Context: an optimization exercise on an open-source flow, tuned for small area. The choices shown serve that exercise and are no tape-out recipe.
Only simulation tests tie the RTL to the original design; equivalence was not proved.
The series may have gaps, and a smaller design here may also do less where the tests do not look.
The clock port is modelled as an ideal driver; clocking choices that lean on that would not hold on a real chip.

==> flow/design.v <==
`timescale 1ns / 1ps
module VGAController2(CLK, KBCODE, HCOORD, VCOORD, KBSTROBE, CSEL, ARST_L);
input CLK, ARST_L, KBSTROBE;
input [7:0] KBCODE;
input [9:0] HCOORD;
input [9:0] VCOORD;
output [11:0] CSEL;
reg refresh;
reg refreshSlow;
reg [31:0] count_i;
reg [31:0] count2_i;
reg [11:0] CSEL;
reg [10:0] XPos;
reg [10:0] xspeed_i;
reg [10:0] YPos;
reg [10:0] yspeed_i;
reg [10:0] laserPos1X; 
reg [10:0] laserPos1Y;
reg [10:0] laserPos2X; 
reg [10:0] laserPos2Y; 
reg [10:0] laserPos3X; 
reg [10:0] laserPos3Y;  
wire col_S;
wire col_N;
wire col_W;
wire col_E;
wire floor;
reg laser1Wait;
reg laser2Wait;
reg laser3Wait;
reg moveright;
reg moveleft;
reg [6:0] jumpcount;
reg [6:0] laserCount;
reg jump;
reg [2:0] laser;
reg shield;
reg laserEN;
wire shieldCol;
wire col_Elaser1;
wire col_Elaser2;
wire col_Elaser3;
assign col_S = (YPos >= 471) ? 1'b1 : 1'b0;
assign col_N = (YPos <= 10) ? 1'b1 : 1'b0;
assign col_W = (XPos <= 10) ? 1'b1 : 1'b0;
assign col_E = (XPos >= 630) ? 1'b1 : 1'b0;
assign floor = (YPos >= 420) ? 1'b1 : 1'b0;
assign col_Elaser1 = (laserPos1X >= 630) ? 1'b1 : 1'b0;
assign col_Elaser2 = (laserPos2X >= 630) ? 1'b1 : 1'b0;
assign col_Elaser3 = (laserPos3X >= 630) ? 1'b1 : 1'b0;
always@(posedge CLK)
    begin
        if((HCOORD >= XPos) && (HCOORD < (XPos + 10))&&(VCOORD >= YPos)&&(VCOORD < (YPos + 2)))
            CSEL <= 12'h000;
        else if((HCOORD >= XPos + 2) && (HCOORD < (XPos + 10)) && (VCOORD >= YPos+2) && (VCOORD < (YPos + 4)))
            CSEL <= 12'hFA5;
        else if((HCOORD >= XPos) && (HCOORD < (XPos + 2)) && (VCOORD >= YPos+2) && (VCOORD < (YPos + 5)))
            CSEL <= 12'h000; 
        else if((HCOORD >= XPos + 2) && (HCOORD < (XPos + 6)) && (VCOORD >= YPos+4) && (VCOORD < (YPos + 5)))
             CSEL <= 12'hFA5;
        else if((HCOORD >= XPos + 6) && (HCOORD < (XPos + 7)) && (VCOORD >= YPos+4) && (VCOORD < (YPos + 5)))
             CSEL <= 12'hFFF; 
        else if((HCOORD >= XPos+7) && (HCOORD < (XPos + 8)) && (VCOORD >= YPos+4) && (VCOORD < (YPos + 5)))
                CSEL <= 12'h00F; 
        else if((HCOORD >= XPos + 8) && (HCOORD < (XPos + 10)) && (VCOORD >= YPos+4) && (VCOORD < (YPos + 5)))
                CSEL <= 12'hFA5;  
        else if((HCOORD >= XPos) && (HCOORD < (XPos + 10)) && (VCOORD >= YPos+5) && (VCOORD < (YPos + 8)))
                CSEL <= 12'hFA5;  
        else if((HCOORD >= XPos) && (HCOORD < (XPos + 6)) && (VCOORD >= YPos+9) && (VCOORD < (YPos + 10)))
                CSEL <= 12'hFA5;  
        else if((HCOORD >= XPos + 6) && (HCOORD < (XPos + 10)) && (VCOORD >= YPos+8) && (VCOORD < (YPos + 9)))
                CSEL <= 12'h000;
        else if((HCOORD >= XPos) && (HCOORD < (XPos + 10)) && (VCOORD >= YPos+8) && (VCOORD < (YPos + 10)))
                CSEL <= 12'hFA5; 
        else if((HCOORD >= XPos + 3) && (HCOORD < (XPos + 7)) && (VCOORD >= YPos+10) && (VCOORD < (YPos + 12)))
                CSEL <= 12'hFA5;  
        else if((HCOORD >= XPos + 1) && (HCOORD < (XPos + 10)) && (VCOORD >= YPos+12) && (VCOORD < (YPos + 14)))
                CSEL <= 12'h00F;          
        else if((HCOORD >= XPos + 1) && (HCOORD < (XPos + 4)) && (VCOORD >= YPos+14) && (VCOORD < (YPos + 16)))
                CSEL <= 12'h00F;  
        else if((HCOORD >= XPos + 1) && (HCOORD < (XPos + 10)) && (VCOORD >= YPos+16) && (VCOORD < (YPos + 23)))
                CSEL <= 12'h00F;
        else if((HCOORD >= XPos + 4) && (HCOORD < (XPos + 15)) && (VCOORD >= YPos+14) && (VCOORD < (YPos + 16)))
                CSEL <= 12'hFA5;
        else if((HCOORD >= XPos + 3) && (HCOORD < (XPos + 5)) && (VCOORD >= YPos+23) && (VCOORD < (YPos + 27)))
                CSEL <= 12'h000;  
        else if((HCOORD >= XPos + 6) && (HCOORD < (XPos + 8)) && (VCOORD >= YPos+23) && (VCOORD < (YPos + 27)))
                CSEL <= 12'h000;
        else if((HCOORD >= XPos + 13) && (HCOORD < (XPos + 22)) && (VCOORD >= YPos + 11) && (VCOORD < (YPos + 13)))
                CSEL <= 12'h000; 
        else if((HCOORD >= XPos + 13) && (HCOORD < (XPos + 15)) && (VCOORD >= YPos + 13) && (VCOORD < (YPos + 14)))
                CSEL <= 12'h000;
        else if((HCOORD >= XPos + 13) && (HCOORD < (XPos + 15)) && (VCOORD >= YPos + 16) && (VCOORD < (YPos + 17)))
                CSEL <= 12'h000; 
        else if((HCOORD >= laserPos1X) && (HCOORD < (laserPos1X + 7)) && (VCOORD >= laserPos1Y) && (VCOORD <(laserPos1Y + 2)))
                CSEL <= 12'hF00;
        else if((HCOORD >= laserPos2X) && (HCOORD < (laserPos2X + 7)) && (VCOORD >= laserPos2Y) && (VCOORD <(laserPos2Y + 2)))
                CSEL <= 12'hF00;   
        else if((HCOORD >= laserPos3X) && (HCOORD < (laserPos3X + 7)) && (VCOORD >= laserPos3Y) && (VCOORD <(laserPos3Y + 2)))
                CSEL <= 12'hF00; 
        else
            CSEL <= 12'hFFF;
    end
always@(posedge CLK or negedge ARST_L)
    begin
        if(ARST_L == 1'b0)
        begin
            jump <= 1'b1;
        end
        else if(jumpcount == 3)
        begin
            jump <= 1'b0;
        end
        else
        begin
            jump <= 1'b1;
        end
    end
always@(posedge CLK or negedge ARST_L)
    begin
        if(ARST_L == 1'b0)
        begin
            laserEN <= 1'b1;
        end
        else if(laserCount == 4)
        begin
            laserEN <= 1'b0;
        end
        else
        begin
            laserEN <= 1'b1;
        end
    end
always@(posedge CLK or negedge ARST_L)
    begin
        if(ARST_L == 1'b0)
        begin
            yspeed_i <= 0;
            xspeed_i <= 0;
            jumpcount <= 0;
            laserCount <= 0;
            moveleft <= 1'b0;
            moveright <= 1'b0;
            laser <= 3'd0;
            laser2Wait <= 1'b0;
            laser3Wait <= 1'b0;
        end
        else if((KBCODE == 8'h1D) && (KBSTROBE == 1'b1) && (col_N == 1'b0) && (col_S == 1'b0) && (col_W == 1'b0) && (col_E == 1'b0) && (jump == 1'b1))
            begin
                yspeed_i <= yspeed_i - 10;
                jumpcount <= jumpcount + 1;
            end
        else if((YPos <= 418)&&(refreshSlow == 1'b1)&& (KBSTROBE == 1'b0) )
            begin 
                yspeed_i <= yspeed_i + 1;
            end
        else if((YPos >= 419)&& (refreshSlow == 1'b1)&&(KBSTROBE == 1'b0))
            begin
                yspeed_i <= 0;
                jumpcount <= 0;
            end
        else if((col_Elaser1 == 1'b1) && (KBSTROBE == 1'b0))
            begin
                laserCount <= 0;
            end
        else if((KBCODE == 8'h23) && (KBSTROBE == 1'b1) && (moveleft == 1'b1 ))  
            begin
                xspeed_i <= 0;
                moveleft <= 1'b0;
            end
        else if((KBCODE == 8'h1C) && (KBSTROBE == 1'b1) && (moveright == 1'b1) )  
            begin
                xspeed_i <= 0;
                moveright <= 1'b0;
            end
        else if((KBCODE == 8'h23) && (KBSTROBE == 1'b1))  
            begin
                xspeed_i <= 3;
                moveright <= 1'b1;
            end
        else if((KBCODE == 8'h1C) && (KBSTROBE == 1'b1))  
            begin
                xspeed_i <= -3;
                moveleft <= 1'b1;
            end
        else if((KBCODE == 8'h29) && (KBSTROBE == 1'b1) && (laserCount == 0) && (laserEN == 1'b1))
            begin
                laser <= 1;
                laserCount <= laserCount + 1;
            end
        else if((KBCODE == 8'h29) && (KBSTROBE == 1'b1) && (laserCount == 1) && (laserEN ==1'b1))
            begin
                laserCount <= laserCount + 1;
                laser <= 2;
                laser2Wait <= 1'b1;
            end
        else if((KBCODE == 8'h29) && (KBSTROBE == 1'b1) && (laserCount == 2)&& (laserEN == 1'b1))
            begin
                laserCount <= laserCount + 1;
                laser <= 3;
                laser3Wait <= 1'b1;
            end 
        else if((refresh == 1'b1))
            begin
                laser <= 0;
            end
        else
        ;
    end        
always@(posedge CLK)
    begin 
        if(ARST_L == 1'b0)
        begin
            count_i <= 0;
            refresh <= 1'b0;
        end
        else if(count_i == 250000)
        begin
            count_i <= 0;
            refresh <= 1'b1;
        end
        else
        begin
            count_i <= count_i + 1;
            refresh <= 1'b0;
        end
    end
always @(posedge CLK or negedge ARST_L)
    begin
        if(ARST_L == 1'b0)
            begin
                laserPos1X <= 0;
                laserPos1Y <= 0; 
                laserPos2X <= 0;
                laserPos2Y <= 0;
                laserPos3X <= 0;
                laserPos3Y <= 0;
            end
        else if(laser == 1)
            begin
                laserPos1X <= (XPos + 22);  
                laserPos1Y <= (YPos + 11);
            end
        else if(laser == 2)
            begin
                laserPos2X <= (XPos + 22);  
                laserPos2Y <= (YPos + 11);
            end
        else if(laser == 3)
            begin
                laserPos3X <= (XPos + 22);  
                laserPos3Y <= (YPos + 11);
            end   
        else if((refresh == 1'b1)&&(col_Elaser1 == 1'b0)&&(col_Elaser2 == 1'b0) && (col_Elaser3 == 1'b0)) 
            begin
                laserPos1X <= laserPos1X + 5;
                laserPos1Y <= laserPos1Y;
                laserPos2X <= laserPos2X + 5;
                laserPos2Y <= laserPos2Y;
                laserPos3X <= laserPos3X + 5;
                laserPos3Y <= laserPos3Y;
            end
        else if((col_Elaser1 == 1'b1))
            begin
                laserPos1X <= 0;
                laserPos1Y <= 0;
            end     
        else if((col_Elaser2 == 1'b1))
            begin
                laserPos2X <= 0;
                laserPos2Y <= 0;
            end
        else if((col_Elaser3 == 1'b1))
            begin
                laserPos3X <= 0;
                laserPos3Y <= 0;       
            end   
        else 
            ;
     end       
always@(posedge CLK)
        begin
            if(ARST_L == 1'b0)
            begin
                count2_i <= 0;
                refreshSlow <= 1'b0;
            end
            else if(count2_i == 1000000)
            begin
                count2_i <= 0;
                refreshSlow <= 1'b1;
            end
            else
            begin
                count2_i <= count2_i + 1;
                refreshSlow <= 1'b0;
            end
        end          
always @(posedge CLK or negedge ARST_L)
    begin
        if(ARST_L == 1'b0)
        begin
            YPos <= 239;
            XPos <= 319;
        end
        else if((refresh == 1'b1) && (col_N == 0) && (col_S == 0) && (col_W == 0) && (col_E == 0) && (floor == 0))
        begin
            YPos <= YPos + yspeed_i;
            XPos <= XPos + xspeed_i;
        end
        else if((col_N == 1) && (refresh == 1'b1))
        begin
            YPos <= 11;
        end
        else if((col_S == 1) && (refresh == 1'b1))
        begin
            YPos <= 420;
        end
        else if((col_W == 1) && (refresh == 1'b1))
        begin
            XPos <= 11;
        end
        else if((col_E == 1) && (refresh == 1'b1))
        begin
            XPos <= 629;
        end
        else if((floor == 1) && (refresh == 1'b1))
        begin
            YPos <= 419;
        end
        else ;
    end
endmodule
==> flow/run.sh <==
#!/bin/bash
# synth_recipe.tcl (not shown) runs the flow's synth.tcl, then flattens the netlist and writes it again
# the make line also repeats each setting of config.mk as NAME=value (left out here)
make -C /OpenROAD-flow-scripts/flow DESIGN_CONFIG=/design/flow/config.mk WORK_HOME=/design/flow/orfs CLKGATE_MAP_FILE= SYNTH_SCRIPT=/design/flow/synth_recipe.tcl finish
==> flow/config.mk <==
export PLATFORM = sky130hd
export DESIGN_NAME = VGAController2
export DESIGN_NICKNAME = VGAController2
export VERILOG_FILES = /design/flow/design.v
export SDC_FILE = /design/flow/constraint.sdc
export NUM_CORES = 4
export LEC_CHECK = 0
export CAP_MARGIN = 20
export CORE_MARGIN = 2
export CORE_UTILIZATION = 40
export SLEW_MARGIN = 20
==> flow/constraint.sdc <==
create_clock -name core_clock -period 10.0 [get_ports {CLK}]
set_input_delay 2.0000 -clock core_clock [delete_from_list [all_inputs] [get_ports {CLK}]]
set_output_delay 2.0000 -clock core_clock [all_outputs]
set_load 0.01 [all_outputs]
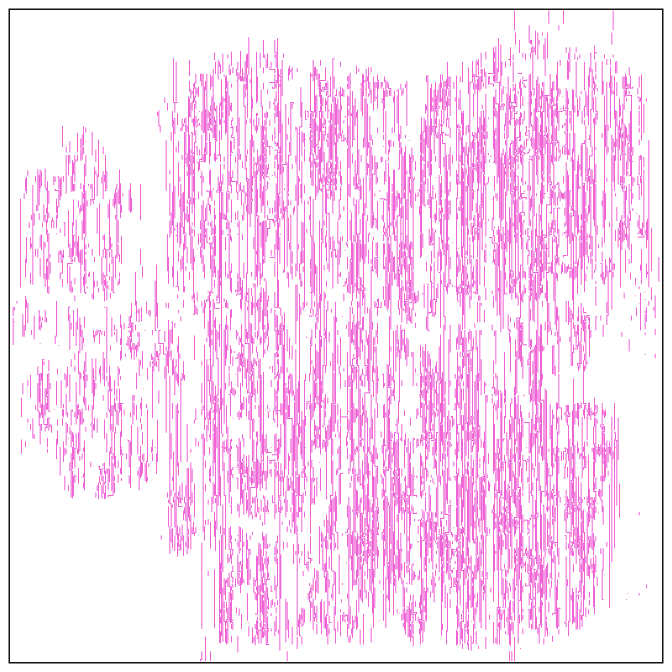
*The metal 2 layer, run 1*
main direction: vertical
nets with wire on the layer: 2676
share of all routed wire: 46%
total routed wirelength: 74.6 mm
met2 Use GR: 0.411
vias: 21600

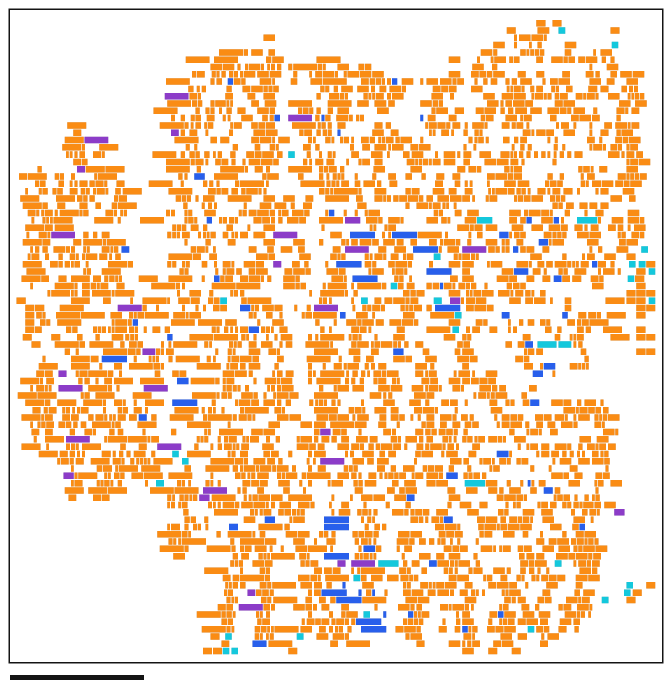
*Sizing map, run 1*
Bar = 50 µm.
[cyan] drive 3 to 4 | cells: 36 | most used: buf_4
[purple] drive 6 and up | cells: 30 | most used: clkbuf_16
[blue] drive 2 | cells: 69 | most used: dfstp_2
[orange] drive 1 or less | cells: 2696 | most used: ha_1

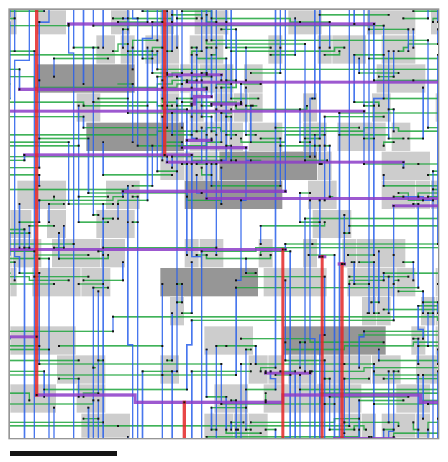
*Zoomed window, run 1*
Bar = 10 µm. Region (101, 150) to (141, 190) µm. Cells in gray, sequential cells in the stronger gray; small squares are vias.
[green] met1
[purple] met3
[blue] met2
[red] met4
netlist names of flops here include: `laserPos1X` (5), `XPos` (1)
most frequent: nand2_1 (14), ha_1 (14), o21ai_0 (9)
sequential cells in the window: 6
cells with their middle in the window: 96

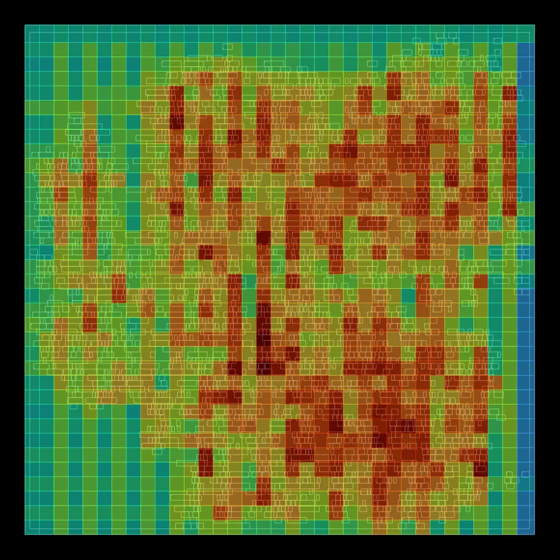
*Routing congestion map, run 1*
WL/cell: 20.8 µm
global routing's busiest layer: met2

==> reports/results.ini, run 1 <==
[synthesis]
ys_seq_area_frac=0.197
synth_compound_area_frac=0.203
ys_seq_elements=193
synthXorXnorAreaFrac=0.111
netlist_area_mm2=0.0228
syn_area_per_cell_um2=8.07
syn_inst=2831
yosysMostFrequentCell=ha_1
synth_top_family_by_area=adder cells
synth_cell_types=102
synthAdderAreaFrac=0.234
synth_top_area_share=0.232
synth_edf_count=0
ys_async_sr_fraction=0.632
synth.area.mux_share=0.00455
synth_top_area_cell=ha_1
yosys-top-cells-count=ha_1 (424), nor2_1 (266), xnor2_1 (237), nand2_1 (232), o21ai_0 (184)
synthFlopType=dfrtp_1
ys_warn_count=1
yosys-top-cells-area=ha_1 (23%), dfrtp_1 (12%), xnor2_1 (9.1%)
synthSimpleGateAreaFrac=0.202

[min_path]
min_path_cells=1
holdCritStartpoint=laserCount[2]
hold_path_class=reg -> reg
min_to=laserEN

[global_route]
grt_max_degree=69
grt_overflow=0
grt_pass1_vias=21000
grt_pass1_wl_mm=117
grt_use_met3=0.0275
grt.total_usage=0.249
met1_usage=0.332
antenna_found_initial=0

[floorplan]
rows=87
io_pins=43
initial_core_util=0.405
coreArea_mm2=0.0564
die_w_um=243
num_tap_cells=756
fp.dieArea_mm2=0.0590
die_h_um=243

[clock_network]
root_buffer=clkbuf_16
ctsResizeCount=0
cts_tree=yes
clock_latency_ps=480
cts_sinks=193
postCtsSetupBuffers=0
clk_pin_slew_worst_paths_ps=80
ctsHoldBuffers=0
htree_levels=4
cts_buffer_depth=2
cts_buffers=17

[worst_setup_path]
r2r_cells=14
cp.depth=14
r2r_slack_ps=4550
path_cells=inv_1 > ha_1 > a21oi_1 > and2_1 > nor2_1 > xnor2_1 > ha_1 > a2111oi_0 > o211ai_1 > o2111ai_1 > o32ai_1 > a21oi_1 > nand3b_1 > a311oi_1
cp-endpoint=CSEL[3]
crit_arrival_ps=5840
critPathRequiredTime_ps=10390
worst-path-buf-inv=1
cp-end-kind=register
start_kind=register
crit_type=reg -> reg
critPathSlowestCell=dfstp_2
crit_start=YPos[3]
r2r_end=CSEL[3]
slowest_delay_ps=850
worstPathMaxFanout=16
crit_family=compound AO/OA/AOI/OAI gates
reg2reg_from=YPos[3]

[routing]
vias_per_cell=6.02
wl_met1_mm=33.7
wl_met2_mm=34.0
drt.antenna.violating_nets=0
drt_pass1_iterations=5
highest_layer=met4
dr_wl_met3_mm=4.34
dr.first_iter.drc_count=1679
drc=0

[cells_and_area]
nets=3275
diodes=0
fillers=5777
buf_share=0.0255
final_common_cell=ha_1
seq_cell_count=193
nClkBuffers=18
fin_area_mm2=0.0245
drive_above_1_share=0.0477
final_util=0.434
regArea_mm2=0.00449
final_cells=3587
n_all_inverters=163
top_area_cell_class=multi-input combinational cells
layout_common_cells=ha_1 (424), nor2_1 (266), xnor2_1 (237), nand2_1 (232), o21ai_0 (183)
nNonClkBuffers=69
seq_share=0.184
area_delta_synth_final_pct=7.25
multi_input_area_mm2=0.0172
multi_input_cells=2374
multi_input_area_share=0.704
reg_top3=count2_i (32), count_i (32)
final-clk-cell-share=0.0234

[timing]
rsz0062_at_grt=no
fin_ws_ps=4550
finalCriticalPeriod_ps=5450
skew_ps=16.9
final_hold_viol_count=0
timing.final.crit_share=0.545
setup_viol_count_final=0
slew_headroom=0.285
tightest_slew_ps=1070
slew_viol_final=0
fin_hold_ws_ps=455
max_freq_mhz=183
finalSetupTns_ps=0

[placement]
dpl_cell_area_mm2=0.0239
hpwl_mm=55.1
io_buffer_count=42
place_ws_ps=4170
dp_cells=3555
place.gp.congestion=0.965

[flow_run]
cap_violations=0

[status]
status=finished clean

==> run 2: a larger rewrite; changed files in full <==
==> flow/design.v <==
module VGAController2(CLK, KBCODE, HCOORD, VCOORD, KBSTROBE, CSEL, ARST_L);
input CLK, ARST_L, KBSTROBE;
input [7:0] KBCODE;
input [9:0] HCOORD;
input [9:0] VCOORD;
output [11:0] CSEL;
reg [17:0] count_i;
reg [19:0] count2_i;
reg refresh;
reg refreshSlow;
wire hit1 = count_i[17] & count_i[16] & count_i[15] & count_i[14] &
            count_i[12] & count_i[7] & count_i[4];                  
wire hit2 = count2_i[19] & count2_i[18] & count2_i[17] & count2_i[16] &
            count2_i[14] & count2_i[9] & count2_i[6];               
always @(posedge CLK) begin
    if (!ARST_L || hit1) count_i <= 18'd0;
    else                 count_i <= count_i + 18'd1;
    refresh <= ARST_L & hit1;
    if (!ARST_L || hit2) count2_i <= 20'd0;
    else                 count2_i <= count2_i + 20'd1;
    refreshSlow <= ARST_L & hit2;
end
reg [9:0]  XPos;
reg [10:0] YPos;
reg [10:0] yspeed_i;
reg        moveleft, moveright;
reg [6:0]  jumpcount;
reg        jump;
reg [1:0]  laserCount;
reg [1:0]  laser;
reg [9:0]  laserPos1X, laserPos2X, laserPos3X;
reg [10:0] laserPos1Y, laserPos2Y, laserPos3Y;
wire col_S = (YPos >= 11'd471);
wire col_N = (YPos <= 11'd10);
wire col_W = (XPos <= 10'd10);
wire col_E = (XPos >= 10'd630);
wire floor = (YPos >= 11'd420);
wire col_Elaser1 = (laserPos1X >= 10'd630);
wire col_Elaser2 = (laserPos2X >= 10'd630);
wire col_Elaser3 = (laserPos3X >= 10'd630);
wire kW  = KBSTROBE & (KBCODE == 8'h1D);
wire kD  = KBSTROBE & (KBCODE == 8'h23);
wire kA  = KBSTROBE & (KBCODE == 8'h1C);
wire kSp = KBSTROBE & (KBCODE == 8'h29);
wire p_jump = kW & ~col_N & ~col_S & ~col_W & ~col_E & jump;
wire p_grav = ~KBSTROBE & refreshSlow;
wire [10:0] ys_add = yspeed_i + (p_jump ? 11'h7F6 : 11'h001);
always @(posedge CLK or negedge ARST_L) begin
    if (!ARST_L) jump <= 1'b1;
    else         jump <= (jumpcount != 7'd3);
end
always @(posedge CLK or negedge ARST_L) begin
    if (!ARST_L) begin
        yspeed_i   <= 11'd0;
        jumpcount  <= 7'd0;
        laserCount <= 2'd0;
        moveleft   <= 1'b0;
        moveright  <= 1'b0;
        laser      <= 2'd0;
    end else if (p_jump) begin
        yspeed_i  <= ys_add;
        jumpcount <= jumpcount + 7'd1;
    end else if (p_grav) begin
        if (YPos <= 11'd418) yspeed_i <= ys_add;
        else begin
            yspeed_i  <= 11'd0;
            jumpcount <= 7'd0;
        end
    end else if (~KBSTROBE & col_Elaser1) begin
        laserCount <= 2'd0;
    end else if (kD & moveleft) begin
        moveleft <= 1'b0;
    end else if (kA & moveright) begin
        moveright <= 1'b0;
    end else if (kD) begin
        moveright <= 1'b1;
    end else if (kA) begin
        moveleft <= 1'b1;
    end else if (kSp & (laserCount != 2'd3)) begin
        laserCount <= laserCount + 2'd1;
        laser      <= laserCount + 2'd1;
    end else if (refresh) begin
        laser <= 2'd0;
    end
end
wire [9:0]  shotX = XPos + 10'd22;
wire [10:0] shotY = YPos + 11'd11;
always @(posedge CLK or negedge ARST_L) begin
    if (!ARST_L) begin
        laserPos1X <= 10'd0; laserPos1Y <= 11'd0;
        laserPos2X <= 10'd0; laserPos2Y <= 11'd0;
        laserPos3X <= 10'd0; laserPos3Y <= 11'd0;
    end else if (laser == 2'd1) begin
        laserPos1X <= shotX; laserPos1Y <= shotY;
    end else if (laser == 2'd2) begin
        laserPos2X <= shotX; laserPos2Y <= shotY;
    end else if (laser == 2'd3) begin
        laserPos3X <= shotX; laserPos3Y <= shotY;
    end else if (refresh & ~col_Elaser1 & ~col_Elaser2 & ~col_Elaser3) begin
        laserPos1X <= laserPos1X + 10'd5;
        laserPos2X <= laserPos2X + 10'd5;
        laserPos3X <= laserPos3X + 10'd5;
    end else if (col_Elaser1) begin
        laserPos1X <= 10'd0; laserPos1Y <= 11'd0;
    end else if (col_Elaser2) begin
        laserPos2X <= 10'd0; laserPos2Y <= 11'd0;
    end else if (col_Elaser3) begin
        laserPos3X <= 10'd0; laserPos3Y <= 11'd0;
    end
end
wire [9:0] xs = moveright ? 10'd3 : moveleft ? 10'h3FD : 10'd0;
always @(posedge CLK or negedge ARST_L) begin
    if (!ARST_L) begin
        YPos <= 11'd239;
        XPos <= 10'd319;
    end else if (refresh) begin
        if (col_N)      YPos <= 11'd11;
        else if (col_S) YPos <= 11'd420;
        else if (col_W) XPos <= 10'd11;
        else if (col_E) XPos <= 10'd629;
        else if (floor) YPos <= 11'd419;
        else begin
            YPos <= YPos + yspeed_i;
            XPos <= XPos + xs;
        end
    end
end
wire [10:0] dx = {1'b0, HCOORD} - {1'b0, XPos};
wire [11:0] dy = {2'b0, VCOORD} - {1'b0, YPos};
wire sx = (dx[10:5] == 6'd0);
wire sy = (dy[11:5] == 7'd0);
reg [3:0] spr;    
always @* begin
    spr = 4'b0000;
    if      (dx[4:0] < 10 && dy[4:0] < 2)                      spr = 4'b1000;
    else if (dx[4:0] >= 2 && dx[4:0] < 10 && dy[4:0] >= 2 && dy[4:0] < 4)  spr = 4'b1101;
    else if (dx[4:0] < 2 && dy[4:0] >= 2 && dy[4:0] < 5)       spr = 4'b1000;
    else if (dx[4:0] >= 2 && dx[4:0] < 6 && dy[4:0] == 4)      spr = 4'b1101;
    else if (dx[4:0] == 6 && dy[4:0] == 4)                     spr = 4'b1111;
    else if (dx[4:0] == 7 && dy[4:0] == 4)                     spr = 4'b1011;
    else if (dx[4:0] >= 8 && dx[4:0] < 10 && dy[4:0] == 4)     spr = 4'b1101;
    else if (dx[4:0] < 10 && dy[4:0] >= 5 && dy[4:0] < 8)      spr = 4'b1101;
    else if (dx[4:0] < 6 && dy[4:0] == 9)                      spr = 4'b1101;
    else if (dx[4:0] >= 6 && dx[4:0] < 10 && dy[4:0] == 8)     spr = 4'b1000;
    else if (dx[4:0] < 10 && dy[4:0] >= 8 && dy[4:0] < 10)     spr = 4'b1101;
    else if (dx[4:0] >= 3 && dx[4:0] < 7 && dy[4:0] >= 10 && dy[4:0] < 12) spr = 4'b1101;
    else if (dx[4:0] >= 1 && dx[4:0] < 10 && dy[4:0] >= 12 && dy[4:0] < 14) spr = 4'b1011;
    else if (dx[4:0] >= 1 && dx[4:0] < 4 && dy[4:0] >= 14 && dy[4:0] < 16)  spr = 4'b1011;
    else if (dx[4:0] >= 1 && dx[4:0] < 10 && dy[4:0] >= 16 && dy[4:0] < 23) spr = 4'b1011;
    else if (dx[4:0] >= 4 && dx[4:0] < 15 && dy[4:0] >= 14 && dy[4:0] < 16) spr = 4'b1101;
    else if (dx[4:0] >= 3 && dx[4:0] < 5 && dy[4:0] >= 23 && dy[4:0] < 27)  spr = 4'b1000;
    else if (dx[4:0] >= 6 && dx[4:0] < 8 && dy[4:0] >= 23 && dy[4:0] < 27)  spr = 4'b1000;
    else if (dx[4:0] >= 13 && dx[4:0] < 22 && dy[4:0] >= 11 && dy[4:0] < 13) spr = 4'b1000;
    else if (dx[4:0] >= 13 && dx[4:0] < 15 && dy[4:0] == 13)   spr = 4'b1000;
    else if (dx[4:0] >= 13 && dx[4:0] < 15 && dy[4:0] == 16)   spr = 4'b1000;
end
wire [10:0] lx1 = {1'b0, HCOORD} - {1'b0, laserPos1X};
wire [10:0] lx2 = {1'b0, HCOORD} - {1'b0, laserPos2X};
wire [10:0] lx3 = {1'b0, HCOORD} - {1'b0, laserPos3X};
wire [11:0] ly1 = {2'b0, VCOORD} - {1'b0, laserPos1Y};
wire [11:0] ly2 = {2'b0, VCOORD} - {1'b0, laserPos2Y};
wire [11:0] ly3 = {2'b0, VCOORD} - {1'b0, laserPos3Y};
wire l1 = (lx1[10:3] == 8'd0) & (lx1[2:0] != 3'd7) & (ly1[11:1] == 11'd0);
wire l2 = (lx2[10:3] == 8'd0) & (lx2[2:0] != 3'd7) & (ly2[11:1] == 11'd0);
wire l3 = (lx3[10:3] == 8'd0) & (lx3[2:0] != 3'd7) & (ly3[11:1] == 11'd0);
wire       sp = sx & sy & spr[3];
reg  [2:0] code;
always @(posedge CLK)
    code <= sp ? spr[2:0] : (l1 | l2 | l3) ? 3'b100 : 3'b111;
assign CSEL = {{4{code[2]}},
               code[2] & code[0], code[2] & code[1], code[2] & code[0], code[2] & code[1],
               code[1], code[0], code[1], code[0]};
endmodule
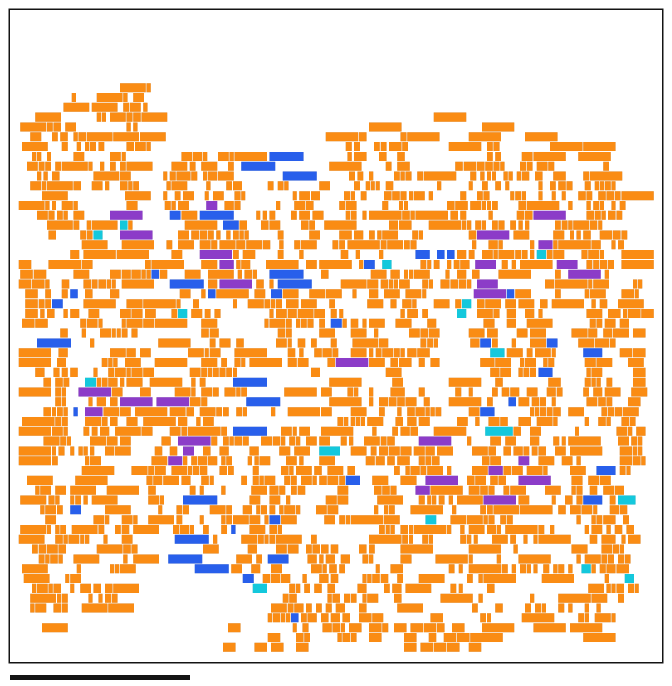
*Sizing map, run 2*
Bar = 50 µm.
[orange] drive 1 or less | cells: 1474 | most used: o21ai_0
[cyan] drive 3 to 4 | cells: 16 | most used: buf_4
[purple] drive 6 and up | cells: 29 | most used: clkbuf_16
[blue] drive 2 | cells: 44 | most used: dfstp_2

==> run 2 against run 1 <==
Net effect: still clean on timing, DRC and antenna; routed wire length decreased by 55%; critical path depth increased by 1; final area decreased by 44%; synthesized area decreased by 45%; worst hold slack improved by 17 ps; largest cell class unchanged.
==> reports/results.ini, run 2 <==
[status]
status=finished clean

[clock_network]
ctsResizeCount=0  ; unchanged
cts_buffers=17  ; unchanged
root_buffer=clkbuf_16
clock_latency_ps=440  ; -40 ps
clk_pin_slew_worst_paths_ps=70  ; about the same
ctsHoldBuffers=0  ; unchanged
cts_buffer_depth=2  ; unchanged
cts_sinks=152  ; -21%
cts_tree=yes

[synthesis]
yosysMostFrequentCell=o21ai_0
syn_area_per_cell_um2=8.18  ; +1.4%
yosys-top-cells-area=dfrtp_1 (19%), ha_1 (12%), dfxtp_1 (6.9%)
ys_seq_area_frac=0.289  ; +0.0922
synth_top_area_cell=dfrtp_1
netlist_area_mm2=0.0125  ; -45%
synth_cell_types=92  ; -9.8%
synth_edf_count=0  ; unchanged
ys_async_sr_fraction=0.717  ; +0.0850
synth.area.mux_share=0.00742  ; +0.00287
ys_warn_count=1  ; unchanged
ys_seq_elements=152  ; -21%
synthAdderAreaFrac=0.138  ; -0.0961
synth_top_family_by_area=compound AO/OA/AOI/OAI gates
synth_top_area_share=0.188  ; -0.0439
synthXorXnorAreaFrac=0.0757  ; -0.0352

[worst_setup_path]
crit_arrival_ps=5760  ; -80 ps
cp-end-kind=register
cp-endpoint=yspeed_i[10]
critPathRequiredTime_ps=10310  ; -80 ps
crit_family=compound AO/OA/AOI/OAI gates
crit_type=in -> reg
worst-path-buf-inv=1  ; unchanged
critPathSlowestCell=or4_1
path_cells=clkdlybuf4s50_1 > nand2b_1 > nor3_1 > nand3_1 > or4_1 > ha_1 > fa_1 > a21oi_1 > o21bai_1 > a21oi_1 > o21ai_0 > o41ai_1 > nor2_1 > o21ai_1 > o221ai_1
r2r_slack_ps=5240  ; +690 ps
reg2reg_from=YPos[0]
worstPathMaxFanout=10  ; -6
cp.depth=15  ; +1
start_kind=input port
slowest_delay_ps=670  ; -180 ps
crit_start=KBCODE[1]
r2r_end=yspeed_i[10]

[placement]
io_buffer_count=42  ; unchanged
hpwl_mm=26.4  ; -52%
dpl_cell_area_mm2=0.0132  ; -45%
dp_cells=1927  ; -46%

[floorplan]
die_w_um=181  ; -26%
rows=64  ; -26%
fp.dieArea_mm2=0.0326  ; -45%
initial_core_util=0.407  ; +0.00198
die_h_um=181  ; -26%
coreArea_mm2=0.0307  ; -46%

[timing]
rsz0062_at_grt=no
fin_hold_ws_ps=472  ; +16.6 ps
finalCriticalPeriod_ps=5450  ; -0.760 ps
timing.final.crit_share=0.545  ; about the same
slew_viol_final=0  ; unchanged
skew_ps=11.5  ; -5.39 ps
fin_ws_ps=4550  ; +0.760 ps
setup_viol_count_final=0  ; unchanged
finalSetupTns_ps=0  ; unchanged
max_freq_mhz=183  ; about the same
final_hold_viol_count=0  ; unchanged
slew_headroom=0.335  ; +0.0509
tightest_slew_ps=995  ; -78.4 ps

[min_path]
holdCritStartpoint=count2_i[0]
min_to=count2_i[0]
hold_path_class=reg -> reg
min_path_cells=1  ; unchanged

[global_route]
top_usage_layer=met2
grt_overflow=0  ; unchanged
grt_pass1_wl_mm=55.0  ; -53%
grt.total_usage=0.208  ; -0.0405
grt_use_met3=0.0346  ; +0.00703

[cells_and_area]
drive_above_1_share=0.0569  ; +0.00926
multi_input_cells=1207  ; -49%
final_cells=1959  ; -45%
regArea_mm2=0.00361  ; -20%
area_delta_synth_final_pct=10.9
reg_top3=count2_i (20), count_i (18)
n_all_inverters=123  ; -25%
final_common_cell=o21ai_0
final_util=0.451  ; +0.0168
nets=1712  ; -48%
layout_common_cells=o21ai_0 (137), nor2_1 (133), inv_1 (120), ha_1 (120), nand2_1 (113)
buf_share=0.0340  ; +0.00851
final-clk-cell-share=0.0430  ; +0.0196
seq_share=0.261  ; +0.0772
multi_input_area_share=0.593  ; -0.111
top_area_cell_class=multi-input combinational cells
diodes=0  ; unchanged
fillers=3020  ; -48%
multi_input_area_mm2=0.00821  ; -52%
seq_cell_count=152  ; -21%

[routing]
dr.first_iter.drc_count=625  ; -63%
vias_per_cell=5.72  ; -5.1%
drt.antenna.violating_nets=0  ; unchanged
highest_layer=met4
dr_wl_met3_mm=1.62  ; -63%
avgRoutedWirePerCell_um=17.2  ; -17%
wl_met2_mm=16.3  ; -52%

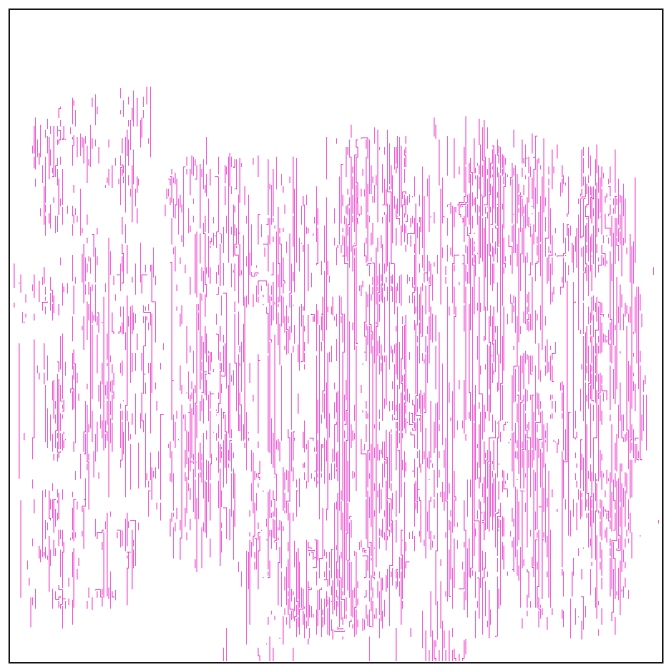
*The metal 2 layer, run 2*
wire length on this layer: 16300 µm
nets with wire on the layer: 1432
share of all routed wire: 48%
longest straight run: 77.9 µm
main direction: vertical
total routed wirelength: 33.8 mm
vias: 11200
met2 Use GR: 0.361

==> run 3: a larger rewrite; changed files in full <==
==> flow/design.v <==
module VGAController2(CLK, KBCODE, HCOORD, VCOORD, KBSTROBE, CSEL, ARST_L);
input CLK, ARST_L, KBSTROBE;
input [7:0] KBCODE;
input [9:0] HCOORD;
input [9:0] VCOORD;
output [11:0] CSEL;
function [10:0] add11;
    input [10:0] a;
    input [10:0] b;
    input        cin;
    integer i;
    reg c;
    begin
        c = cin;
        for (i = 0; i < 11; i = i + 1) begin
            add11[i] = a[i] ^ b[i] ^ c;
            c = (a[i] & b[i]) | (c & (a[i] ^ b[i]));
        end
    end
endfunction
function [9:0] inc10;
    input [9:0] a;
    integer i;
    reg c;
    begin
        c = 1'b1;
        for (i = 0; i < 10; i = i + 1) begin
            inc10[i] = a[i] ^ c;
            c = a[i] & c;
        end
    end
endfunction
reg [17:0] count_i;
reg [19:0] count2_i;
reg refresh;
reg refreshSlow;
wire hit1 = (count_i  == 18'h150C9);
wire hit2 = (count2_i == 20'h1C4D6);
always @(posedge CLK or negedge ARST_L) begin
    if (!ARST_L) begin
        count_i     <= 18'h2A192;
        count2_i    <= 20'h389AD;
        refresh     <= 1'b0;
        refreshSlow <= 1'b0;
    end else begin
        count_i     <= {count_i[16:0],  ~(count_i[17]  ^ count_i[10]  ^ hit1)};
        count2_i    <= {count2_i[18:0], ~(count2_i[19] ^ count2_i[16] ^ hit2)};
        refresh     <= hit1;
        refreshSlow <= hit2;
    end
end
reg [9:0]  XP;
reg [10:0] YP;
reg [10:0] yspeed_i;
reg        moveleft, moveright;
reg [6:0]  jumpcount;
reg        jump;
reg [1:0]  laserCount;
reg [1:0]  laser;
reg [9:0]  laserPos1X, laserPos2X, laserPos3X;
reg [10:0] laserPos1Y, laserPos2Y, laserPos3Y;
wire ywrap = (YP <= 11'd10);                           
wire col_N = (YP >= 11'd11) & (YP <= 11'd21);          
wire col_S = (YP >= 11'd482) | ywrap;                  
wire floor = (YP >= 11'd431) | ywrap;                  
wire col_W = (XP <= 10'd32);                           
wire col_E = (XP >= 10'd652);                          
wire col_Elaser1 = (laserPos1X >= 10'd630);
wire col_Elaser2 = (laserPos2X >= 10'd630);
wire col_Elaser3 = (laserPos3X >= 10'd630);
wire kW  = KBSTROBE & (KBCODE == 8'h1D);
wire kD  = KBSTROBE & (KBCODE == 8'h23);
wire kA  = KBSTROBE & (KBCODE == 8'h1C);
wire kSp = KBSTROBE & (KBCODE == 8'h29);
wire p_jump = kW & ~col_N & ~col_S & ~col_W & ~col_E & jump;
wire p_grav = ~KBSTROBE & refreshSlow;
wire [10:0] ys_add = add11(yspeed_i, {{7{p_jump}}, 1'b0, p_jump, p_jump, ~p_jump}, 1'b0);
wire [6:0] jc_inc;
assign jc_inc[0] = ~jumpcount[0];
genvar g;
generate for (g = 1; g < 7; g = g + 1) begin : jci
    assign jc_inc[g] = jumpcount[g] ^ (&jumpcount[g-1:0]);
end endgenerate
always @(posedge CLK or negedge ARST_L) begin
    if (!ARST_L) jump <= 1'b1;
    else         jump <= (jumpcount != 7'd3);
end
always @(posedge CLK) begin
    if (!ARST_L) begin
        yspeed_i   <= 11'd0;
        jumpcount  <= 7'd0;
        laserCount <= 2'd0;
        moveleft   <= 1'b0;
        moveright  <= 1'b0;
        laser      <= 2'd0;
    end else if (p_jump) begin
        yspeed_i  <= ys_add;
        jumpcount <= jc_inc;
    end else if (p_grav) begin
        if (~floor & (YP != 11'd430)) yspeed_i <= ys_add;    
        else begin
            yspeed_i  <= 11'd0;
            jumpcount <= 7'd0;
        end
    end else if (~KBSTROBE & col_Elaser1) begin
        laserCount <= 2'd0;
    end else if (kD & moveleft) begin
        moveleft <= 1'b0;
    end else if (kA & moveright) begin
        moveright <= 1'b0;
    end else if (kD) begin
        moveright <= 1'b1;
    end else if (kA) begin
        moveleft <= 1'b1;
    end else if (kSp & (laserCount != 2'd3)) begin
        laserCount <= {laserCount[1] ^ laserCount[0], ~laserCount[0]};
        laser      <= {laserCount[1] ^ laserCount[0], ~laserCount[0]};
    end else if (refresh) begin
        laser <= 2'd0;
    end
end
function [9:0] plus5;
    input [9:0] a;
    reg [6:0] hi;
    begin
        hi = inc10({3'b000, a[9:3]}) ;
        plus5[0] = ~a[0];
        plus5[1] = a[1] ^ a[0];
        plus5[2] = ~(a[2] ^ (a[1] & a[0]));
        plus5[9:3] = (a[2] | (a[1] & a[0])) ? hi : a[9:3];
    end
endfunction
wire l_mv = refresh & ~col_Elaser1 & ~col_Elaser2 & ~col_Elaser3;
always @(posedge CLK) begin
    if (!ARST_L) begin
        laserPos1X <= 10'd0; laserPos1Y <= 11'd0;
        laserPos2X <= 10'd0; laserPos2Y <= 11'd0;
        laserPos3X <= 10'd0; laserPos3Y <= 11'd0;
    end else if (laser == 2'd1) begin
        laserPos1X <= XP; laserPos1Y <= YP;
    end else if (laser == 2'd2) begin
        laserPos2X <= XP; laserPos2Y <= YP;
    end else if (laser == 2'd3) begin
        laserPos3X <= XP; laserPos3Y <= YP;
    end else if (l_mv) begin
        laserPos1X <= plus5(laserPos1X);
        laserPos2X <= plus5(laserPos2X);
        laserPos3X <= plus5(laserPos3X);
    end else if (col_Elaser1) begin
        laserPos1X <= 10'd0; laserPos1Y <= 11'd0;
    end else if (col_Elaser2) begin
        laserPos2X <= 10'd0; laserPos2Y <= 11'd0;
    end else if (col_Elaser3) begin
        laserPos3X <= 10'd0; laserPos3Y <= 11'd0;
    end
end
wire [10:0] xp_add = add11({1'b0, XP}, {1'b0, {8{moveleft}}, moveright, moveright | moveleft}, 1'b0);
wire [10:0] yp_add = add11(YP, yspeed_i, 1'b0);
always @(posedge CLK or negedge ARST_L) begin
    if (!ARST_L) begin
        YP <= 11'd250;
        XP <= 10'd341;
    end else if (refresh) begin
        if (col_N)      YP <= 11'd22;
        else if (col_S) YP <= 11'd431;
        else if (col_W) XP <= 10'd33;
        else if (col_E) XP <= 10'd651;
        else if (floor) YP <= 11'd430;
        else begin
            YP <= yp_add;
            XP <= xp_add[9:0];
        end
    end
end
wire [10:0] slo  = add11({6'd0, HCOORD[4:0]}, {6'd0, ~XP[4:0]}, 1'b1);
wire [4:0]  ix   = slo[4:0];
wire        c5   = slo[5];
wire [4:0]  hh   = HCOORD[9:5];
wire [5:0]  hm;                       
assign hm[0] = 1'b1;
generate for (g = 1; g < 6; g = g + 1) begin : hmg
    assign hm[g] = &hh[g-1:0];
end endgenerate
wire [4:0]  xd   = XP[9:5] ^ hh;
wire        sx   = c5 ? ((xd == hm[4:0]) & ~hm[5]) : (xd == 5'd0);
wire [10:0] tlo  = add11({7'd0, VCOORD[3:0]}, {7'd0, ~YP[3:0]}, 1'b1);
wire        c4   = tlo[4];
wire [5:0]  vh   = VCOORD[9:4];
wire [6:0]  vp;                       
wire [6:0]  vm;                       
assign vp[0] = 1'b1;
assign vm[0] = 1'b1;
generate for (g = 1; g < 7; g = g + 1) begin : vmg
    assign vp[g] = &vh[g-1:0];
    assign vm[g] = ~|vh[g-1:0];
end endgenerate
wire [6:0]  yd   = YP[10:4] ^ {1'b0, vh};
wire        e0   = (yd == 7'd0);
wire        ep   = (yd == vp);
wire        em   = (yd == vm) & (|vh);
wire        sy   = (c4 ? (e0 | ep) : (em | e0)) & ~ywrap;
wire [4:0]  iy   = {c4 ? ep : e0, tlo[3:0]};
reg  [3:0] spr;    
always @* begin
    case ({iy, ix})
    10'd682: spr = 4'b1000;
    10'd683: spr = 4'b1000;
    10'd684: spr = 4'b1000;
    10'd685: spr = 4'b1000;
    10'd686: spr = 4'b1000;
    10'd687: spr = 4'b1000;
    10'd688: spr = 4'b1000;
    10'd689: spr = 4'b1000;
    10'd690: spr = 4'b1000;
    10'd691: spr = 4'b1000;
    10'd714: spr = 4'b1000;
    10'd715: spr = 4'b1000;
    10'd716: spr = 4'b1000;
    10'd717: spr = 4'b1000;
    10'd718: spr = 4'b1000;
    10'd719: spr = 4'b1000;
    10'd720: spr = 4'b1000;
    10'd721: spr = 4'b1000;
    10'd722: spr = 4'b1000;
    10'd723: spr = 4'b1000;
    10'd746: spr = 4'b1000;
    10'd747: spr = 4'b1000;
    10'd748: spr = 4'b1101;
    10'd749: spr = 4'b1101;
    10'd750: spr = 4'b1101;
    10'd751: spr = 4'b1101;
    10'd752: spr = 4'b1101;
    10'd753: spr = 4'b1101;
    10'd754: spr = 4'b1101;
    10'd755: spr = 4'b1101;
    10'd778: spr = 4'b1000;
    10'd779: spr = 4'b1000;
    10'd780: spr = 4'b1101;
    10'd781: spr = 4'b1101;
    10'd782: spr = 4'b1101;
    10'd783: spr = 4'b1101;
    10'd784: spr = 4'b1101;
    10'd785: spr = 4'b1101;
    10'd786: spr = 4'b1101;
    10'd787: spr = 4'b1101;
    10'd810: spr = 4'b1000;
    10'd811: spr = 4'b1000;
    10'd812: spr = 4'b1101;
    10'd813: spr = 4'b1101;
    10'd814: spr = 4'b1101;
    10'd815: spr = 4'b1101;
    10'd816: spr = 4'b1111;
    10'd817: spr = 4'b1011;
    10'd818: spr = 4'b1101;
    10'd819: spr = 4'b1101;
    10'd842: spr = 4'b1101;
    10'd843: spr = 4'b1101;
    10'd844: spr = 4'b1101;
    10'd845: spr = 4'b1101;
    10'd846: spr = 4'b1101;
    10'd847: spr = 4'b1101;
    10'd848: spr = 4'b1101;
    10'd849: spr = 4'b1101;
    10'd850: spr = 4'b1101;
    10'd851: spr = 4'b1101;
    10'd874: spr = 4'b1101;
    10'd875: spr = 4'b1101;
    10'd876: spr = 4'b1101;
    10'd877: spr = 4'b1101;
    10'd878: spr = 4'b1101;
    10'd879: spr = 4'b1101;
    10'd880: spr = 4'b1101;
    10'd881: spr = 4'b1101;
    10'd882: spr = 4'b1101;
    10'd883: spr = 4'b1101;
    10'd906: spr = 4'b1101;
    10'd907: spr = 4'b1101;
    10'd908: spr = 4'b1101;
    10'd909: spr = 4'b1101;
    10'd910: spr = 4'b1101;
    10'd911: spr = 4'b1101;
    10'd912: spr = 4'b1101;
    10'd913: spr = 4'b1101;
    10'd914: spr = 4'b1101;
    10'd915: spr = 4'b1101;
    10'd938: spr = 4'b1101;
    10'd939: spr = 4'b1101;
    10'd940: spr = 4'b1101;
    10'd941: spr = 4'b1101;
    10'd942: spr = 4'b1101;
    10'd943: spr = 4'b1101;
    10'd944: spr = 4'b1000;
    10'd945: spr = 4'b1000;
    10'd946: spr = 4'b1000;
    10'd947: spr = 4'b1000;
    10'd970: spr = 4'b1101;
    10'd971: spr = 4'b1101;
    10'd972: spr = 4'b1101;
    10'd973: spr = 4'b1101;
    10'd974: spr = 4'b1101;
    10'd975: spr = 4'b1101;
    10'd976: spr = 4'b1101;
    10'd977: spr = 4'b1101;
    10'd978: spr = 4'b1101;
    10'd979: spr = 4'b1101;
    10'd1005: spr = 4'b1101;
    10'd1006: spr = 4'b1101;
    10'd1007: spr = 4'b1101;
    10'd1008: spr = 4'b1101;
    10'd13: spr = 4'b1101;
    10'd14: spr = 4'b1101;
    10'd15: spr = 4'b1101;
    10'd16: spr = 4'b1101;
    10'd23: spr = 4'b1000;
    10'd24: spr = 4'b1000;
    10'd25: spr = 4'b1000;
    10'd26: spr = 4'b1000;
    10'd27: spr = 4'b1000;
    10'd28: spr = 4'b1000;
    10'd29: spr = 4'b1000;
    10'd30: spr = 4'b1000;
    10'd31: spr = 4'b1000;
    10'd43: spr = 4'b1011;
    10'd44: spr = 4'b1011;
    10'd45: spr = 4'b1011;
    10'd46: spr = 4'b1011;
    10'd47: spr = 4'b1011;
    10'd48: spr = 4'b1011;
    10'd49: spr = 4'b1011;
    10'd50: spr = 4'b1011;
    10'd51: spr = 4'b1011;
    10'd55: spr = 4'b1000;
    10'd56: spr = 4'b1000;
    10'd57: spr = 4'b1000;
    10'd58: spr = 4'b1000;
    10'd59: spr = 4'b1000;
    10'd60: spr = 4'b1000;
    10'd61: spr = 4'b1000;
    10'd62: spr = 4'b1000;
    10'd63: spr = 4'b1000;
    10'd75: spr = 4'b1011;
    10'd76: spr = 4'b1011;
    10'd77: spr = 4'b1011;
    10'd78: spr = 4'b1011;
    10'd79: spr = 4'b1011;
    10'd80: spr = 4'b1011;
    10'd81: spr = 4'b1011;
    10'd82: spr = 4'b1011;
    10'd83: spr = 4'b1011;
    10'd87: spr = 4'b1000;
    10'd88: spr = 4'b1000;
    10'd107: spr = 4'b1011;
    10'd108: spr = 4'b1011;
    10'd109: spr = 4'b1011;
    10'd110: spr = 4'b1101;
    10'd111: spr = 4'b1101;
    10'd112: spr = 4'b1101;
    10'd113: spr = 4'b1101;
    10'd114: spr = 4'b1101;
    10'd115: spr = 4'b1101;
    10'd116: spr = 4'b1101;
    10'd117: spr = 4'b1101;
    10'd118: spr = 4'b1101;
    10'd119: spr = 4'b1101;
    10'd120: spr = 4'b1101;
    10'd139: spr = 4'b1011;
    10'd140: spr = 4'b1011;
    10'd141: spr = 4'b1011;
    10'd142: spr = 4'b1101;
    10'd143: spr = 4'b1101;
    10'd144: spr = 4'b1101;
    10'd145: spr = 4'b1101;
    10'd146: spr = 4'b1101;
    10'd147: spr = 4'b1101;
    10'd148: spr = 4'b1101;
    10'd149: spr = 4'b1101;
    10'd150: spr = 4'b1101;
    10'd151: spr = 4'b1101;
    10'd152: spr = 4'b1101;
    10'd171: spr = 4'b1011;
    10'd172: spr = 4'b1011;
    10'd173: spr = 4'b1011;
    10'd174: spr = 4'b1011;
    10'd175: spr = 4'b1011;
    10'd176: spr = 4'b1011;
    10'd177: spr = 4'b1011;
    10'd178: spr = 4'b1011;
    10'd179: spr = 4'b1011;
    10'd183: spr = 4'b1000;
    10'd184: spr = 4'b1000;
    10'd203: spr = 4'b1011;
    10'd204: spr = 4'b1011;
    10'd205: spr = 4'b1011;
    10'd206: spr = 4'b1011;
    10'd207: spr = 4'b1011;
    10'd208: spr = 4'b1011;
    10'd209: spr = 4'b1011;
    10'd210: spr = 4'b1011;
    10'd211: spr = 4'b1011;
    10'd235: spr = 4'b1011;
    10'd236: spr = 4'b1011;
    10'd237: spr = 4'b1011;
    10'd238: spr = 4'b1011;
    10'd239: spr = 4'b1011;
    10'd240: spr = 4'b1011;
    10'd241: spr = 4'b1011;
    10'd242: spr = 4'b1011;
    10'd243: spr = 4'b1011;
    10'd267: spr = 4'b1011;
    10'd268: spr = 4'b1011;
    10'd269: spr = 4'b1011;
    10'd270: spr = 4'b1011;
    10'd271: spr = 4'b1011;
    10'd272: spr = 4'b1011;
    10'd273: spr = 4'b1011;
    10'd274: spr = 4'b1011;
    10'd275: spr = 4'b1011;
    10'd299: spr = 4'b1011;
    10'd300: spr = 4'b1011;
    10'd301: spr = 4'b1011;
    10'd302: spr = 4'b1011;
    10'd303: spr = 4'b1011;
    10'd304: spr = 4'b1011;
    10'd305: spr = 4'b1011;
    10'd306: spr = 4'b1011;
    10'd307: spr = 4'b1011;
    10'd331: spr = 4'b1011;
    10'd332: spr = 4'b1011;
    10'd333: spr = 4'b1011;
    10'd334: spr = 4'b1011;
    10'd335: spr = 4'b1011;
    10'd336: spr = 4'b1011;
    10'd337: spr = 4'b1011;
    10'd338: spr = 4'b1011;
    10'd339: spr = 4'b1011;
    10'd363: spr = 4'b1011;
    10'd364: spr = 4'b1011;
    10'd365: spr = 4'b1011;
    10'd366: spr = 4'b1011;
    10'd367: spr = 4'b1011;
    10'd368: spr = 4'b1011;
    10'd369: spr = 4'b1011;
    10'd370: spr = 4'b1011;
    10'd371: spr = 4'b1011;
    10'd397: spr = 4'b1000;
    10'd398: spr = 4'b1000;
    10'd400: spr = 4'b1000;
    10'd401: spr = 4'b1000;
    10'd429: spr = 4'b1000;
    10'd430: spr = 4'b1000;
    10'd432: spr = 4'b1000;
    10'd433: spr = 4'b1000;
    10'd461: spr = 4'b1000;
    10'd462: spr = 4'b1000;
    10'd464: spr = 4'b1000;
    10'd465: spr = 4'b1000;
    10'd493: spr = 4'b1000;
    10'd494: spr = 4'b1000;
    10'd496: spr = 4'b1000;
    10'd497: spr = 4'b1000;
    default: spr = 4'b0000;
    endcase
end
wire [6:0] ha  = HCOORD[9:3];
wire [6:0] ham;                        
assign ham[0] = 1'b1;
generate for (g = 1; g < 7; g = g + 1) begin : hag
    assign ham[g] = ~|ha[g-1:0];
end endgenerate
wire       hnz = |ha;
wire [2:0] hl  = HCOORD[2:0];
wire [9:0] vw  = {1'b0, VCOORD[9:1]};
wire [9:0] vwm;                        
assign vwm[0] = 1'b1;
generate for (g = 1; g < 10; g = g + 1) begin : vwg
    assign vwm[g] = ~|vw[g-1:0];
end endgenerate
wire       vnz = |vw;
wire       v0  = VCOORD[0];
function lhit;
    input [9:0]  lx;
    input [10:0] ly;
    input [6:0]  ha;
    input [6:0]  ham;
    input        hnz;
    input [2:0]  hl;
    input [9:0]  vw;
    input [9:0]  vwm;
    input        vnz;
    input        v0;
    reg [6:0] dxh;
    reg [9:0] dyh;
    reg hx, hy;
    begin
        dxh = ha ^ lx[9:3];
        hx  = ((dxh == 7'd0) & (hl >= lx[2:0]) & ~((hl == 3'd7) & (lx[2:0] == 3'd0))) |
              ((dxh == ham) & hnz & ({1'b0, lx[2:0]} >= {1'b0, hl} + 4'd2));
        dyh = vw ^ ly[10:1];
        hy  = ((dyh == 10'd0) & (v0 | ~ly[0])) |
              ((dyh == vwm) & vnz & ~v0 & ly[0]);
        lhit = hx & hy;
    end
endfunction
wire l1 = lhit(laserPos1X, laserPos1Y, ha, ham, hnz, hl, vw, vwm, vnz, v0);
wire l2 = lhit(laserPos2X, laserPos2Y, ha, ham, hnz, hl, vw, vwm, vnz, v0);
wire l3 = lhit(laserPos3X, laserPos3Y, ha, ham, hnz, hl, vw, vwm, vnz, v0);
wire       sp = sx & sy & spr[3];
reg  [2:0] code;
always @(posedge CLK)
    code <= sp ? spr[2:0] : (l1 | l2 | l3) ? 3'b100 : 3'b111;
assign CSEL = {{4{code[2]}},
               code[2] & code[0], code[2] & code[1], code[2] & code[0], code[2] & code[1],
               code[1], code[0], code[1], code[0]};
endmodule
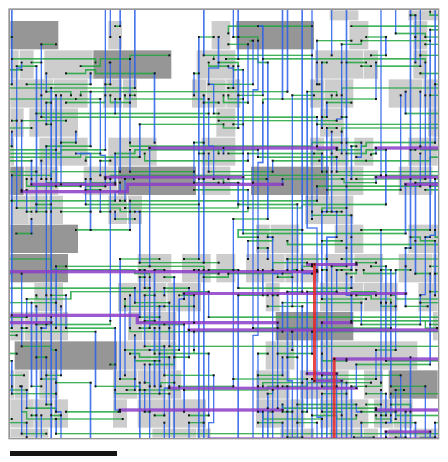
*Zoomed window, run 3*
Bar = 10 µm. Region (64, 97) to (104, 137) µm. Cells in gray, sequential cells in the stronger gray; small squares are vias.
[green] met1
[blue] met2
[purple] met3
[red] met4
cells with their middle in the window: 99
netlist names of flops here include: `laserPos2X` (6), `XP` (2), `laserPos3X` (2)
sequential cells in the window: 10
most frequent: nor2_1 (12), dfxtp_1 (8)

==> run 3 against run 2 <==
Net effect: first-iteration DRC count grew 22%; still clean on timing, DRC and antenna; sequential cell count is the same; fmax shrank 17%; critical endpoint is now yspeed_i[10]; cell count shrank 21%.
==> reports/results.ini, run 3 <==
[cells_and_area]
final_util=0.453  ; +0.00138
nets=1321  ; -23%
fillers=2565  ; -15%
area_delta_synth_final_pct=10.9  ; about the same
diodes=0  ; unchanged
n_all_inverters=86  ; -30%
multi_input_cells=886  ; -27%
multi_input_area_share=0.556  ; -0.0371
largest_register=count2_i
layout_common_cells=dfxtp_1 (90), nor2_1 (89), inv_1 (84), nand2_1 (72), ha_1 (63)
nNonClkBuffers=52
final_common_cell=dfxtp_1
seq_share=0.287  ; +0.0259
nClkBuffers=17
final_cells=1543  ; -21%
seq_cell_count=152  ; unchanged
multi_input_area_mm2=0.00658  ; -20%
reg_top3=count2_i (20), count_i (18)
buf_share=0.0417  ; +0.00769
final-clk-cell-share=0.0529  ; +0.00995
top_area_cell_class=multi-input combinational cells
drive_above_1_share=0.0894  ; +0.0325

[timing]
skew_ps=11.8  ; +0.292 ps
fin_ws_ps=3430  ; -1120 ps
fin_hold_ws_ps=365  ; -107 ps
tightest_slew_ps=878  ; -117 ps
timing.final.crit_share=0.657  ; +0.112
slew_headroom=0.415  ; +0.0791
slew_viol_final=0  ; unchanged
setup_viol_count_final=0  ; unchanged
finalSetupTns_ps=0  ; unchanged
finalCriticalPeriod_ps=6570  ; +1120 ps
rsz0062_at_grt=no
max_freq_mhz=152  ; -17%
final_hold_viol_count=0  ; unchanged

[clock_network]
clock_latency_ps=430  ; about the same
ctsResizeCount=0  ; unchanged
cts_buffers=17  ; unchanged
cts_tree=yes
root_buffer=clkbuf_16
ctsHoldBuffers=0  ; unchanged
cts_buffer_depth=2  ; unchanged
cts_sinks=152  ; unchanged
postCtsSetupBuffers=0
clk_pin_slew_worst_paths_ps=70  ; about the same

[worst_setup_path]
cp-endpoint=yspeed_i[10]
start_kind=input port
crit_start=KBSTROBE
cp.depth=23  ; +8
r2r_end=yspeed_i[10]
critPathRequiredTime_ps=10350  ; +40 ps
crit_type=in -> reg
r2r_slack_ps=4610  ; -630 ps
critPathSlowestCell=clkdlybuf4s50_1
crit_arrival_ps=6920  ; +1160 ps
path_cells=clkdlybuf4s50_1 > nand3b_1 > or4_1 > nor2_1 > o211ai_1 > buf_4 > ha_1 > inv_1 > fa_1 > inv_1 > fa_1 > ha_1 > inv_1 > fa_1 > fa_1 > fa_1 > inv_1 > fa_1 > fa_1 > fa_1 > mux2i_1 > nor2_1 > a211oi_1
worst-path-buf-inv=6  ; +5
crit_family=adder cells
reg2reg_from=YP[9]
slowest_delay_ps=550  ; -120 ps
worstPathMaxFanout=15  ; +5
cp-end-kind=register

[synthesis]
ys_async_sr_fraction=0.408  ; -0.309
synthXorXnorAreaFrac=0.0598  ; -0.0159
synth_edf_count=0  ; unchanged
netlist_area_mm2=0.0107  ; -15%
synth_top_family_by_area=compound AO/OA/AOI/OAI gates
synth_top_area_cell=dfxtp_1
yosys-top-cells-count=dfxtp_1 (90), nor2_1 (89), inv_1 (85), nand2_1 (72), ha_1 (63)
synth.area.mux_share=0.00857  ; +0.00115
yosys-top-cells-area=dfxtp_1 (17%), dfrtp_1 (7.7%), ha_1 (7.4%)
synth_top_area_share=0.169  ; -0.0195
ys_seq_elements=152  ; unchanged
syn_area_per_cell_um2=8.84  ; +8.0%
synthAdderAreaFrac=0.134  ; -0.00395
syn_inst=1207
yosysMostFrequentCell=dfxtp_1
ys_seq_area_frac=0.318  ; +0.0288
ys_warn_count=1  ; unchanged
synth_cell_types=90  ; -2.2%

[floorplan]
die_h_um=167  ; -7.4%
die_w_um=167  ; -7.4%
num_tap_cells=335
rows=59  ; -7.8%
initial_core_util=0.408  ; +0.00113
coreArea_mm2=0.0261  ; -15%
fp.dieArea_mm2=0.0280  ; -14%

[placement]
hpwl_mm=19.9  ; -25%
dp_cells=1510  ; -22%
dpl_cell_area_mm2=0.0112  ; -15%
io_buffer_count=42  ; unchanged

[routing]
drt.antenna.violating_nets=0  ; unchanged
highest_layer=met4
wl_met2_mm=12.4  ; -24%
dr_wl_met3_mm=1.43  ; -12%
vias_per_cell=5.90  ; +3.1%
avgRoutedWirePerCell_um=17.7  ; +2.8%
dr.first_iter.drc_count=760  ; +22%
num_vias=9097  ; -19%
routed_wl_mm=27.4  ; -19%

[global_route]
use_met2=0.306  ; -0.0549
grt.total_usage=0.197  ; -0.0117
top_usage_layer=met2
grt_pass1_vias=8514
grt_pass1_wl_mm=44.8  ; -19%
grt_use_met3=0.0260  ; -0.00856
antenna_found_initial=0
grt_overflow=0  ; unchanged

[min_path]
holdCritStartpoint=count2_i[15]
min_to=count2_i[16]
hold_path_class=reg -> reg
min_path_cells=0  ; -1

[status]
status=finished clean

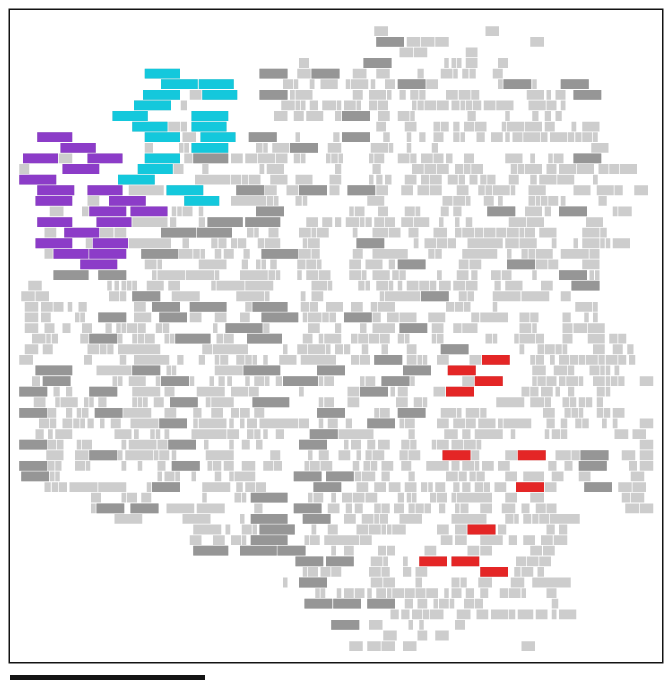
*Register map, names as in the netlist, run 3*
Bar = 50 µm. Other sequential cells in the stronger gray, the rest of the logic in the fainter gray.
[cyan] `count_i` | flops: 18 | where: upper left
[red] `laserPos2Y` | flops: 11
[purple] `count2_i` | flops: 20
FF/Latch Area: 0.00339 mm²

==> run 4: a larger rewrite; changed files in full <==
removed: flow/run.sh
==> flow/design.v <==
module VGAController2(CLK, KBCODE, HCOORD, VCOORD, KBSTROBE, CSEL, ARST_L);
input CLK, ARST_L, KBSTROBE;
input [7:0] KBCODE;
input [9:0] HCOORD;
input [9:0] VCOORD;
output [11:0] CSEL;
function [10:0] add11;
    input [10:0] a;
    input [10:0] b;
    input        cin;
    integer i;
    reg c;
    begin
        c = cin;
        for (i = 0; i < 11; i = i + 1) begin
            add11[i] = a[i] ^ b[i] ^ c;
            c = (a[i] & b[i]) | (c & (a[i] ^ b[i]));
        end
    end
endfunction
function [9:0] inc10;
    input [9:0] a;
    integer i;
    reg c;
    begin
        c = 1'b1;
        for (i = 0; i < 10; i = i + 1) begin
            inc10[i] = a[i] ^ c;
            c = a[i] & c;
        end
    end
endfunction
localparam [17:0] P1 = 18'h2AAAA;
localparam [19:0] P2 = 20'hAAAAA;
reg [17:0] c1;
reg [19:0] c2;
reg refresh;
reg refreshSlow;
wire [17:0] count_i  = c1 ^ P1;
wire [19:0] count2_i = c2 ^ P2;
wire hit1 = (count_i  == 18'h150C9);
wire hit2 = (count2_i == 20'h1C4D6);
wire [17:0] count_n  = {count_i[16:0],  ~(count_i[17]  ^ count_i[10]  ^ hit1)};
wire [19:0] count2_n = {count2_i[18:0], ~(count2_i[19] ^ count2_i[16] ^ hit2)};
always @(posedge CLK) begin
    if (!ARST_L) begin
        c1          <= 18'h2A192 ^ P1;
        c2          <= 20'h389AD ^ P2;
        refresh     <= 1'b0;
        refreshSlow <= 1'b0;
    end else begin
        c1          <= count_n  ^ P1;
        c2          <= count2_n ^ P2;
        refresh     <= hit1;
        refreshSlow <= hit2;
    end
end
reg [9:0]  XP;
reg [10:0] YP;
reg [10:0] yspeed_i;
reg        moveleft, moveright;
reg [6:0]  jumpcount;
reg        jump;
reg [1:0]  laserCount;
reg [1:0]  laser;
reg [9:0]  laserPos1X, laserPos2X, laserPos3X;
reg [10:0] laserPos1Y, laserPos2Y, laserPos3Y;
wire ywrap = (YP <= 11'd10);                           
wire col_N = (YP >= 11'd11) & (YP <= 11'd21);          
wire col_S = (YP >= 11'd482) | ywrap;                  
wire floor = (YP >= 11'd431) | ywrap;                  
wire col_W = (XP <= 10'd32);                           
wire col_E = (XP >= 10'd652);                          
wire col_Elaser1 = (laserPos1X >= 10'd630);
wire col_Elaser2 = (laserPos2X >= 10'd630);
wire col_Elaser3 = (laserPos3X >= 10'd630);
wire kW  = KBSTROBE & (KBCODE == 8'h1D);
wire kD  = KBSTROBE & (KBCODE == 8'h23);
wire kA  = KBSTROBE & (KBCODE == 8'h1C);
wire kSp = KBSTROBE & (KBCODE == 8'h29);
wire p_jump = kW & ~col_N & ~col_S & ~col_W & ~col_E & jump;
wire p_grav = ~KBSTROBE & refreshSlow;
wire [10:0] ys_add = add11(yspeed_i, {{7{p_jump}}, 1'b0, p_jump, p_jump, ~p_jump}, 1'b0);
wire [6:0] jc_inc;
assign jc_inc[0] = ~jumpcount[0];
genvar g;
generate for (g = 1; g < 7; g = g + 1) begin : jci
    assign jc_inc[g] = jumpcount[g] ^ (&jumpcount[g-1:0]);
end endgenerate
always @(posedge CLK or negedge ARST_L) begin
    if (!ARST_L) jump <= 1'b1;
    else         jump <= (jumpcount != 7'd3);
end
wire ys_up  = ~p_jump & p_grav & ~floor & (YP != 11'd430);    
wire ys_clr = ~p_jump & p_grav & ~(~floor & (YP != 11'd430));
always @(posedge CLK) begin
    if (!ARST_L | ys_clr)  yspeed_i[10:1] <= 10'd0;
    else if (p_jump | ys_up) yspeed_i[10:1] <= ys_add[10:1];
    if (!ARST_L | ys_clr)  yspeed_i[0] <= 1'b0;
    else if (ys_up)        yspeed_i[0] <= ~yspeed_i[0];
end
always @(posedge CLK) begin
    if (!ARST_L | ys_clr)  jumpcount <= 7'd0;
    else if (p_jump)       jumpcount <= jc_inc;
end
always @(posedge CLK) begin
    if (!ARST_L) begin
        laserCount <= 2'd0;
        moveleft   <= 1'b0;
        moveright  <= 1'b0;
        laser      <= 2'd0;
    end else if (p_jump | p_grav) begin
    end else if (~KBSTROBE & col_Elaser1) begin
        laserCount <= 2'd0;
    end else if (kD & moveleft) begin
        moveleft <= 1'b0;
    end else if (kA & moveright) begin
        moveright <= 1'b0;
    end else if (kD) begin
        moveright <= 1'b1;
    end else if (kA) begin
        moveleft <= 1'b1;
    end else if (kSp & (laserCount != 2'd3)) begin
        laserCount <= {laserCount[1] ^ laserCount[0], ~laserCount[0]};
        laser      <= {laserCount[1] ^ laserCount[0], ~laserCount[0]};
    end else if (refresh) begin
        laser <= 2'd0;
    end
end
function [9:0] plus5;
    input [9:0] a;
    reg [6:0] hi;
    begin
        hi = inc10({3'b000, a[9:3]}) ;
        plus5[0] = ~a[0];
        plus5[1] = a[1] ^ a[0];
        plus5[2] = ~(a[2] ^ (a[1] & a[0]));
        plus5[9:3] = (a[2] | (a[1] & a[0])) ? hi : a[9:3];
    end
endfunction
wire l_mv = refresh & ~col_Elaser1 & ~col_Elaser2 & ~col_Elaser3;
always @(posedge CLK) begin
    if (!ARST_L) begin
        laserPos1X <= 10'd0; laserPos1Y <= 11'd0;
        laserPos2X <= 10'd0; laserPos2Y <= 11'd0;
        laserPos3X <= 10'd0; laserPos3Y <= 11'd0;
    end else if (laser == 2'd1) begin
        laserPos1X <= XP; laserPos1Y <= YP;
    end else if (laser == 2'd2) begin
        laserPos2X <= XP; laserPos2Y <= YP;
    end else if (laser == 2'd3) begin
        laserPos3X <= XP; laserPos3Y <= YP;
    end else if (l_mv) begin
        laserPos1X <= plus5(laserPos1X);
        laserPos2X <= plus5(laserPos2X);
        laserPos3X <= plus5(laserPos3X);
    end else if (col_Elaser1) begin
        laserPos1X <= 10'd0; laserPos1Y <= 11'd0;
    end else if (col_Elaser2) begin
        laserPos2X <= 10'd0; laserPos2Y <= 11'd0;
    end else if (col_Elaser3) begin
        laserPos3X <= 10'd0; laserPos3Y <= 11'd0;
    end
end
wire [10:0] xp_add = add11({1'b0, XP}, {1'b0, {8{moveleft}}, moveright, moveright | moveleft}, 1'b0);
wire [10:0] yp_add = add11(YP, yspeed_i, 1'b0);
always @(posedge CLK) begin
    if (!ARST_L) begin
        YP <= 11'd250;
        XP <= 10'd341;
    end else if (refresh) begin
        if (col_N)      YP <= 11'd22;
        else if (col_S) YP <= 11'd431;
        else if (col_W) XP <= 10'd33;
        else if (col_E) XP <= 10'd651;
        else if (floor) YP <= 11'd430;
        else begin
            YP <= yp_add;
            XP <= xp_add[9:0];
        end
    end
end
wire [10:0] slo  = add11({6'd0, HCOORD[4:0]}, {6'd0, ~XP[4:0]}, 1'b0);
wire [4:0]  ix   = slo[4:0];
wire        c5   = slo[5];
wire [4:0]  hh   = HCOORD[9:5];
wire [5:0]  hm;                       
assign hm[0] = 1'b1;
generate for (g = 1; g < 6; g = g + 1) begin : hmg
    assign hm[g] = &hh[g-1:0];
end endgenerate
wire [4:0]  xd   = XP[9:5] ^ hh;
wire        sx   = c5 ? ((xd == hm[4:0]) & ~hm[5]) : (xd == 5'd0);
wire [10:0] tlo  = add11({7'd0, VCOORD[3:0]}, {7'd0, ~YP[3:0]}, 1'b0);
wire        c4   = tlo[4];
wire [5:0]  vh   = VCOORD[9:4];
wire [6:0]  vp;                       
wire [6:0]  vm;                       
assign vp[0] = 1'b1;
assign vm[0] = 1'b1;
generate for (g = 1; g < 7; g = g + 1) begin : vmg
    assign vp[g] = &vh[g-1:0];
    assign vm[g] = ~|vh[g-1:0];
end endgenerate
wire [6:0]  yd   = YP[10:4] ^ {1'b0, vh};
wire        e0   = (yd == 7'd0);
wire        ep   = (yd == vp);
wire        em   = (yd == vm) & (|vh);
wire        sy   = (c4 ? (e0 | ep) : (em | e0)) & ~ywrap;
wire [4:0]  iy   = {c4 ? ep : e0, tlo[3:0]};
reg  [3:0] spr;    
always @* begin
    case ({iy, ix})
    10'd649: spr = 4'b1000;
    10'd650: spr = 4'b1000;
    10'd651: spr = 4'b1000;
    10'd652: spr = 4'b1000;
    10'd653: spr = 4'b1000;
    10'd654: spr = 4'b1000;
    10'd655: spr = 4'b1000;
    10'd656: spr = 4'b1000;
    10'd657: spr = 4'b1000;
    10'd658: spr = 4'b1000;
    10'd681: spr = 4'b1000;
    10'd682: spr = 4'b1000;
    10'd683: spr = 4'b1000;
    10'd684: spr = 4'b1000;
    10'd685: spr = 4'b1000;
    10'd686: spr = 4'b1000;
    10'd687: spr = 4'b1000;
    10'd688: spr = 4'b1000;
    10'd689: spr = 4'b1000;
    10'd690: spr = 4'b1000;
    10'd713: spr = 4'b1000;
    10'd714: spr = 4'b1000;
    10'd715: spr = 4'b1101;
    10'd716: spr = 4'b1101;
    10'd717: spr = 4'b1101;
    10'd718: spr = 4'b1101;
    10'd719: spr = 4'b1101;
    10'd720: spr = 4'b1101;
    10'd721: spr = 4'b1101;
    10'd722: spr = 4'b1101;
    10'd745: spr = 4'b1000;
    10'd746: spr = 4'b1000;
    10'd747: spr = 4'b1101;
    10'd748: spr = 4'b1101;
    10'd749: spr = 4'b1101;
    10'd750: spr = 4'b1101;
    10'd751: spr = 4'b1101;
    10'd752: spr = 4'b1101;
    10'd753: spr = 4'b1101;
    10'd754: spr = 4'b1101;
    10'd777: spr = 4'b1000;
    10'd778: spr = 4'b1000;
    10'd779: spr = 4'b1101;
    10'd780: spr = 4'b1101;
    10'd781: spr = 4'b1101;
    10'd782: spr = 4'b1101;
    10'd783: spr = 4'b1111;
    10'd784: spr = 4'b1011;
    10'd785: spr = 4'b1101;
    10'd786: spr = 4'b1101;
    10'd809: spr = 4'b1101;
    10'd810: spr = 4'b1101;
    10'd811: spr = 4'b1101;
    10'd812: spr = 4'b1101;
    10'd813: spr = 4'b1101;
    10'd814: spr = 4'b1101;
    10'd815: spr = 4'b1101;
    10'd816: spr = 4'b1101;
    10'd817: spr = 4'b1101;
    10'd818: spr = 4'b1101;
    10'd841: spr = 4'b1101;
    10'd842: spr = 4'b1101;
    10'd843: spr = 4'b1101;
    10'd844: spr = 4'b1101;
    10'd845: spr = 4'b1101;
    10'd846: spr = 4'b1101;
    10'd847: spr = 4'b1101;
    10'd848: spr = 4'b1101;
    10'd849: spr = 4'b1101;
    10'd850: spr = 4'b1101;
    10'd873: spr = 4'b1101;
    10'd874: spr = 4'b1101;
    10'd875: spr = 4'b1101;
    10'd876: spr = 4'b1101;
    10'd877: spr = 4'b1101;
    10'd878: spr = 4'b1101;
    10'd879: spr = 4'b1101;
    10'd880: spr = 4'b1101;
    10'd881: spr = 4'b1101;
    10'd882: spr = 4'b1101;
    10'd905: spr = 4'b1101;
    10'd906: spr = 4'b1101;
    10'd907: spr = 4'b1101;
    10'd908: spr = 4'b1101;
    10'd909: spr = 4'b1101;
    10'd910: spr = 4'b1101;
    10'd911: spr = 4'b1000;
    10'd912: spr = 4'b1000;
    10'd913: spr = 4'b1000;
    10'd914: spr = 4'b1000;
    10'd937: spr = 4'b1101;
    10'd938: spr = 4'b1101;
    10'd939: spr = 4'b1101;
    10'd940: spr = 4'b1101;
    10'd941: spr = 4'b1101;
    10'd942: spr = 4'b1101;
    10'd943: spr = 4'b1101;
    10'd944: spr = 4'b1101;
    10'd945: spr = 4'b1101;
    10'd946: spr = 4'b1101;
    10'd972: spr = 4'b1101;
    10'd973: spr = 4'b1101;
    10'd974: spr = 4'b1101;
    10'd975: spr = 4'b1101;
    10'd1004: spr = 4'b1101;
    10'd1005: spr = 4'b1101;
    10'd1006: spr = 4'b1101;
    10'd1007: spr = 4'b1101;
    10'd1014: spr = 4'b1000;
    10'd1015: spr = 4'b1000;
    10'd1016: spr = 4'b1000;
    10'd1017: spr = 4'b1000;
    10'd1018: spr = 4'b1000;
    10'd1019: spr = 4'b1000;
    10'd1020: spr = 4'b1000;
    10'd1021: spr = 4'b1000;
    10'd1022: spr = 4'b1000;
    10'd10: spr = 4'b1011;
    10'd11: spr = 4'b1011;
    10'd12: spr = 4'b1011;
    10'd13: spr = 4'b1011;
    10'd14: spr = 4'b1011;
    10'd15: spr = 4'b1011;
    10'd16: spr = 4'b1011;
    10'd17: spr = 4'b1011;
    10'd18: spr = 4'b1011;
    10'd22: spr = 4'b1000;
    10'd23: spr = 4'b1000;
    10'd24: spr = 4'b1000;
    10'd25: spr = 4'b1000;
    10'd26: spr = 4'b1000;
    10'd27: spr = 4'b1000;
    10'd28: spr = 4'b1000;
    10'd29: spr = 4'b1000;
    10'd30: spr = 4'b1000;
    10'd42: spr = 4'b1011;
    10'd43: spr = 4'b1011;
    10'd44: spr = 4'b1011;
    10'd45: spr = 4'b1011;
    10'd46: spr = 4'b1011;
    10'd47: spr = 4'b1011;
    10'd48: spr = 4'b1011;
    10'd49: spr = 4'b1011;
    10'd50: spr = 4'b1011;
    10'd54: spr = 4'b1000;
    10'd55: spr = 4'b1000;
    10'd74: spr = 4'b1011;
    10'd75: spr = 4'b1011;
    10'd76: spr = 4'b1011;
    10'd77: spr = 4'b1101;
    10'd78: spr = 4'b1101;
    10'd79: spr = 4'b1101;
    10'd80: spr = 4'b1101;
    10'd81: spr = 4'b1101;
    10'd82: spr = 4'b1101;
    10'd83: spr = 4'b1101;
    10'd84: spr = 4'b1101;
    10'd85: spr = 4'b1101;
    10'd86: spr = 4'b1101;
    10'd87: spr = 4'b1101;
    10'd106: spr = 4'b1011;
    10'd107: spr = 4'b1011;
    10'd108: spr = 4'b1011;
    10'd109: spr = 4'b1101;
    10'd110: spr = 4'b1101;
    10'd111: spr = 4'b1101;
    10'd112: spr = 4'b1101;
    10'd113: spr = 4'b1101;
    10'd114: spr = 4'b1101;
    10'd115: spr = 4'b1101;
    10'd116: spr = 4'b1101;
    10'd117: spr = 4'b1101;
    10'd118: spr = 4'b1101;
    10'd119: spr = 4'b1101;
    10'd138: spr = 4'b1011;
    10'd139: spr = 4'b1011;
    10'd140: spr = 4'b1011;
    10'd141: spr = 4'b1011;
    10'd142: spr = 4'b1011;
    10'd143: spr = 4'b1011;
    10'd144: spr = 4'b1011;
    10'd145: spr = 4'b1011;
    10'd146: spr = 4'b1011;
    10'd150: spr = 4'b1000;
    10'd151: spr = 4'b1000;
    10'd170: spr = 4'b1011;
    10'd171: spr = 4'b1011;
    10'd172: spr = 4'b1011;
    10'd173: spr = 4'b1011;
    10'd174: spr = 4'b1011;
    10'd175: spr = 4'b1011;
    10'd176: spr = 4'b1011;
    10'd177: spr = 4'b1011;
    10'd178: spr = 4'b1011;
    10'd202: spr = 4'b1011;
    10'd203: spr = 4'b1011;
    10'd204: spr = 4'b1011;
    10'd205: spr = 4'b1011;
    10'd206: spr = 4'b1011;
    10'd207: spr = 4'b1011;
    10'd208: spr = 4'b1011;
    10'd209: spr = 4'b1011;
    10'd210: spr = 4'b1011;
    10'd234: spr = 4'b1011;
    10'd235: spr = 4'b1011;
    10'd236: spr = 4'b1011;
    10'd237: spr = 4'b1011;
    10'd238: spr = 4'b1011;
    10'd239: spr = 4'b1011;
    10'd240: spr = 4'b1011;
    10'd241: spr = 4'b1011;
    10'd242: spr = 4'b1011;
    10'd266: spr = 4'b1011;
    10'd267: spr = 4'b1011;
    10'd268: spr = 4'b1011;
    10'd269: spr = 4'b1011;
    10'd270: spr = 4'b1011;
    10'd271: spr = 4'b1011;
    10'd272: spr = 4'b1011;
    10'd273: spr = 4'b1011;
    10'd274: spr = 4'b1011;
    10'd298: spr = 4'b1011;
    10'd299: spr = 4'b1011;
    10'd300: spr = 4'b1011;
    10'd301: spr = 4'b1011;
    10'd302: spr = 4'b1011;
    10'd303: spr = 4'b1011;
    10'd304: spr = 4'b1011;
    10'd305: spr = 4'b1011;
    10'd306: spr = 4'b1011;
    10'd330: spr = 4'b1011;
    10'd331: spr = 4'b1011;
    10'd332: spr = 4'b1011;
    10'd333: spr = 4'b1011;
    10'd334: spr = 4'b1011;
    10'd335: spr = 4'b1011;
    10'd336: spr = 4'b1011;
    10'd337: spr = 4'b1011;
    10'd338: spr = 4'b1011;
    10'd364: spr = 4'b1000;
    10'd365: spr = 4'b1000;
    10'd367: spr = 4'b1000;
    10'd368: spr = 4'b1000;
    10'd396: spr = 4'b1000;
    10'd397: spr = 4'b1000;
    10'd399: spr = 4'b1000;
    10'd400: spr = 4'b1000;
    10'd428: spr = 4'b1000;
    10'd429: spr = 4'b1000;
    10'd431: spr = 4'b1000;
    10'd432: spr = 4'b1000;
    10'd460: spr = 4'b1000;
    10'd461: spr = 4'b1000;
    10'd463: spr = 4'b1000;
    10'd464: spr = 4'b1000;
    default: spr = 4'b0000;
    endcase
end
wire [6:0] ha  = HCOORD[9:3];
wire [6:0] ham;                        
assign ham[0] = 1'b1;
generate for (g = 1; g < 7; g = g + 1) begin : hag
    assign ham[g] = ~|ha[g-1:0];
end endgenerate
wire       hnz = |ha;
wire [2:0] hl  = HCOORD[2:0];
wire [9:0] vw  = {1'b0, VCOORD[9:1]};
wire [9:0] vwm;                        
assign vwm[0] = 1'b1;
generate for (g = 1; g < 10; g = g + 1) begin : vwg
    assign vwm[g] = ~|vw[g-1:0];
end endgenerate
wire       vnz = |vw;
wire       v0  = VCOORD[0];
function lhit;
    input [9:0]  lx;
    input [10:0] ly;
    input [6:0]  ha;
    input [6:0]  ham;
    input        hnz;
    input [2:0]  hl;
    input [9:0]  vw;
    input [9:0]  vwm;
    input        vnz;
    input        v0;
    reg [6:0] dxh;
    reg [9:0] dyh;
    reg hx, hy;
    begin
        dxh = ha ^ lx[9:3];
        hx  = ((dxh == 7'd0) & (hl >= lx[2:0]) & ~((hl == 3'd7) & (lx[2:0] == 3'd0))) |
              ((dxh == ham) & hnz & ({1'b0, lx[2:0]} >= {1'b0, hl} + 4'd2));
        dyh = vw ^ ly[10:1];
        hy  = ((dyh == 10'd0) & (v0 | ~ly[0])) |
              ((dyh == vwm) & vnz & ~v0 & ly[0]);
        lhit = hx & hy;
    end
endfunction
wire l1 = lhit(laserPos1X, laserPos1Y, ha, ham, hnz, hl, vw, vwm, vnz, v0);
wire l2 = lhit(laserPos2X, laserPos2Y, ha, ham, hnz, hl, vw, vwm, vnz, v0);
wire l3 = lhit(laserPos3X, laserPos3Y, ha, ham, hnz, hl, vw, vwm, vnz, v0);
wire       sp = sx & sy & spr[3];
reg  [2:0] code;
always @(posedge CLK)
    code <= sp ? spr[2:0] : (l1 | l2 | l3) ? 3'b100 : 3'b111;
assign CSEL = {{4{code[2]}},
               code[2] & code[0], code[2] & code[1], code[2] & code[0], code[2] & code[1],
               code[1], code[0], code[1], code[0]};
endmodule
==> flow/flow/run.sh <==
#!/bin/bash
# Layout flow: the standard ORFS flow (standard.sh) with
#  - the same synthesis script (synth_recipe.tcl), except that
#    * adders are not pre-mapped to full/half-adder cells (ADDER_MAP_FILE
#      empty), so ABC sees all the logic, and
#    * the final technology mapping uses area-oriented ABC scripts
#      (flow/abc.script.in: &deepsyn, then amap or &nf); three such
#      syntheses run side by side (different seeds / mappers) and the one
#      with the smallest cell area is laid out;
#    registers are mapped exactly as in the standard synthesis;
#  - the smallest buffer cell for pass-through outputs and port buffers
#    (every port still gets its own buffer);
#  - clock tree synthesis without dummy loads, with clkbuf_8 only.
# Each tool's output goes to its own log in this folder (and ORFS's logs).
set -euo pipefail
HERE=$(pwd)

ARGS=(ADDER_MAP_FILE=
      "MIN_BUF_CELL_AND_PORTS=sky130_fd_sc_hd__buf_1 A X"
      "BUFFER_PORTS_ARGS=-buffer_cell sky130_fd_sc_hd__buf_1"
      "CTS_ARGS=-sink_clustering_enable -repair_clock_nets -dont_use_dummy_load -buf_list {sky130_fd_sc_hd__clkbuf_8}")

run_synth() {  # $1 = name, $2 = seed, $3 = mapper
  local n=$1
  sed -e "s/@SEED@/$2/" -e "s/@MAP@/$3/" flow/abc.script.in > abc_$n.script
  {
    cat <<TCL
proc abc {args} {
  set i [lsearch \$args -script]
  if { \$i >= 0 } { lset args [expr {\$i + 1}] $HERE/abc_$n.script }
  yosys abc {*}\$args
}
TCL
    cat synth_recipe.tcl
  } > synth_$n.tcl
  sed -E "s#WORK_HOME=[^ ]*/orfs #WORK_HOME=$HERE/syn_$n #" standard.sh > standard_$n.sh
  grep -q "WORK_HOME=$HERE/syn_$n " standard_$n.sh
  bash standard_$n.sh "${ARGS[@]}" SYNTH_SCRIPT=$HERE/synth_$n.tcl synth > synth_$n.log 2>&1
}

run_synth a 1 amap &
run_synth b 2 amap &
run_synth c 3 "\&nf -a" &
wait

best=""; best_area=""
for n in a b c; do
  rpt=syn_$n/reports/sky130hd/VGAController2/base/synth_stat.txt
  [[ -f $rpt ]] || continue
  a=$(awk '/Chip area for module/ {print $NF}' $rpt | tail -1)
  echo "synthesis $n: $a" >> synth_choice.log
  if [[ -z $best ]] || awk "BEGIN{exit !($a < $best_area)}"; then best=$n; best_area=$a; fi
done
echo "chosen: $best ($best_area)" >> synth_choice.log
mkdir -p orfs
cp -a syn_$best/. orfs/
bash standard.sh "${ARGS[@]}" SYNTH_SCRIPT=$HERE/synth_$best.tcl finish > layout.log 2>&1
==> flow/flow/abc.script.in <==
strash
dc2
&get -n
&st
&deepsyn -T 100 -S @SEED@
&put
dch -f
@MAP@
==> flow/standard.sh <==
#!/bin/bash
# synth_recipe.tcl (not shown) runs the flow's synth.tcl, then flattens the netlist and writes it again
# the make line also repeats each setting of config.mk as NAME=value (left out here)
make -C /OpenROAD-flow-scripts/flow DESIGN_CONFIG=/design/flow/config.mk WORK_HOME=/design/flow/orfs CLKGATE_MAP_FILE= SYNTH_SCRIPT=/design/flow/synth_recipe.tcl "${@:-finish}"
==> flow/config.mk <==
export PLATFORM = sky130hd
export DESIGN_NAME = VGAController2
export DESIGN_NICKNAME = VGAController2
export VERILOG_FILES = /design/flow/design.v
export SDC_FILE = /design/flow/constraint.sdc
export NUM_CORES = 4
export LEC_CHECK = 0
export CAP_MARGIN = 20
export CORE_MARGIN = 2
export CORE_UTILIZATION = 50
export SLEW_MARGIN = 20
==> run 4 against run 3 <==
Net effect: the run now fails in 1_2_yosys.
==> reports/results.ini, run 4 <==
[status]
failing_step=1_2_yosys
error=ERROR: Found 2373 problems in 'check -assert'.
status=stopped before the end

[synthesis]
ys_warn_count=1  ; unchanged

==> run 5: changes to the inputs <==
==> flow/flow/run.sh (replaced) <==
#!/bin/bash
# Layout flow: the standard ORFS flow (standard.sh) with
#  - the same synthesis script (synth_recipe.tcl), except that
#    * adders are not pre-mapped to full/half-adder cells (ADDER_MAP_FILE
#      empty), so ABC sees all the logic, and
#    * the final technology mapping uses an area-oriented ABC script
#      (flow/abc_area.script: &deepsyn for two minutes, then amap);
#    registers are mapped exactly as in the standard synthesis;
#  - the smallest buffer cell for pass-through outputs and port buffers
#    (every port still gets its own buffer);
#  - clock tree synthesis without dummy loads, with clkbuf_8 only.
# Each tool's output goes to its own log in this folder (and ORFS's logs).
set -euo pipefail
HERE=$(pwd)
{
  cat <<TCL
proc abc {args} {
  set i [lsearch \$args -script]
  if { \$i >= 0 } { lset args [expr {\$i + 1}] $HERE/flow/abc_area.script }
  yosys abc {*}\$args
}
TCL
  cat synth_recipe.tcl
} > synth_area.tcl

ARGS=(SYNTH_SCRIPT=$HERE/synth_area.tcl
      ADDER_MAP_FILE=
      "MIN_BUF_CELL_AND_PORTS=sky130_fd_sc_hd__buf_1 A X"
      "BUFFER_PORTS_ARGS=-buffer_cell sky130_fd_sc_hd__buf_1"
      "CTS_ARGS=-sink_clustering_enable -repair_clock_nets -dont_use_dummy_load -buf_list {sky130_fd_sc_hd__clkbuf_8}")
bash standard.sh "${ARGS[@]}" synth > synth.log 2>&1
bash standard.sh "${ARGS[@]}" finish > layout.log 2>&1
==> flow/flow/abc_area.script (new file) <==
strash
dc2
&get -n
&st
&deepsyn -T 120
&put
dch -f
amap
--- a/flow/config.mk
+++ b/flow/config.mk
@@ -9,3 +9,3 @@
 export CORE_MARGIN = 2
-export CORE_UTILIZATION = 50
+export CORE_UTILIZATION = 65
 export SLEW_MARGIN = 20
removed: flow/flow/abc.script.in
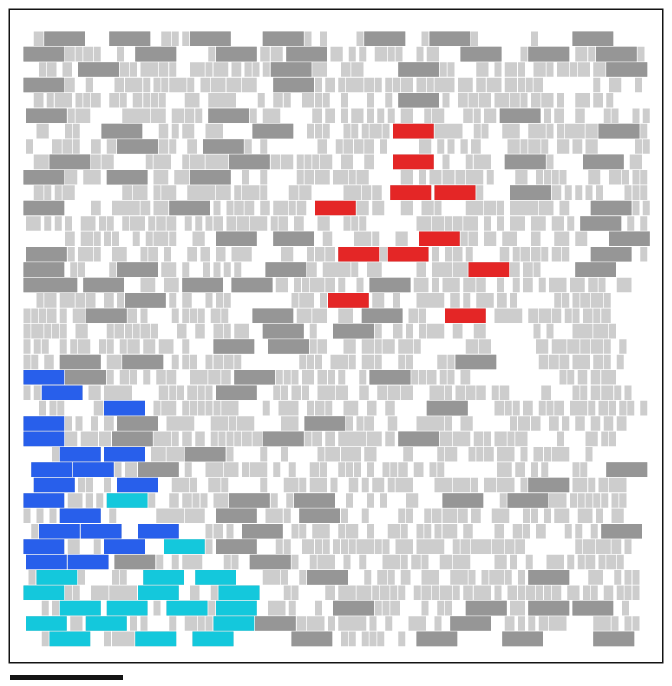
*Register map, names as in the netlist, run 5*
Bar = 20 µm. Other sequential cells in the stronger gray, the rest of the logic in the fainter gray.
[blue] `c2` | flops: 20 | where: lower left
[red] `laserPos2Y` | flops: 11
[cyan] `c1` | flops: 18 | where: lower left

==> run 5 against run 4 <==
Net effect: now clean on timing, DRC and antenna.
==> reports/results.ini, run 5 <==
[routing]
drt.antenna.violating_nets=0
dr_wl_met3_mm=2.34
routed_wl_mm=23.7
wl_met2_mm=10.5
highest_layer=met4
drt_pass1_iterations=7
num_vias=8768

[min_path]
min_path_cells=1

[global_route]
grt_pass1_vias=7678
top_usage_layer=met2
grt_max_degree=42
antenna_found_initial=0

[cells_and_area]
fin_area_mm2=0.00866
area_delta_synth_final_pct=7.62
nets=1238
multi_input_area_share=0.500
fillers=1072
n_all_inverters=170
largest_register=c2
buf_share=0.0225
nClkBuffers=17
top_area_cell_class=multi-input combinational cells
diodes=0

[worst_setup_path]
crit_top_cell=o21ai_0
r2r_slack_ps=5770
reg2reg_from=YP[3]
r2r_cells=17
r2r_end=XP[9]
crit_family=compound AO/OA/AOI/OAI gates
crit_type=in -> reg
path_cells=buf_1 > clkinv_1 > o22ai_1 > clkinv_1 > nand2_1 > o21ai_0 > nand2_1 > o21ai_0 > o21ai_0 > clkinv_1 > nand4_1 > o21ai_0 > a2111oi_0 > a31oi_1 > nor3_1 > o21ai_0 > or3_1 > a21o_1
worstPathMaxFanout=6

[timing]
rsz0062_at_grt=no
timing.final.crit_share=0.514
max_freq_mhz=195
tightest_slew_ps=858
slew_viol_final=0
setup_viol_count_final=0

[synthesis]
synth_cell_types=49
synth_edf_count=0
ys_warn_count=1  ; unchanged
synthSimpleGateAreaFrac=0.238
synth_top_area_share=0.376
syn_area_per_cell_um2=7.01
yosys-top-cells-area=dfxtp_1 (38%), nor2_1 (11%), clkinv_1 (7.9%)
synth_compound_area_frac=0.300
synthFlopType=dfxtp_1

[placement]
io_buffer_count=42
dp_cells=1356
place.gp.congestion=1.04

[clock_network]
htree_levels=4
cts_buffer_depth=2
ctsResizeCount=0
cts_tree=yes
postCtsSetupBuffers=0
root_buffer=clkbuf_8
ctsHoldBuffers=0
clock_latency_ps=480

[status]
status=finished clean

[floorplan]
num_tap_cells=168
initial_core_util=0.667
die_w_um=115
io_pins=43

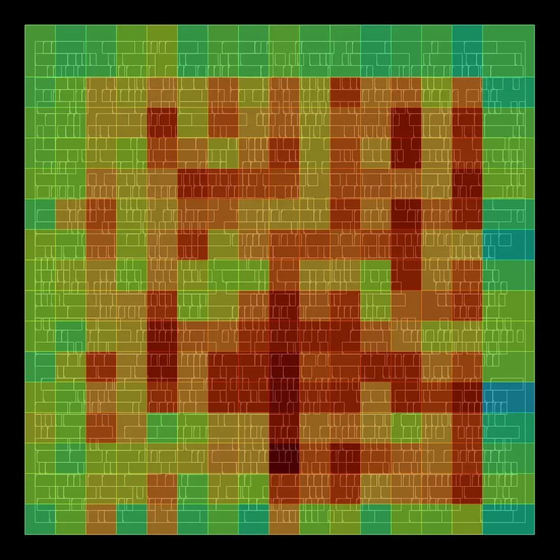
*Routing congestion map, run 5*
WL/cell: 17.2 µm
met1 Usage GRT: 0.485
All-Layer GR Usage: 0.365
final core occ: 0.718
GR Layer Usage met3: 0.0817

==> run 6: changes to the inputs <==
--- a/flow/design.v
+++ b/flow/design.v
@@ -83,11 +83,7 @@
 wire [10:0] ys_add = add11(yspeed_i, {{7{p_jump}}, 1'b0, p_jump, p_jump, ~p_jump}, 1'b0);
-wire [6:0] jc_inc;
-assign jc_inc[0] = ~jumpcount[0];
+wire [6:0] jc_inc = {jumpcount[5:0], jumpcount[6] ^ jumpcount[5] ^ (jumpcount[5:0] == 6'd0)};
 genvar g;
-generate for (g = 1; g < 7; g = g + 1) begin : jci
-    assign jc_inc[g] = jumpcount[g] ^ (&jumpcount[g-1:0]);
-end endgenerate
 always @(posedge CLK or negedge ARST_L) begin
     if (!ARST_L) jump <= 1'b1;
-    else         jump <= (jumpcount != 7'd3);
+    else         jump <= (jumpcount != 7'd4);    
 end
@@ -260,3 +256,3 @@
     10'd783: spr = 4'b1111;
-    10'd784: spr = 4'b1011;
+    10'd784: spr = 4'b1010;
     10'd785: spr = 4'b1101;
@@ -330,11 +326,11 @@
     10'd1022: spr = 4'b1000;
-    10'd10: spr = 4'b1011;
-    10'd11: spr = 4'b1011;
-    10'd12: spr = 4'b1011;
-    10'd13: spr = 4'b1011;
-    10'd14: spr = 4'b1011;
-    10'd15: spr = 4'b1011;
-    10'd16: spr = 4'b1011;
-    10'd17: spr = 4'b1011;
-    10'd18: spr = 4'b1011;
+    10'd10: spr = 4'b1010;
+    10'd11: spr = 4'b1010;
+    10'd12: spr = 4'b1010;
+    10'd13: spr = 4'b1010;
+    10'd14: spr = 4'b1010;
+    10'd15: spr = 4'b1010;
+    10'd16: spr = 4'b1010;
+    10'd17: spr = 4'b1010;
+    10'd18: spr = 4'b1010;
     10'd22: spr = 4'b1000;
@@ -348,16 +344,16 @@
     10'd30: spr = 4'b1000;
-    10'd42: spr = 4'b1011;
-    10'd43: spr = 4'b1011;
-    10'd44: spr = 4'b1011;
-    10'd45: spr = 4'b1011;
-    10'd46: spr = 4'b1011;
-    10'd47: spr = 4'b1011;
-    10'd48: spr = 4'b1011;
-    10'd49: spr = 4'b1011;
-    10'd50: spr = 4'b1011;
+    10'd42: spr = 4'b1010;
+    10'd43: spr = 4'b1010;
+    10'd44: spr = 4'b1010;
+    10'd45: spr = 4'b1010;
+    10'd46: spr = 4'b1010;
+    10'd47: spr = 4'b1010;
+    10'd48: spr = 4'b1010;
+    10'd49: spr = 4'b1010;
+    10'd50: spr = 4'b1010;
     10'd54: spr = 4'b1000;
     10'd55: spr = 4'b1000;
-    10'd74: spr = 4'b1011;
-    10'd75: spr = 4'b1011;
-    10'd76: spr = 4'b1011;
+    10'd74: spr = 4'b1010;
+    10'd75: spr = 4'b1010;
+    10'd76: spr = 4'b1010;
     10'd77: spr = 4'b1101;
@@ -373,5 +369,5 @@
     10'd87: spr = 4'b1101;
-    10'd106: spr = 4'b1011;
-    10'd107: spr = 4'b1011;
-    10'd108: spr = 4'b1011;
+    10'd106: spr = 4'b1010;
+    10'd107: spr = 4'b1010;
+    10'd108: spr = 4'b1010;
     10'd109: spr = 4'b1101;
@@ -387,67 +383,67 @@
     10'd119: spr = 4'b1101;
-    10'd138: spr = 4'b1011;
-    10'd139: spr = 4'b1011;
-    10'd140: spr = 4'b1011;
-    10'd141: spr = 4'b1011;
-    10'd142: spr = 4'b1011;
-    10'd143: spr = 4'b1011;
-    10'd144: spr = 4'b1011;
-    10'd145: spr = 4'b1011;
-    10'd146: spr = 4'b1011;
+    10'd138: spr = 4'b1010;
+    10'd139: spr = 4'b1010;
+    10'd140: spr = 4'b1010;
+    10'd141: spr = 4'b1010;
+    10'd142: spr = 4'b1010;
+    10'd143: spr = 4'b1010;
+    10'd144: spr = 4'b1010;
+    10'd145: spr = 4'b1010;
+    10'd146: spr = 4'b1010;
     10'd150: spr = 4'b1000;
     10'd151: spr = 4'b1000;
-    10'd170: spr = 4'b1011;
-    10'd171: spr = 4'b1011;
-    10'd172: spr = 4'b1011;
-    10'd173: spr = 4'b1011;
-    10'd174: spr = 4'b1011;
-    10'd175: spr = 4'b1011;
-    10'd176: spr = 4'b1011;
-    10'd177: spr = 4'b1011;
-    10'd178: spr = 4'b1011;
-    10'd202: spr = 4'b1011;
-    10'd203: spr = 4'b1011;
-    10'd204: spr = 4'b1011;
-    10'd205: spr = 4'b1011;
-    10'd206: spr = 4'b1011;
-    10'd207: spr = 4'b1011;
-    10'd208: spr = 4'b1011;
-    10'd209: spr = 4'b1011;
-    10'd210: spr = 4'b1011;
-    10'd234: spr = 4'b1011;
-    10'd235: spr = 4'b1011;
-    10'd236: spr = 4'b1011;
-    10'd237: spr = 4'b1011;
-    10'd238: spr = 4'b1011;
-    10'd239: spr = 4'b1011;
-    10'd240: spr = 4'b1011;
-    10'd241: spr = 4'b1011;
-    10'd242: spr = 4'b1011;
-    10'd266: spr = 4'b1011;
-    10'd267: spr = 4'b1011;
-    10'd268: spr = 4'b1011;
-    10'd269: spr = 4'b1011;
-    10'd270: spr = 4'b1011;
-    10'd271: spr = 4'b1011;
-    10'd272: spr = 4'b1011;
-    10'd273: spr = 4'b1011;
-    10'd274: spr = 4'b1011;
-    10'd298: spr = 4'b1011;
-    10'd299: spr = 4'b1011;
-    10'd300: spr = 4'b1011;
-    10'd301: spr = 4'b1011;
-    10'd302: spr = 4'b1011;
-    10'd303: spr = 4'b1011;
-    10'd304: spr = 4'b1011;
-    10'd305: spr = 4'b1011;
-    10'd306: spr = 4'b1011;
-    10'd330: spr = 4'b1011;
-    10'd331: spr = 4'b1011;
-    10'd332: spr = 4'b1011;
-    10'd333: spr = 4'b1011;
-    10'd334: spr = 4'b1011;
-    10'd335: spr = 4'b1011;
-    10'd336: spr = 4'b1011;
-    10'd337: spr = 4'b1011;
-    10'd338: spr = 4'b1011;
+    10'd170: spr = 4'b1010;
+    10'd171: spr = 4'b1010;
+    10'd172: spr = 4'b1010;
+    10'd173: spr = 4'b1010;
+    10'd174: spr = 4'b1010;
+    10'd175: spr = 4'b1010;
+    10'd176: spr = 4'b1010;
+    10'd177: spr = 4'b1010;
+    10'd178: spr = 4'b1010;
+    10'd202: spr = 4'b1010;
+    10'd203: spr = 4'b1010;
+    10'd204: spr = 4'b1010;
+    10'd205: spr = 4'b1010;
+    10'd206: spr = 4'b1010;
+    10'd207: spr = 4'b1010;
+    10'd208: spr = 4'b1010;
+    10'd209: spr = 4'b1010;
+    10'd210: spr = 4'b1010;
+    10'd234: spr = 4'b1010;
+    10'd235: spr = 4'b1010;
+    10'd236: spr = 4'b1010;
+    10'd237: spr = 4'b1010;
+    10'd238: spr = 4'b1010;
+    10'd239: spr = 4'b1010;
+    10'd240: spr = 4'b1010;
+    10'd241: spr = 4'b1010;
+    10'd242: spr = 4'b1010;
+    10'd266: spr = 4'b1010;
+    10'd267: spr = 4'b1010;
+    10'd268: spr = 4'b1010;
+    10'd269: spr = 4'b1010;
+    10'd270: spr = 4'b1010;
+    10'd271: spr = 4'b1010;
+    10'd272: spr = 4'b1010;
+    10'd273: spr = 4'b1010;
+    10'd274: spr = 4'b1010;
+    10'd298: spr = 4'b1010;
+    10'd299: spr = 4'b1010;
+    10'd300: spr = 4'b1010;
+    10'd301: spr = 4'b1010;
+    10'd302: spr = 4'b1010;
+    10'd303: spr = 4'b1010;
+    10'd304: spr = 4'b1010;
+    10'd305: spr = 4'b1010;
+    10'd306: spr = 4'b1010;
+    10'd330: spr = 4'b1010;
+    10'd331: spr = 4'b1010;
+    10'd332: spr = 4'b1010;
+    10'd333: spr = 4'b1010;
+    10'd334: spr = 4'b1010;
+    10'd335: spr = 4'b1010;
+    10'd336: spr = 4'b1010;
+    10'd337: spr = 4'b1010;
+    10'd338: spr = 4'b1010;
     10'd364: spr = 4'b1000;
@@ -520,3 +516,3 @@
                code[2] & code[0], code[2] & code[1], code[2] & code[0], code[2] & code[1],
-               code[1], code[0], code[1], code[0]};
+               code[1], code[1] | code[0], code[1], code[1] | code[0]};
 endmodule
==> flow/flow/run.sh (replaced) <==
#!/bin/bash
# Layout flow: the standard ORFS flow (standard.sh) with
#  - the same synthesis script (synth_recipe.tcl), except that
#    * adders are not pre-mapped to full/half-adder cells (ADDER_MAP_FILE
#      empty), so ABC sees all the logic, and
#    * the final technology mapping uses area-oriented ABC scripts
#      (flow/abc.script.in: &deepsyn, then amap or &nf); three such
#      syntheses run side by side (different seeds / mappers) and the one
#      with the smallest cell area is laid out;
#    registers are mapped exactly as in the standard synthesis;
#  - the smallest buffer cell for pass-through outputs and port buffers
#    (every port still gets its own buffer);
#  - clock tree synthesis without dummy loads, with clkbuf_8 only.
# Each tool's output goes to its own log in this folder (and ORFS's logs).
set -euo pipefail
HERE=$(pwd)

ARGS=(ADDER_MAP_FILE=
      "MIN_BUF_CELL_AND_PORTS=sky130_fd_sc_hd__buf_1 A X"
      "BUFFER_PORTS_ARGS=-buffer_cell sky130_fd_sc_hd__buf_1"
      "CTS_ARGS=-sink_clustering_enable -repair_clock_nets -dont_use_dummy_load -buf_list {sky130_fd_sc_hd__clkbuf_8}")

run_synth() {  # $1 = name, $2 = seed, $3 = mapper
  local n=$1
  sed -e "s/@SEED@/$2/" -e "s/@MAP@/$3/" flow/abc.script.in | tr '|' '\n' > abc_$n.script
  {
    cat <<TCL
proc abc {args} {
  set i [lsearch \$args -script]
  if { \$i >= 0 } { lset args [expr {\$i + 1}] $HERE/abc_$n.script }
  yosys abc {*}\$args
}
TCL
    cat synth_recipe.tcl
  } > synth_$n.tcl
  sed -E "s#WORK_HOME=[^ ]*/orfs #WORK_HOME=$HERE/syn_$n #" standard.sh > standard_$n.sh
  grep -q "WORK_HOME=$HERE/syn_$n " standard_$n.sh
  bash standard_$n.sh "${ARGS[@]}" SYNTH_SCRIPT=$HERE/synth_$n.tcl synth > synth_$n.log 2>&1
}

run_synth a 1 "\&put|dch -f|amap" &
run_synth b 2 "\&put|dch -f|amap" &
run_synth c 3 "\&dch -f|\&nf -a|\&put" &
wait

best=""; best_area=""
for n in a b c; do
  rpt=syn_$n/reports/sky130hd/VGAController2/base/synth_stat.txt
  [[ -f $rpt && -f syn_$n/results/sky130hd/VGAController2/base/1_synth.odb ]] || continue
  a=$(awk '/Chip area for module/ {print $NF}' $rpt | tail -1)
  echo "synthesis $n: $a" >> synth_choice.log
  if [[ -z $best ]] || awk "BEGIN{exit !($a < $best_area)}"; then best=$n; best_area=$a; fi
done
echo "chosen: $best ($best_area)" >> synth_choice.log
mkdir -p orfs
cp -a syn_$best/. orfs/
bash standard.sh "${ARGS[@]}" SYNTH_SCRIPT=$HERE/synth_$best.tcl finish > layout.log 2>&1
==> flow/flow/abc.script.in (new file) <==
strash
dc2
&get -n
&st
&deepsyn -T 100 -S @SEED@
@MAP@
--- a/flow/config.mk
+++ b/flow/config.mk
@@ -9,3 +9,3 @@
 export CORE_MARGIN = 2
-export CORE_UTILIZATION = 65
+export CORE_UTILIZATION = 50
 export SLEW_MARGIN = 20
removed: flow/flow/abc_area.script
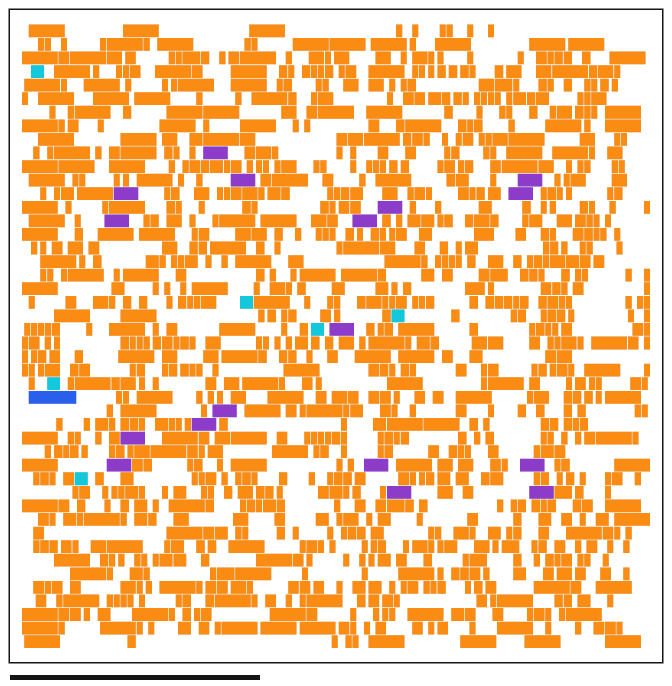
*Sizing map, run 6*
Bar = 50 µm.
[orange] drive 1 or less | cells: 1160 | most used: nor2_1
[cyan] drive 3 to 4 | cells: 6 | most used: buf_4
[blue] drive 2 | cells: 1 | most used: dfstp_2
[purple] drive 6 and up | cells: 17 | most used: clkbuf_8

==> run 6 against run 5 <==
Net effect: still clean; cell count increased by 2.0%; non-clock buffer count increased by 1; core utilization decreased by 17 points; die area increased by 29%; routed wire length increased by 4.7%; synthesized area decreased by 0.30%; via count decreased by 3.5%; largest cell class unchanged.
==> reports/results.ini, run 6 <==
[synthesis]
synth_compound_area_frac=0.306  ; +0.00541
syn_area_per_cell_um2=7.11  ; +1.5%
synthFlopType=dfxtp_1
ys_async_sr_fraction=0.00658
yosys-top-cells-count=nor2_1 (217), clkinv_1 (173), dfxtp_1 (151), o22ai_1 (84), o21ai_0 (79)
synth_top_family_by_area=compound AO/OA/AOI/OAI gates
ys_seq_area_frac=0.380
synth_edf_count=0  ; unchanged
netlist_area_mm2=0.00802
ys_seq_elements=152
yosysMostFrequentCell=nor2_1
synth_top_area_cell=dfxtp_1
ys_warn_count=1  ; unchanged
synth_cell_types=49  ; unchanged
yosys-top-cells-area=dfxtp_1 (38%), nor2_1 (10%), clkinv_1 (8.1%)
synthXorXnorAreaFrac=0
synthAdderAreaFrac=0
synth.area.mux_share=0
synth_top_area_share=0.377  ; +0.00111
syn_inst=1128
synthSimpleGateAreaFrac=0.229  ; -0.00912

[timing]
tightest_slew_ps=1110  ; +254 ps
timing.final.crit_share=0.467  ; -0.0467
rsz0062_at_grt=no
setup_viol_count_final=0  ; unchanged
finalCriticalPeriod_ps=4670
fin_ws_ps=5330
finalSetupTns_ps=0
slew_viol_final=0  ; unchanged
skew_ps=42.0
max_freq_mhz=214  ; +10%
fin_hold_ws_ps=381
final_hold_viol_count=0

[floorplan]
initial_core_util=0.509  ; -0.158
io_pins=43  ; unchanged
rows=46
num_tap_cells=216  ; +29%
coreArea_mm2=0.0158
fp.dieArea_mm2=0.0171
die_h_um=131
die_w_um=131  ; +13%

[worst_setup_path]
r2r_end=yspeed_i[10]
critPathRequiredTime_ps=10310
critPathSlowestCell=a31oi_1
reg2reg_from=YP[3]
crit_type=in -> reg
crit_arrival_ps=4980
slowest_delay_ps=300
worstPathMaxFanout=7  ; +1
cp-end-kind=register
cp.depth=19
r2r_cells=17  ; unchanged
crit_start=HCOORD[0]
cp-endpoint=code[0]
crit_family=compound AO/OA/AOI/OAI gates
start_kind=input port
path_cells=buf_1 > clkinv_1 > nor2_1 > clkinv_1 > o22ai_1 > nand2_1 > o21ai_0 > nand2_1 > o21ai_0 > nor2_1 > a21oi_1 > nor3_1 > a31oi_1 > clkinv_1 > a31oi_1 > a21oi_1 > o21ai_0 > nor2b_1 > nor2_1
r2r_slack_ps=6100  ; +330 ps

[clock_network]
cts_sinks=152
cts_tree=yes
clock_latency_ps=460  ; -20 ps
cts_buffers=17
ctsHoldBuffers=0  ; unchanged
cts_buffer_depth=2  ; unchanged
postCtsSetupBuffers=0  ; unchanged
clk_pin_slew_worst_paths_ps=80
ctsResizeCount=0  ; unchanged
htree_levels=4  ; unchanged
root_buffer=clkbuf_8

[global_route]
grt_overflow=0
top_usage_layer=met2
grt_pass1_wl_mm=38.4
grt_use_met3=0.0493  ; -0.0324
met1_usage=0.405  ; -0.0806
grt_pass1_vias=7409  ; -3.5%
grt.total_usage=0.292  ; -0.0731
grt_max_degree=40  ; -4.8%
antenna_found_initial=0  ; unchanged

[placement]
hpwl_mm=18.7
place_ws_ps=4990
io_buffer_count=42  ; unchanged
dpl_cell_area_mm2=0.00846
place.gp.congestion=1.04  ; +0.45%
dp_cells=1383  ; +2.0%

[cells_and_area]
final_cells=1400
multi_input_area_mm2=0.00429
regArea_mm2=0.00305
nClkBuffers=17  ; unchanged
fin_area_mm2=0.00869  ; +0.42%
top_area_cell_class=multi-input combinational cells
nets=1217  ; -1.7%
diodes=0  ; unchanged
seq_cell_count=152
reg_top3=c2 (20), c1 (18)
seq_share=0.351
layout_common_cells=nor2_1 (217), clkinv_1 (173), dfxtp_1 (151), o22ai_1 (84), o21ai_0 (78)
final_util=0.551  ; -0.166
area_delta_synth_final_pct=8.39
fillers=1659  ; +55%
largest_reg_flops=20
final_common_cell=nor2_1
multi_input_area_share=0.493  ; -0.00698
n_all_inverters=173  ; +1.8%
buf_share=0.0233  ; +0.000769
largest_register=c2
drive_above_1_share=0.0203
nNonClkBuffers=48
multi_input_cells=794
final-clk-cell-share=0.0269

[routing]
drt.antenna.violating_nets=0  ; unchanged
drt_pass1_iterations=5  ; -2
highest_layer=met4
drc=0
avgRoutedWirePerCell_um=17.7  ; +2.7%
dr_wl_met3_mm=1.58  ; -33%
dr.first_iter.drc_count=756
vias_per_cell=6.04
wl_met2_mm=11.2  ; +6.2%
wl_met1_mm=11.5

[min_path]
min_path_cells=1  ; unchanged
holdCritStartpoint=c2[18]
hold_path_class=reg -> reg
min_to=c2[19]

[flow_run]
cap_violations=0

[status]
status=finished clean

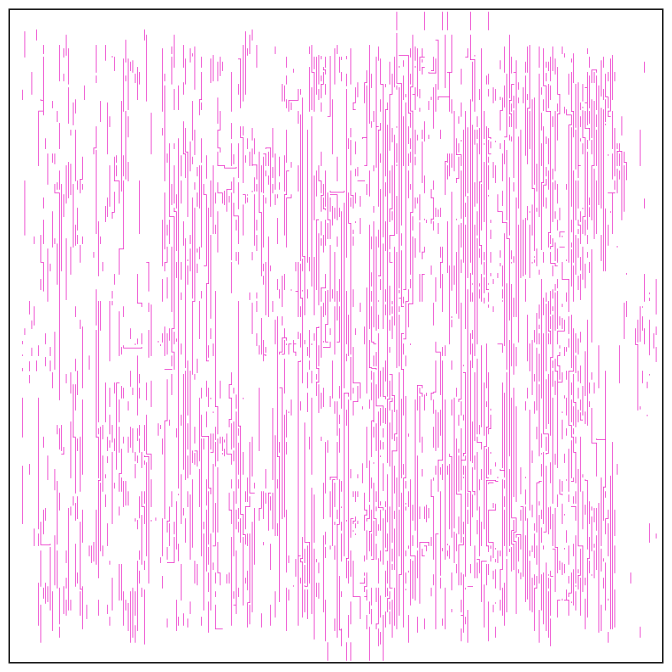
*The metal 2 layer, run 6*
met2 Use GR: 0.473
vias: 8460
total routed wirelength: 24.8 mm

==> run 7: changes to the inputs <==
--- a/flow/flow/run.sh
+++ b/flow/flow/run.sh
@@ -12,3 +12,6 @@
 #    (every port still gets its own buffer);
-#  - clock tree synthesis without dummy loads, with clkbuf_8 only.
+#  - clock tree synthesis without dummy loads, with clkbuf_4 buffers; after
+#    it, each clock buffer whose flip-flop clock pins would see a slew over
+#    85 ps is upsized to clkbuf_8 (flow/clock_buffers.tcl);
+#  - buffers from synthesis removed at floorplan (REMOVE_ABC_BUFFERS).
 # Each tool's output goes to its own log in this folder (and ORFS's logs).
@@ -20,3 +23,6 @@
       "BUFFER_PORTS_ARGS=-buffer_cell sky130_fd_sc_hd__buf_1"
-      "CTS_ARGS=-sink_clustering_enable -repair_clock_nets -dont_use_dummy_load -buf_list {sky130_fd_sc_hd__clkbuf_8}")
+      "CTS_ARGS=-sink_clustering_enable -repair_clock_nets -dont_use_dummy_load -buf_list {sky130_fd_sc_hd__clkbuf_4}"
+      POST_CTS_TCL=$HERE/flow/clock_buffers.tcl
+      REMOVE_ABC_BUFFERS=1)
+export CLK_SLEW_TARGET=0.085
 
==> flow/flow/clock_buffers.tcl (new file) <==
# Upsize the clock-tree buffers whose flip-flop clock pins see a high slew.
estimate_parasitics -placement
set lib_big [get_lib_cells sky130_fd_sc_hd__clkbuf_8]
set changed 0
foreach inst [get_cells -hierarchical *] {
  set m [get_property $inst ref_name]
  if { $m ne "sky130_fd_sc_hd__clkbuf_4" } { continue }
  set out [get_pins -of_objects $inst -filter "direction == output"]
  set net [get_nets -of_objects $out]
  set worst 0
  foreach p [get_pins -of_objects $net -filter "direction == input"] {
    set s [get_property $p slew_max]
    if { $s > $worst } { set worst $s }
  }
  if { $worst > $::env(CLK_SLEW_TARGET) } {
    replace_cell $inst $lib_big
    incr changed
  }
}
puts "clock buffers upsized: $changed"
if { $changed > 0 } {
  detailed_placement
  estimate_parasitics -placement
}
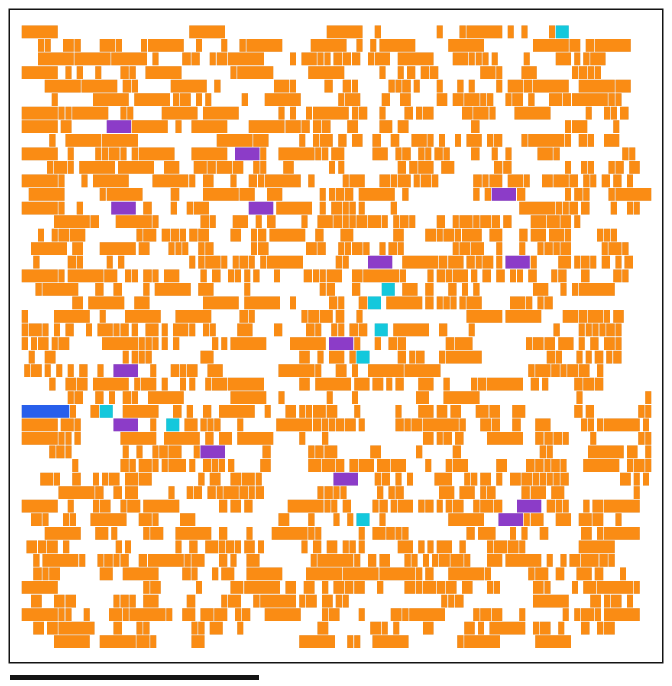
*Sizing map, run 7*
Bar = 50 µm.
[purple] drive 6 and up | cells: 14 | most used: clkbuf_8
[blue] drive 2 | cells: 1 | most used: dfstp_2
[cyan] drive 3 to 4 | cells: 8 | most used: buf_4
[orange] drive 1 or less | cells: 1179 | most used: nor2_1
Non-clock buffers: 47
PnR worst setup slack: 5250 ps

==> run 7 against run 6 <==
Net effect: sequential cell count is the same; register-to-register slack lost 410 ps; sequential share of layout area is essentially flat; synthesized area grew 0.34%; die area grew 0.33%; critical path depth shrank 3; critical endpoint is now code[2].
==> reports/results.ini, run 7 <==
[min_path]
min_path_cells=1  ; unchanged
hold_path_class=reg -> reg
min_to=c2[2]
holdCritStartpoint=c2[1]

[cells_and_area]
drive_above_1_share=0.0191  ; -0.00114
final-clk-cell-share=0.0248  ; -0.00216
multi_input_area_share=0.495  ; +0.00223
n_all_inverters=175  ; +1.2%
buf_share=0.0224  ; -0.000867
largest_reg_flops=20  ; unchanged
multi_input_cells=811  ; +2.1%
multi_input_area_mm2=0.00431  ; +0.47%
largest_register=c2
fin_area_mm2=0.00869  ; about the same
top_area_cell_class=multi-input combinational cells
seq_cell_count=152  ; unchanged
nets=1235  ; +1.5%
fillers=1589  ; -4.2%
diodes=0  ; unchanged
regArea_mm2=0.00305  ; unchanged
layout_common_cells=nor2_1 (239), clkinv_1 (175), dfxtp_1 (151), nand2_1 (88), o21ai_0 (82)
area_delta_synth_final_pct=8.04
seq_share=0.351  ; about the same
final_common_cell=nor2_1
nClkBuffers=17  ; unchanged
reg_top3=c2 (20), c1 (18)
final_util=0.549  ; -0.00193
final_cells=1418  ; +1.3%

[timing]
timing.final.crit_share=0.475  ; +0.00815
skew_ps=32.8  ; -9.18 ps
finalSetupTns_ps=0  ; unchanged
rsz0062_at_grt=no
max_freq_mhz=210  ; -1.7%
final_hold_viol_count=0  ; unchanged
fin_hold_ws_ps=367  ; -13.9 ps
setup_viol_count_final=0  ; unchanged
slew_headroom=0.230
slew_viol_final=0  ; unchanged
tightest_slew_ps=1150  ; +39.7 ps
finalCriticalPeriod_ps=4750  ; +81.5 ps

[flow_run]
cap_violations=0  ; unchanged

[worst_setup_path]
r2r_slack_ps=5690  ; -410 ps
worst-path-buf-inv=5
critPathSlowestCell=o21ai_0
path_cells=buf_1 > clkinv_1 > o22ai_1 > clkinv_1 > nand2_1 > o21ai_0 > nand2_1 > o21ai_0 > o21ai_0 > clkinv_1 > a221oi_1 > nor3_1 > nor4_1 > o21ai_0 > nor3_1 > clkinv_1
worstPathMaxFanout=9  ; +2
cp-endpoint=code[2]
cp.depth=16  ; -3
critPathRequiredTime_ps=10320  ; about the same
crit_type=in -> reg
crit_start=VCOORD[1]
cp-end-kind=register
r2r_cells=13  ; -4
r2r_end=XP[7]
crit_arrival_ps=5070  ; +90 ps
reg2reg_from=YP[3]
start_kind=input port
slowest_delay_ps=390  ; +90 ps
crit_family=compound AO/OA/AOI/OAI gates

[routing]
drc=0  ; unchanged
dr_wl_met3_mm=1.76  ; +12%
drt_pass1_iterations=6  ; +1
highest_layer=met4
vias_per_cell=5.99  ; -0.90%
avgRoutedWirePerCell_um=17.2  ; -2.5%
wl_met1_mm=11.3  ; -1.7%
routed_wl_mm=24.5  ; -1.2%
num_vias=8492  ; +0.38%
wl_met2_mm=10.8  ; -3.9%
dr.first_iter.drc_count=871  ; +15%
drt.antenna.violating_nets=0  ; unchanged

[placement]
dpl_cell_area_mm2=0.00848  ; +0.24%
dp_cells=1401  ; +1.3%
place.gp.congestion=0.973  ; -6.8%
place_ws_ps=4850  ; -136 ps
io_buffer_count=42  ; unchanged
hpwl_mm=18.3  ; -1.7%

[synthesis]
synth_edf_count=0  ; unchanged
netlist_area_mm2=0.00805  ; +0.34%
synthAdderAreaFrac=0  ; unchanged
synth.area.mux_share=0  ; unchanged
synth_compound_area_frac=0.296  ; -0.00960
ys_seq_elements=152  ; unchanged
synthXorXnorAreaFrac=0  ; unchanged
synthSimpleGateAreaFrac=0.239  ; +0.0103
ys_seq_area_frac=0.379  ; -0.00130
synth_cell_types=46  ; -6.1%
synth_top_area_share=0.376  ; -0.00129
synth_top_area_cell=dfxtp_1
synth_top_family_by_area=compound AO/OA/AOI/OAI gates
yosys-top-cells-count=nor2_1 (239), clkinv_1 (175), dfxtp_1 (151), nand2_1 (88), o21ai_0 (83)
syn_area_per_cell_um2=7.02  ; -1.3%
syn_inst=1147  ; +1.7%
synthFlopType=dfxtp_1
ys_warn_count=1  ; unchanged
yosysMostFrequentCell=nor2_1
ys_async_sr_fraction=0.00658  ; unchanged
yosys-top-cells-area=dfxtp_1 (38%), nor2_1 (11%), clkinv_1 (8.2%)

[global_route]
grt_overflow=0  ; unchanged
top_usage_layer=met2
grt.total_usage=0.291  ; -0.00116
grt_pass1_wl_mm=38.6  ; +0.67%
use_met2=0.467  ; -0.00613
antenna_found_initial=0  ; unchanged
grt_max_degree=45  ; +13%
met1_usage=0.405  ; about the same
grt_pass1_vias=7573  ; +2.2%
grt_use_met3=0.0460  ; -0.00326

[floorplan]
io_pins=43  ; unchanged
num_tap_cells=216  ; unchanged
die_w_um=131  ; +0.16%
coreArea_mm2=0.0158  ; +0.37%
rows=46  ; unchanged
die_h_um=131  ; +0.16%
initial_core_util=0.508  ; about the same
fp.dieArea_mm2=0.0171  ; +0.33%

[clock_network]
clock_latency_ps=450  ; about the same
clk_pin_slew_worst_paths_ps=100  ; +20 ps
cts_tree=yes
cts_sinks=152  ; unchanged

[status]
status=finished clean

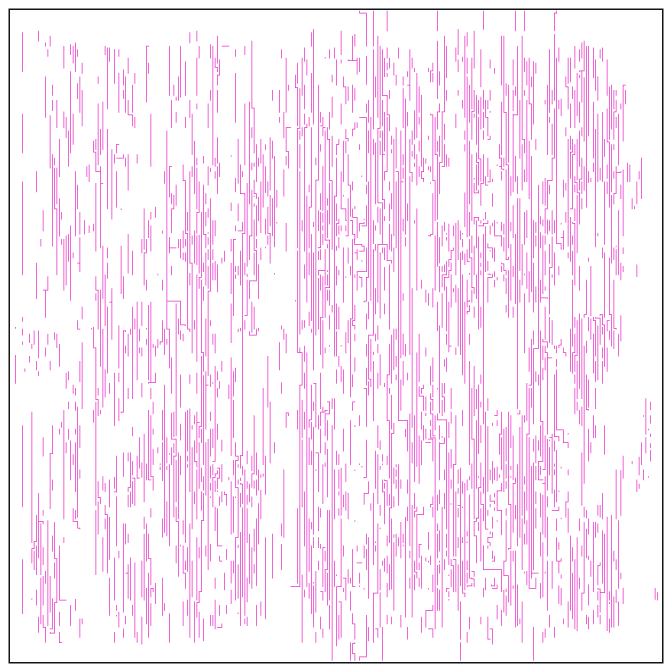
*The metal 2 layer, run 7*
wire length on this layer: 10800 µm
share of all routed wire: 44%
longest straight run: 50.0 µm
main direction: vertical
nets with wire on the layer: 1042


==> gallery <==
Register map, names as in the netlist.
Bar = 50 µm. Other sequential cells in the stronger gray, the rest of the logic in the fainter gray.
Plate I
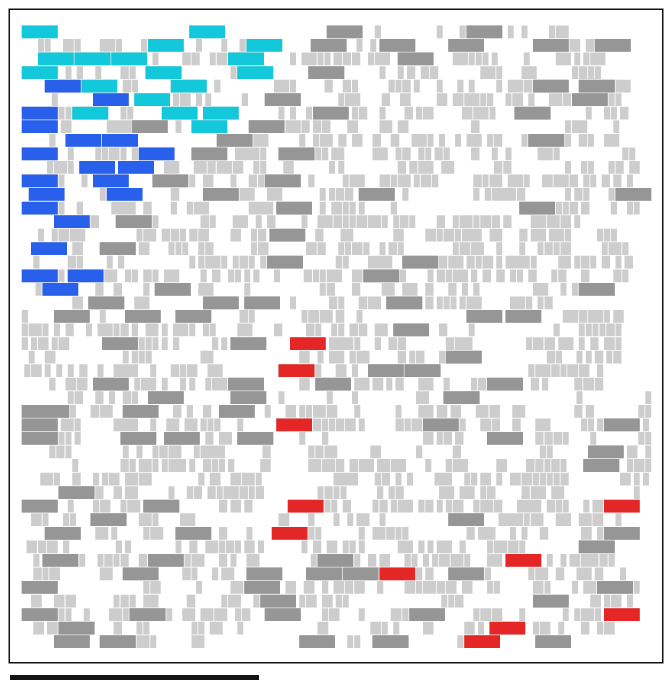
Plate II
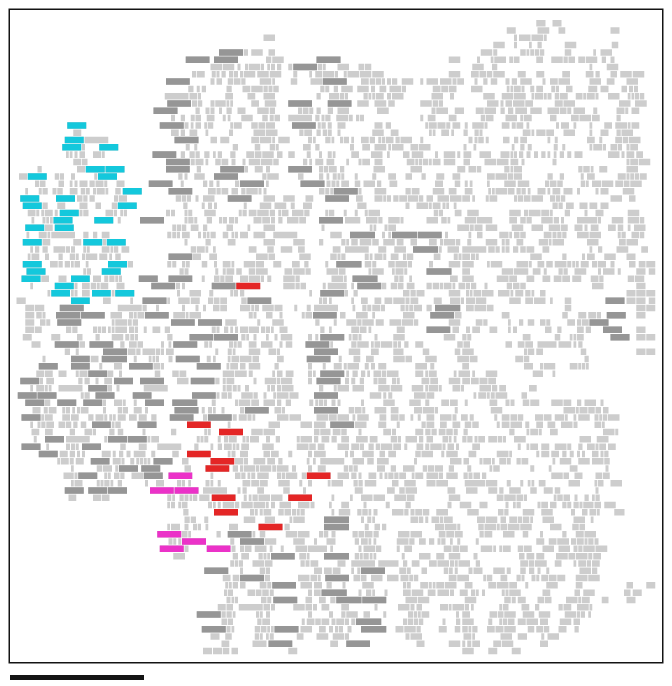
Plate III
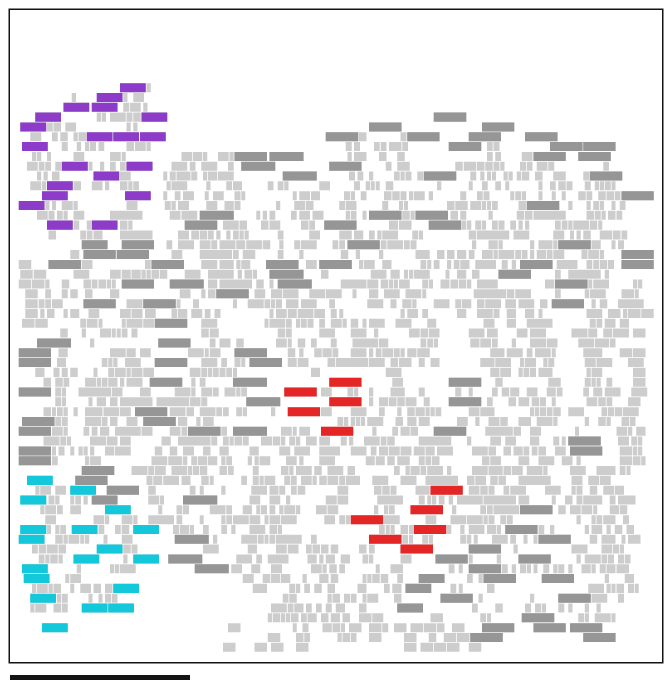
Plate I: run 7
Plate III: run 2
Plate II: run 1
The one with the most cells is Plate II.

Key to Plate II:
[cyan] `count_i` | flops: 32
[magenta] `jumpcount` | flops: 7 | where: lower left
[red] `laserPos2Y` | flops: 11

what the ideal ports hide:
The flow's constraints put no driver on any port. The routed layouts listed below were extracted and timed again, unchanged, in two steps.
Step 1 assumes that a clkbuf_16 drives the clock port and a buf_2 every other input.
Step 2, shift: input delay + t, output delay - t, t = (earliest + latest rising clock arrival at the registers) / 2. This alone moves slack from input paths to output paths.
a / b / c = no drivers / after step 1 / after step 2; a / b = the first two.
run	t (ns)	setup slack, ns	worst setup path at the end	worst register clock-pin slew, ns	worst slew at a driven data input, ns
run 1	0.530	4.545 / 4.545 / 4.103	input to register	0.08 / 0.08	0.04
run 2	0.485	4.546 / 4.573 / 4.088	input to register	0.08 / 0.08	0.04
run 3	0.475	3.426 / 3.451 / 2.976	input to register	0.07 / 0.07	0.03
run 5	0.497	4.862 / 4.874 / 4.377	input to register	0.10 / 0.10	0.03
run 6	0.476	5.329 / 5.344 / 4.868	input to register	0.10 / 0.10	0.04
run 7	0.479	5.247 / 5.260 / 4.782	input to register	0.10 / 0.10	0.06
After both steps every run listed still meets setup and hold. For run 5, which loses most, drivers alone change the setup slack by +0.012 ns; drivers and shift together by -0.485 ns.
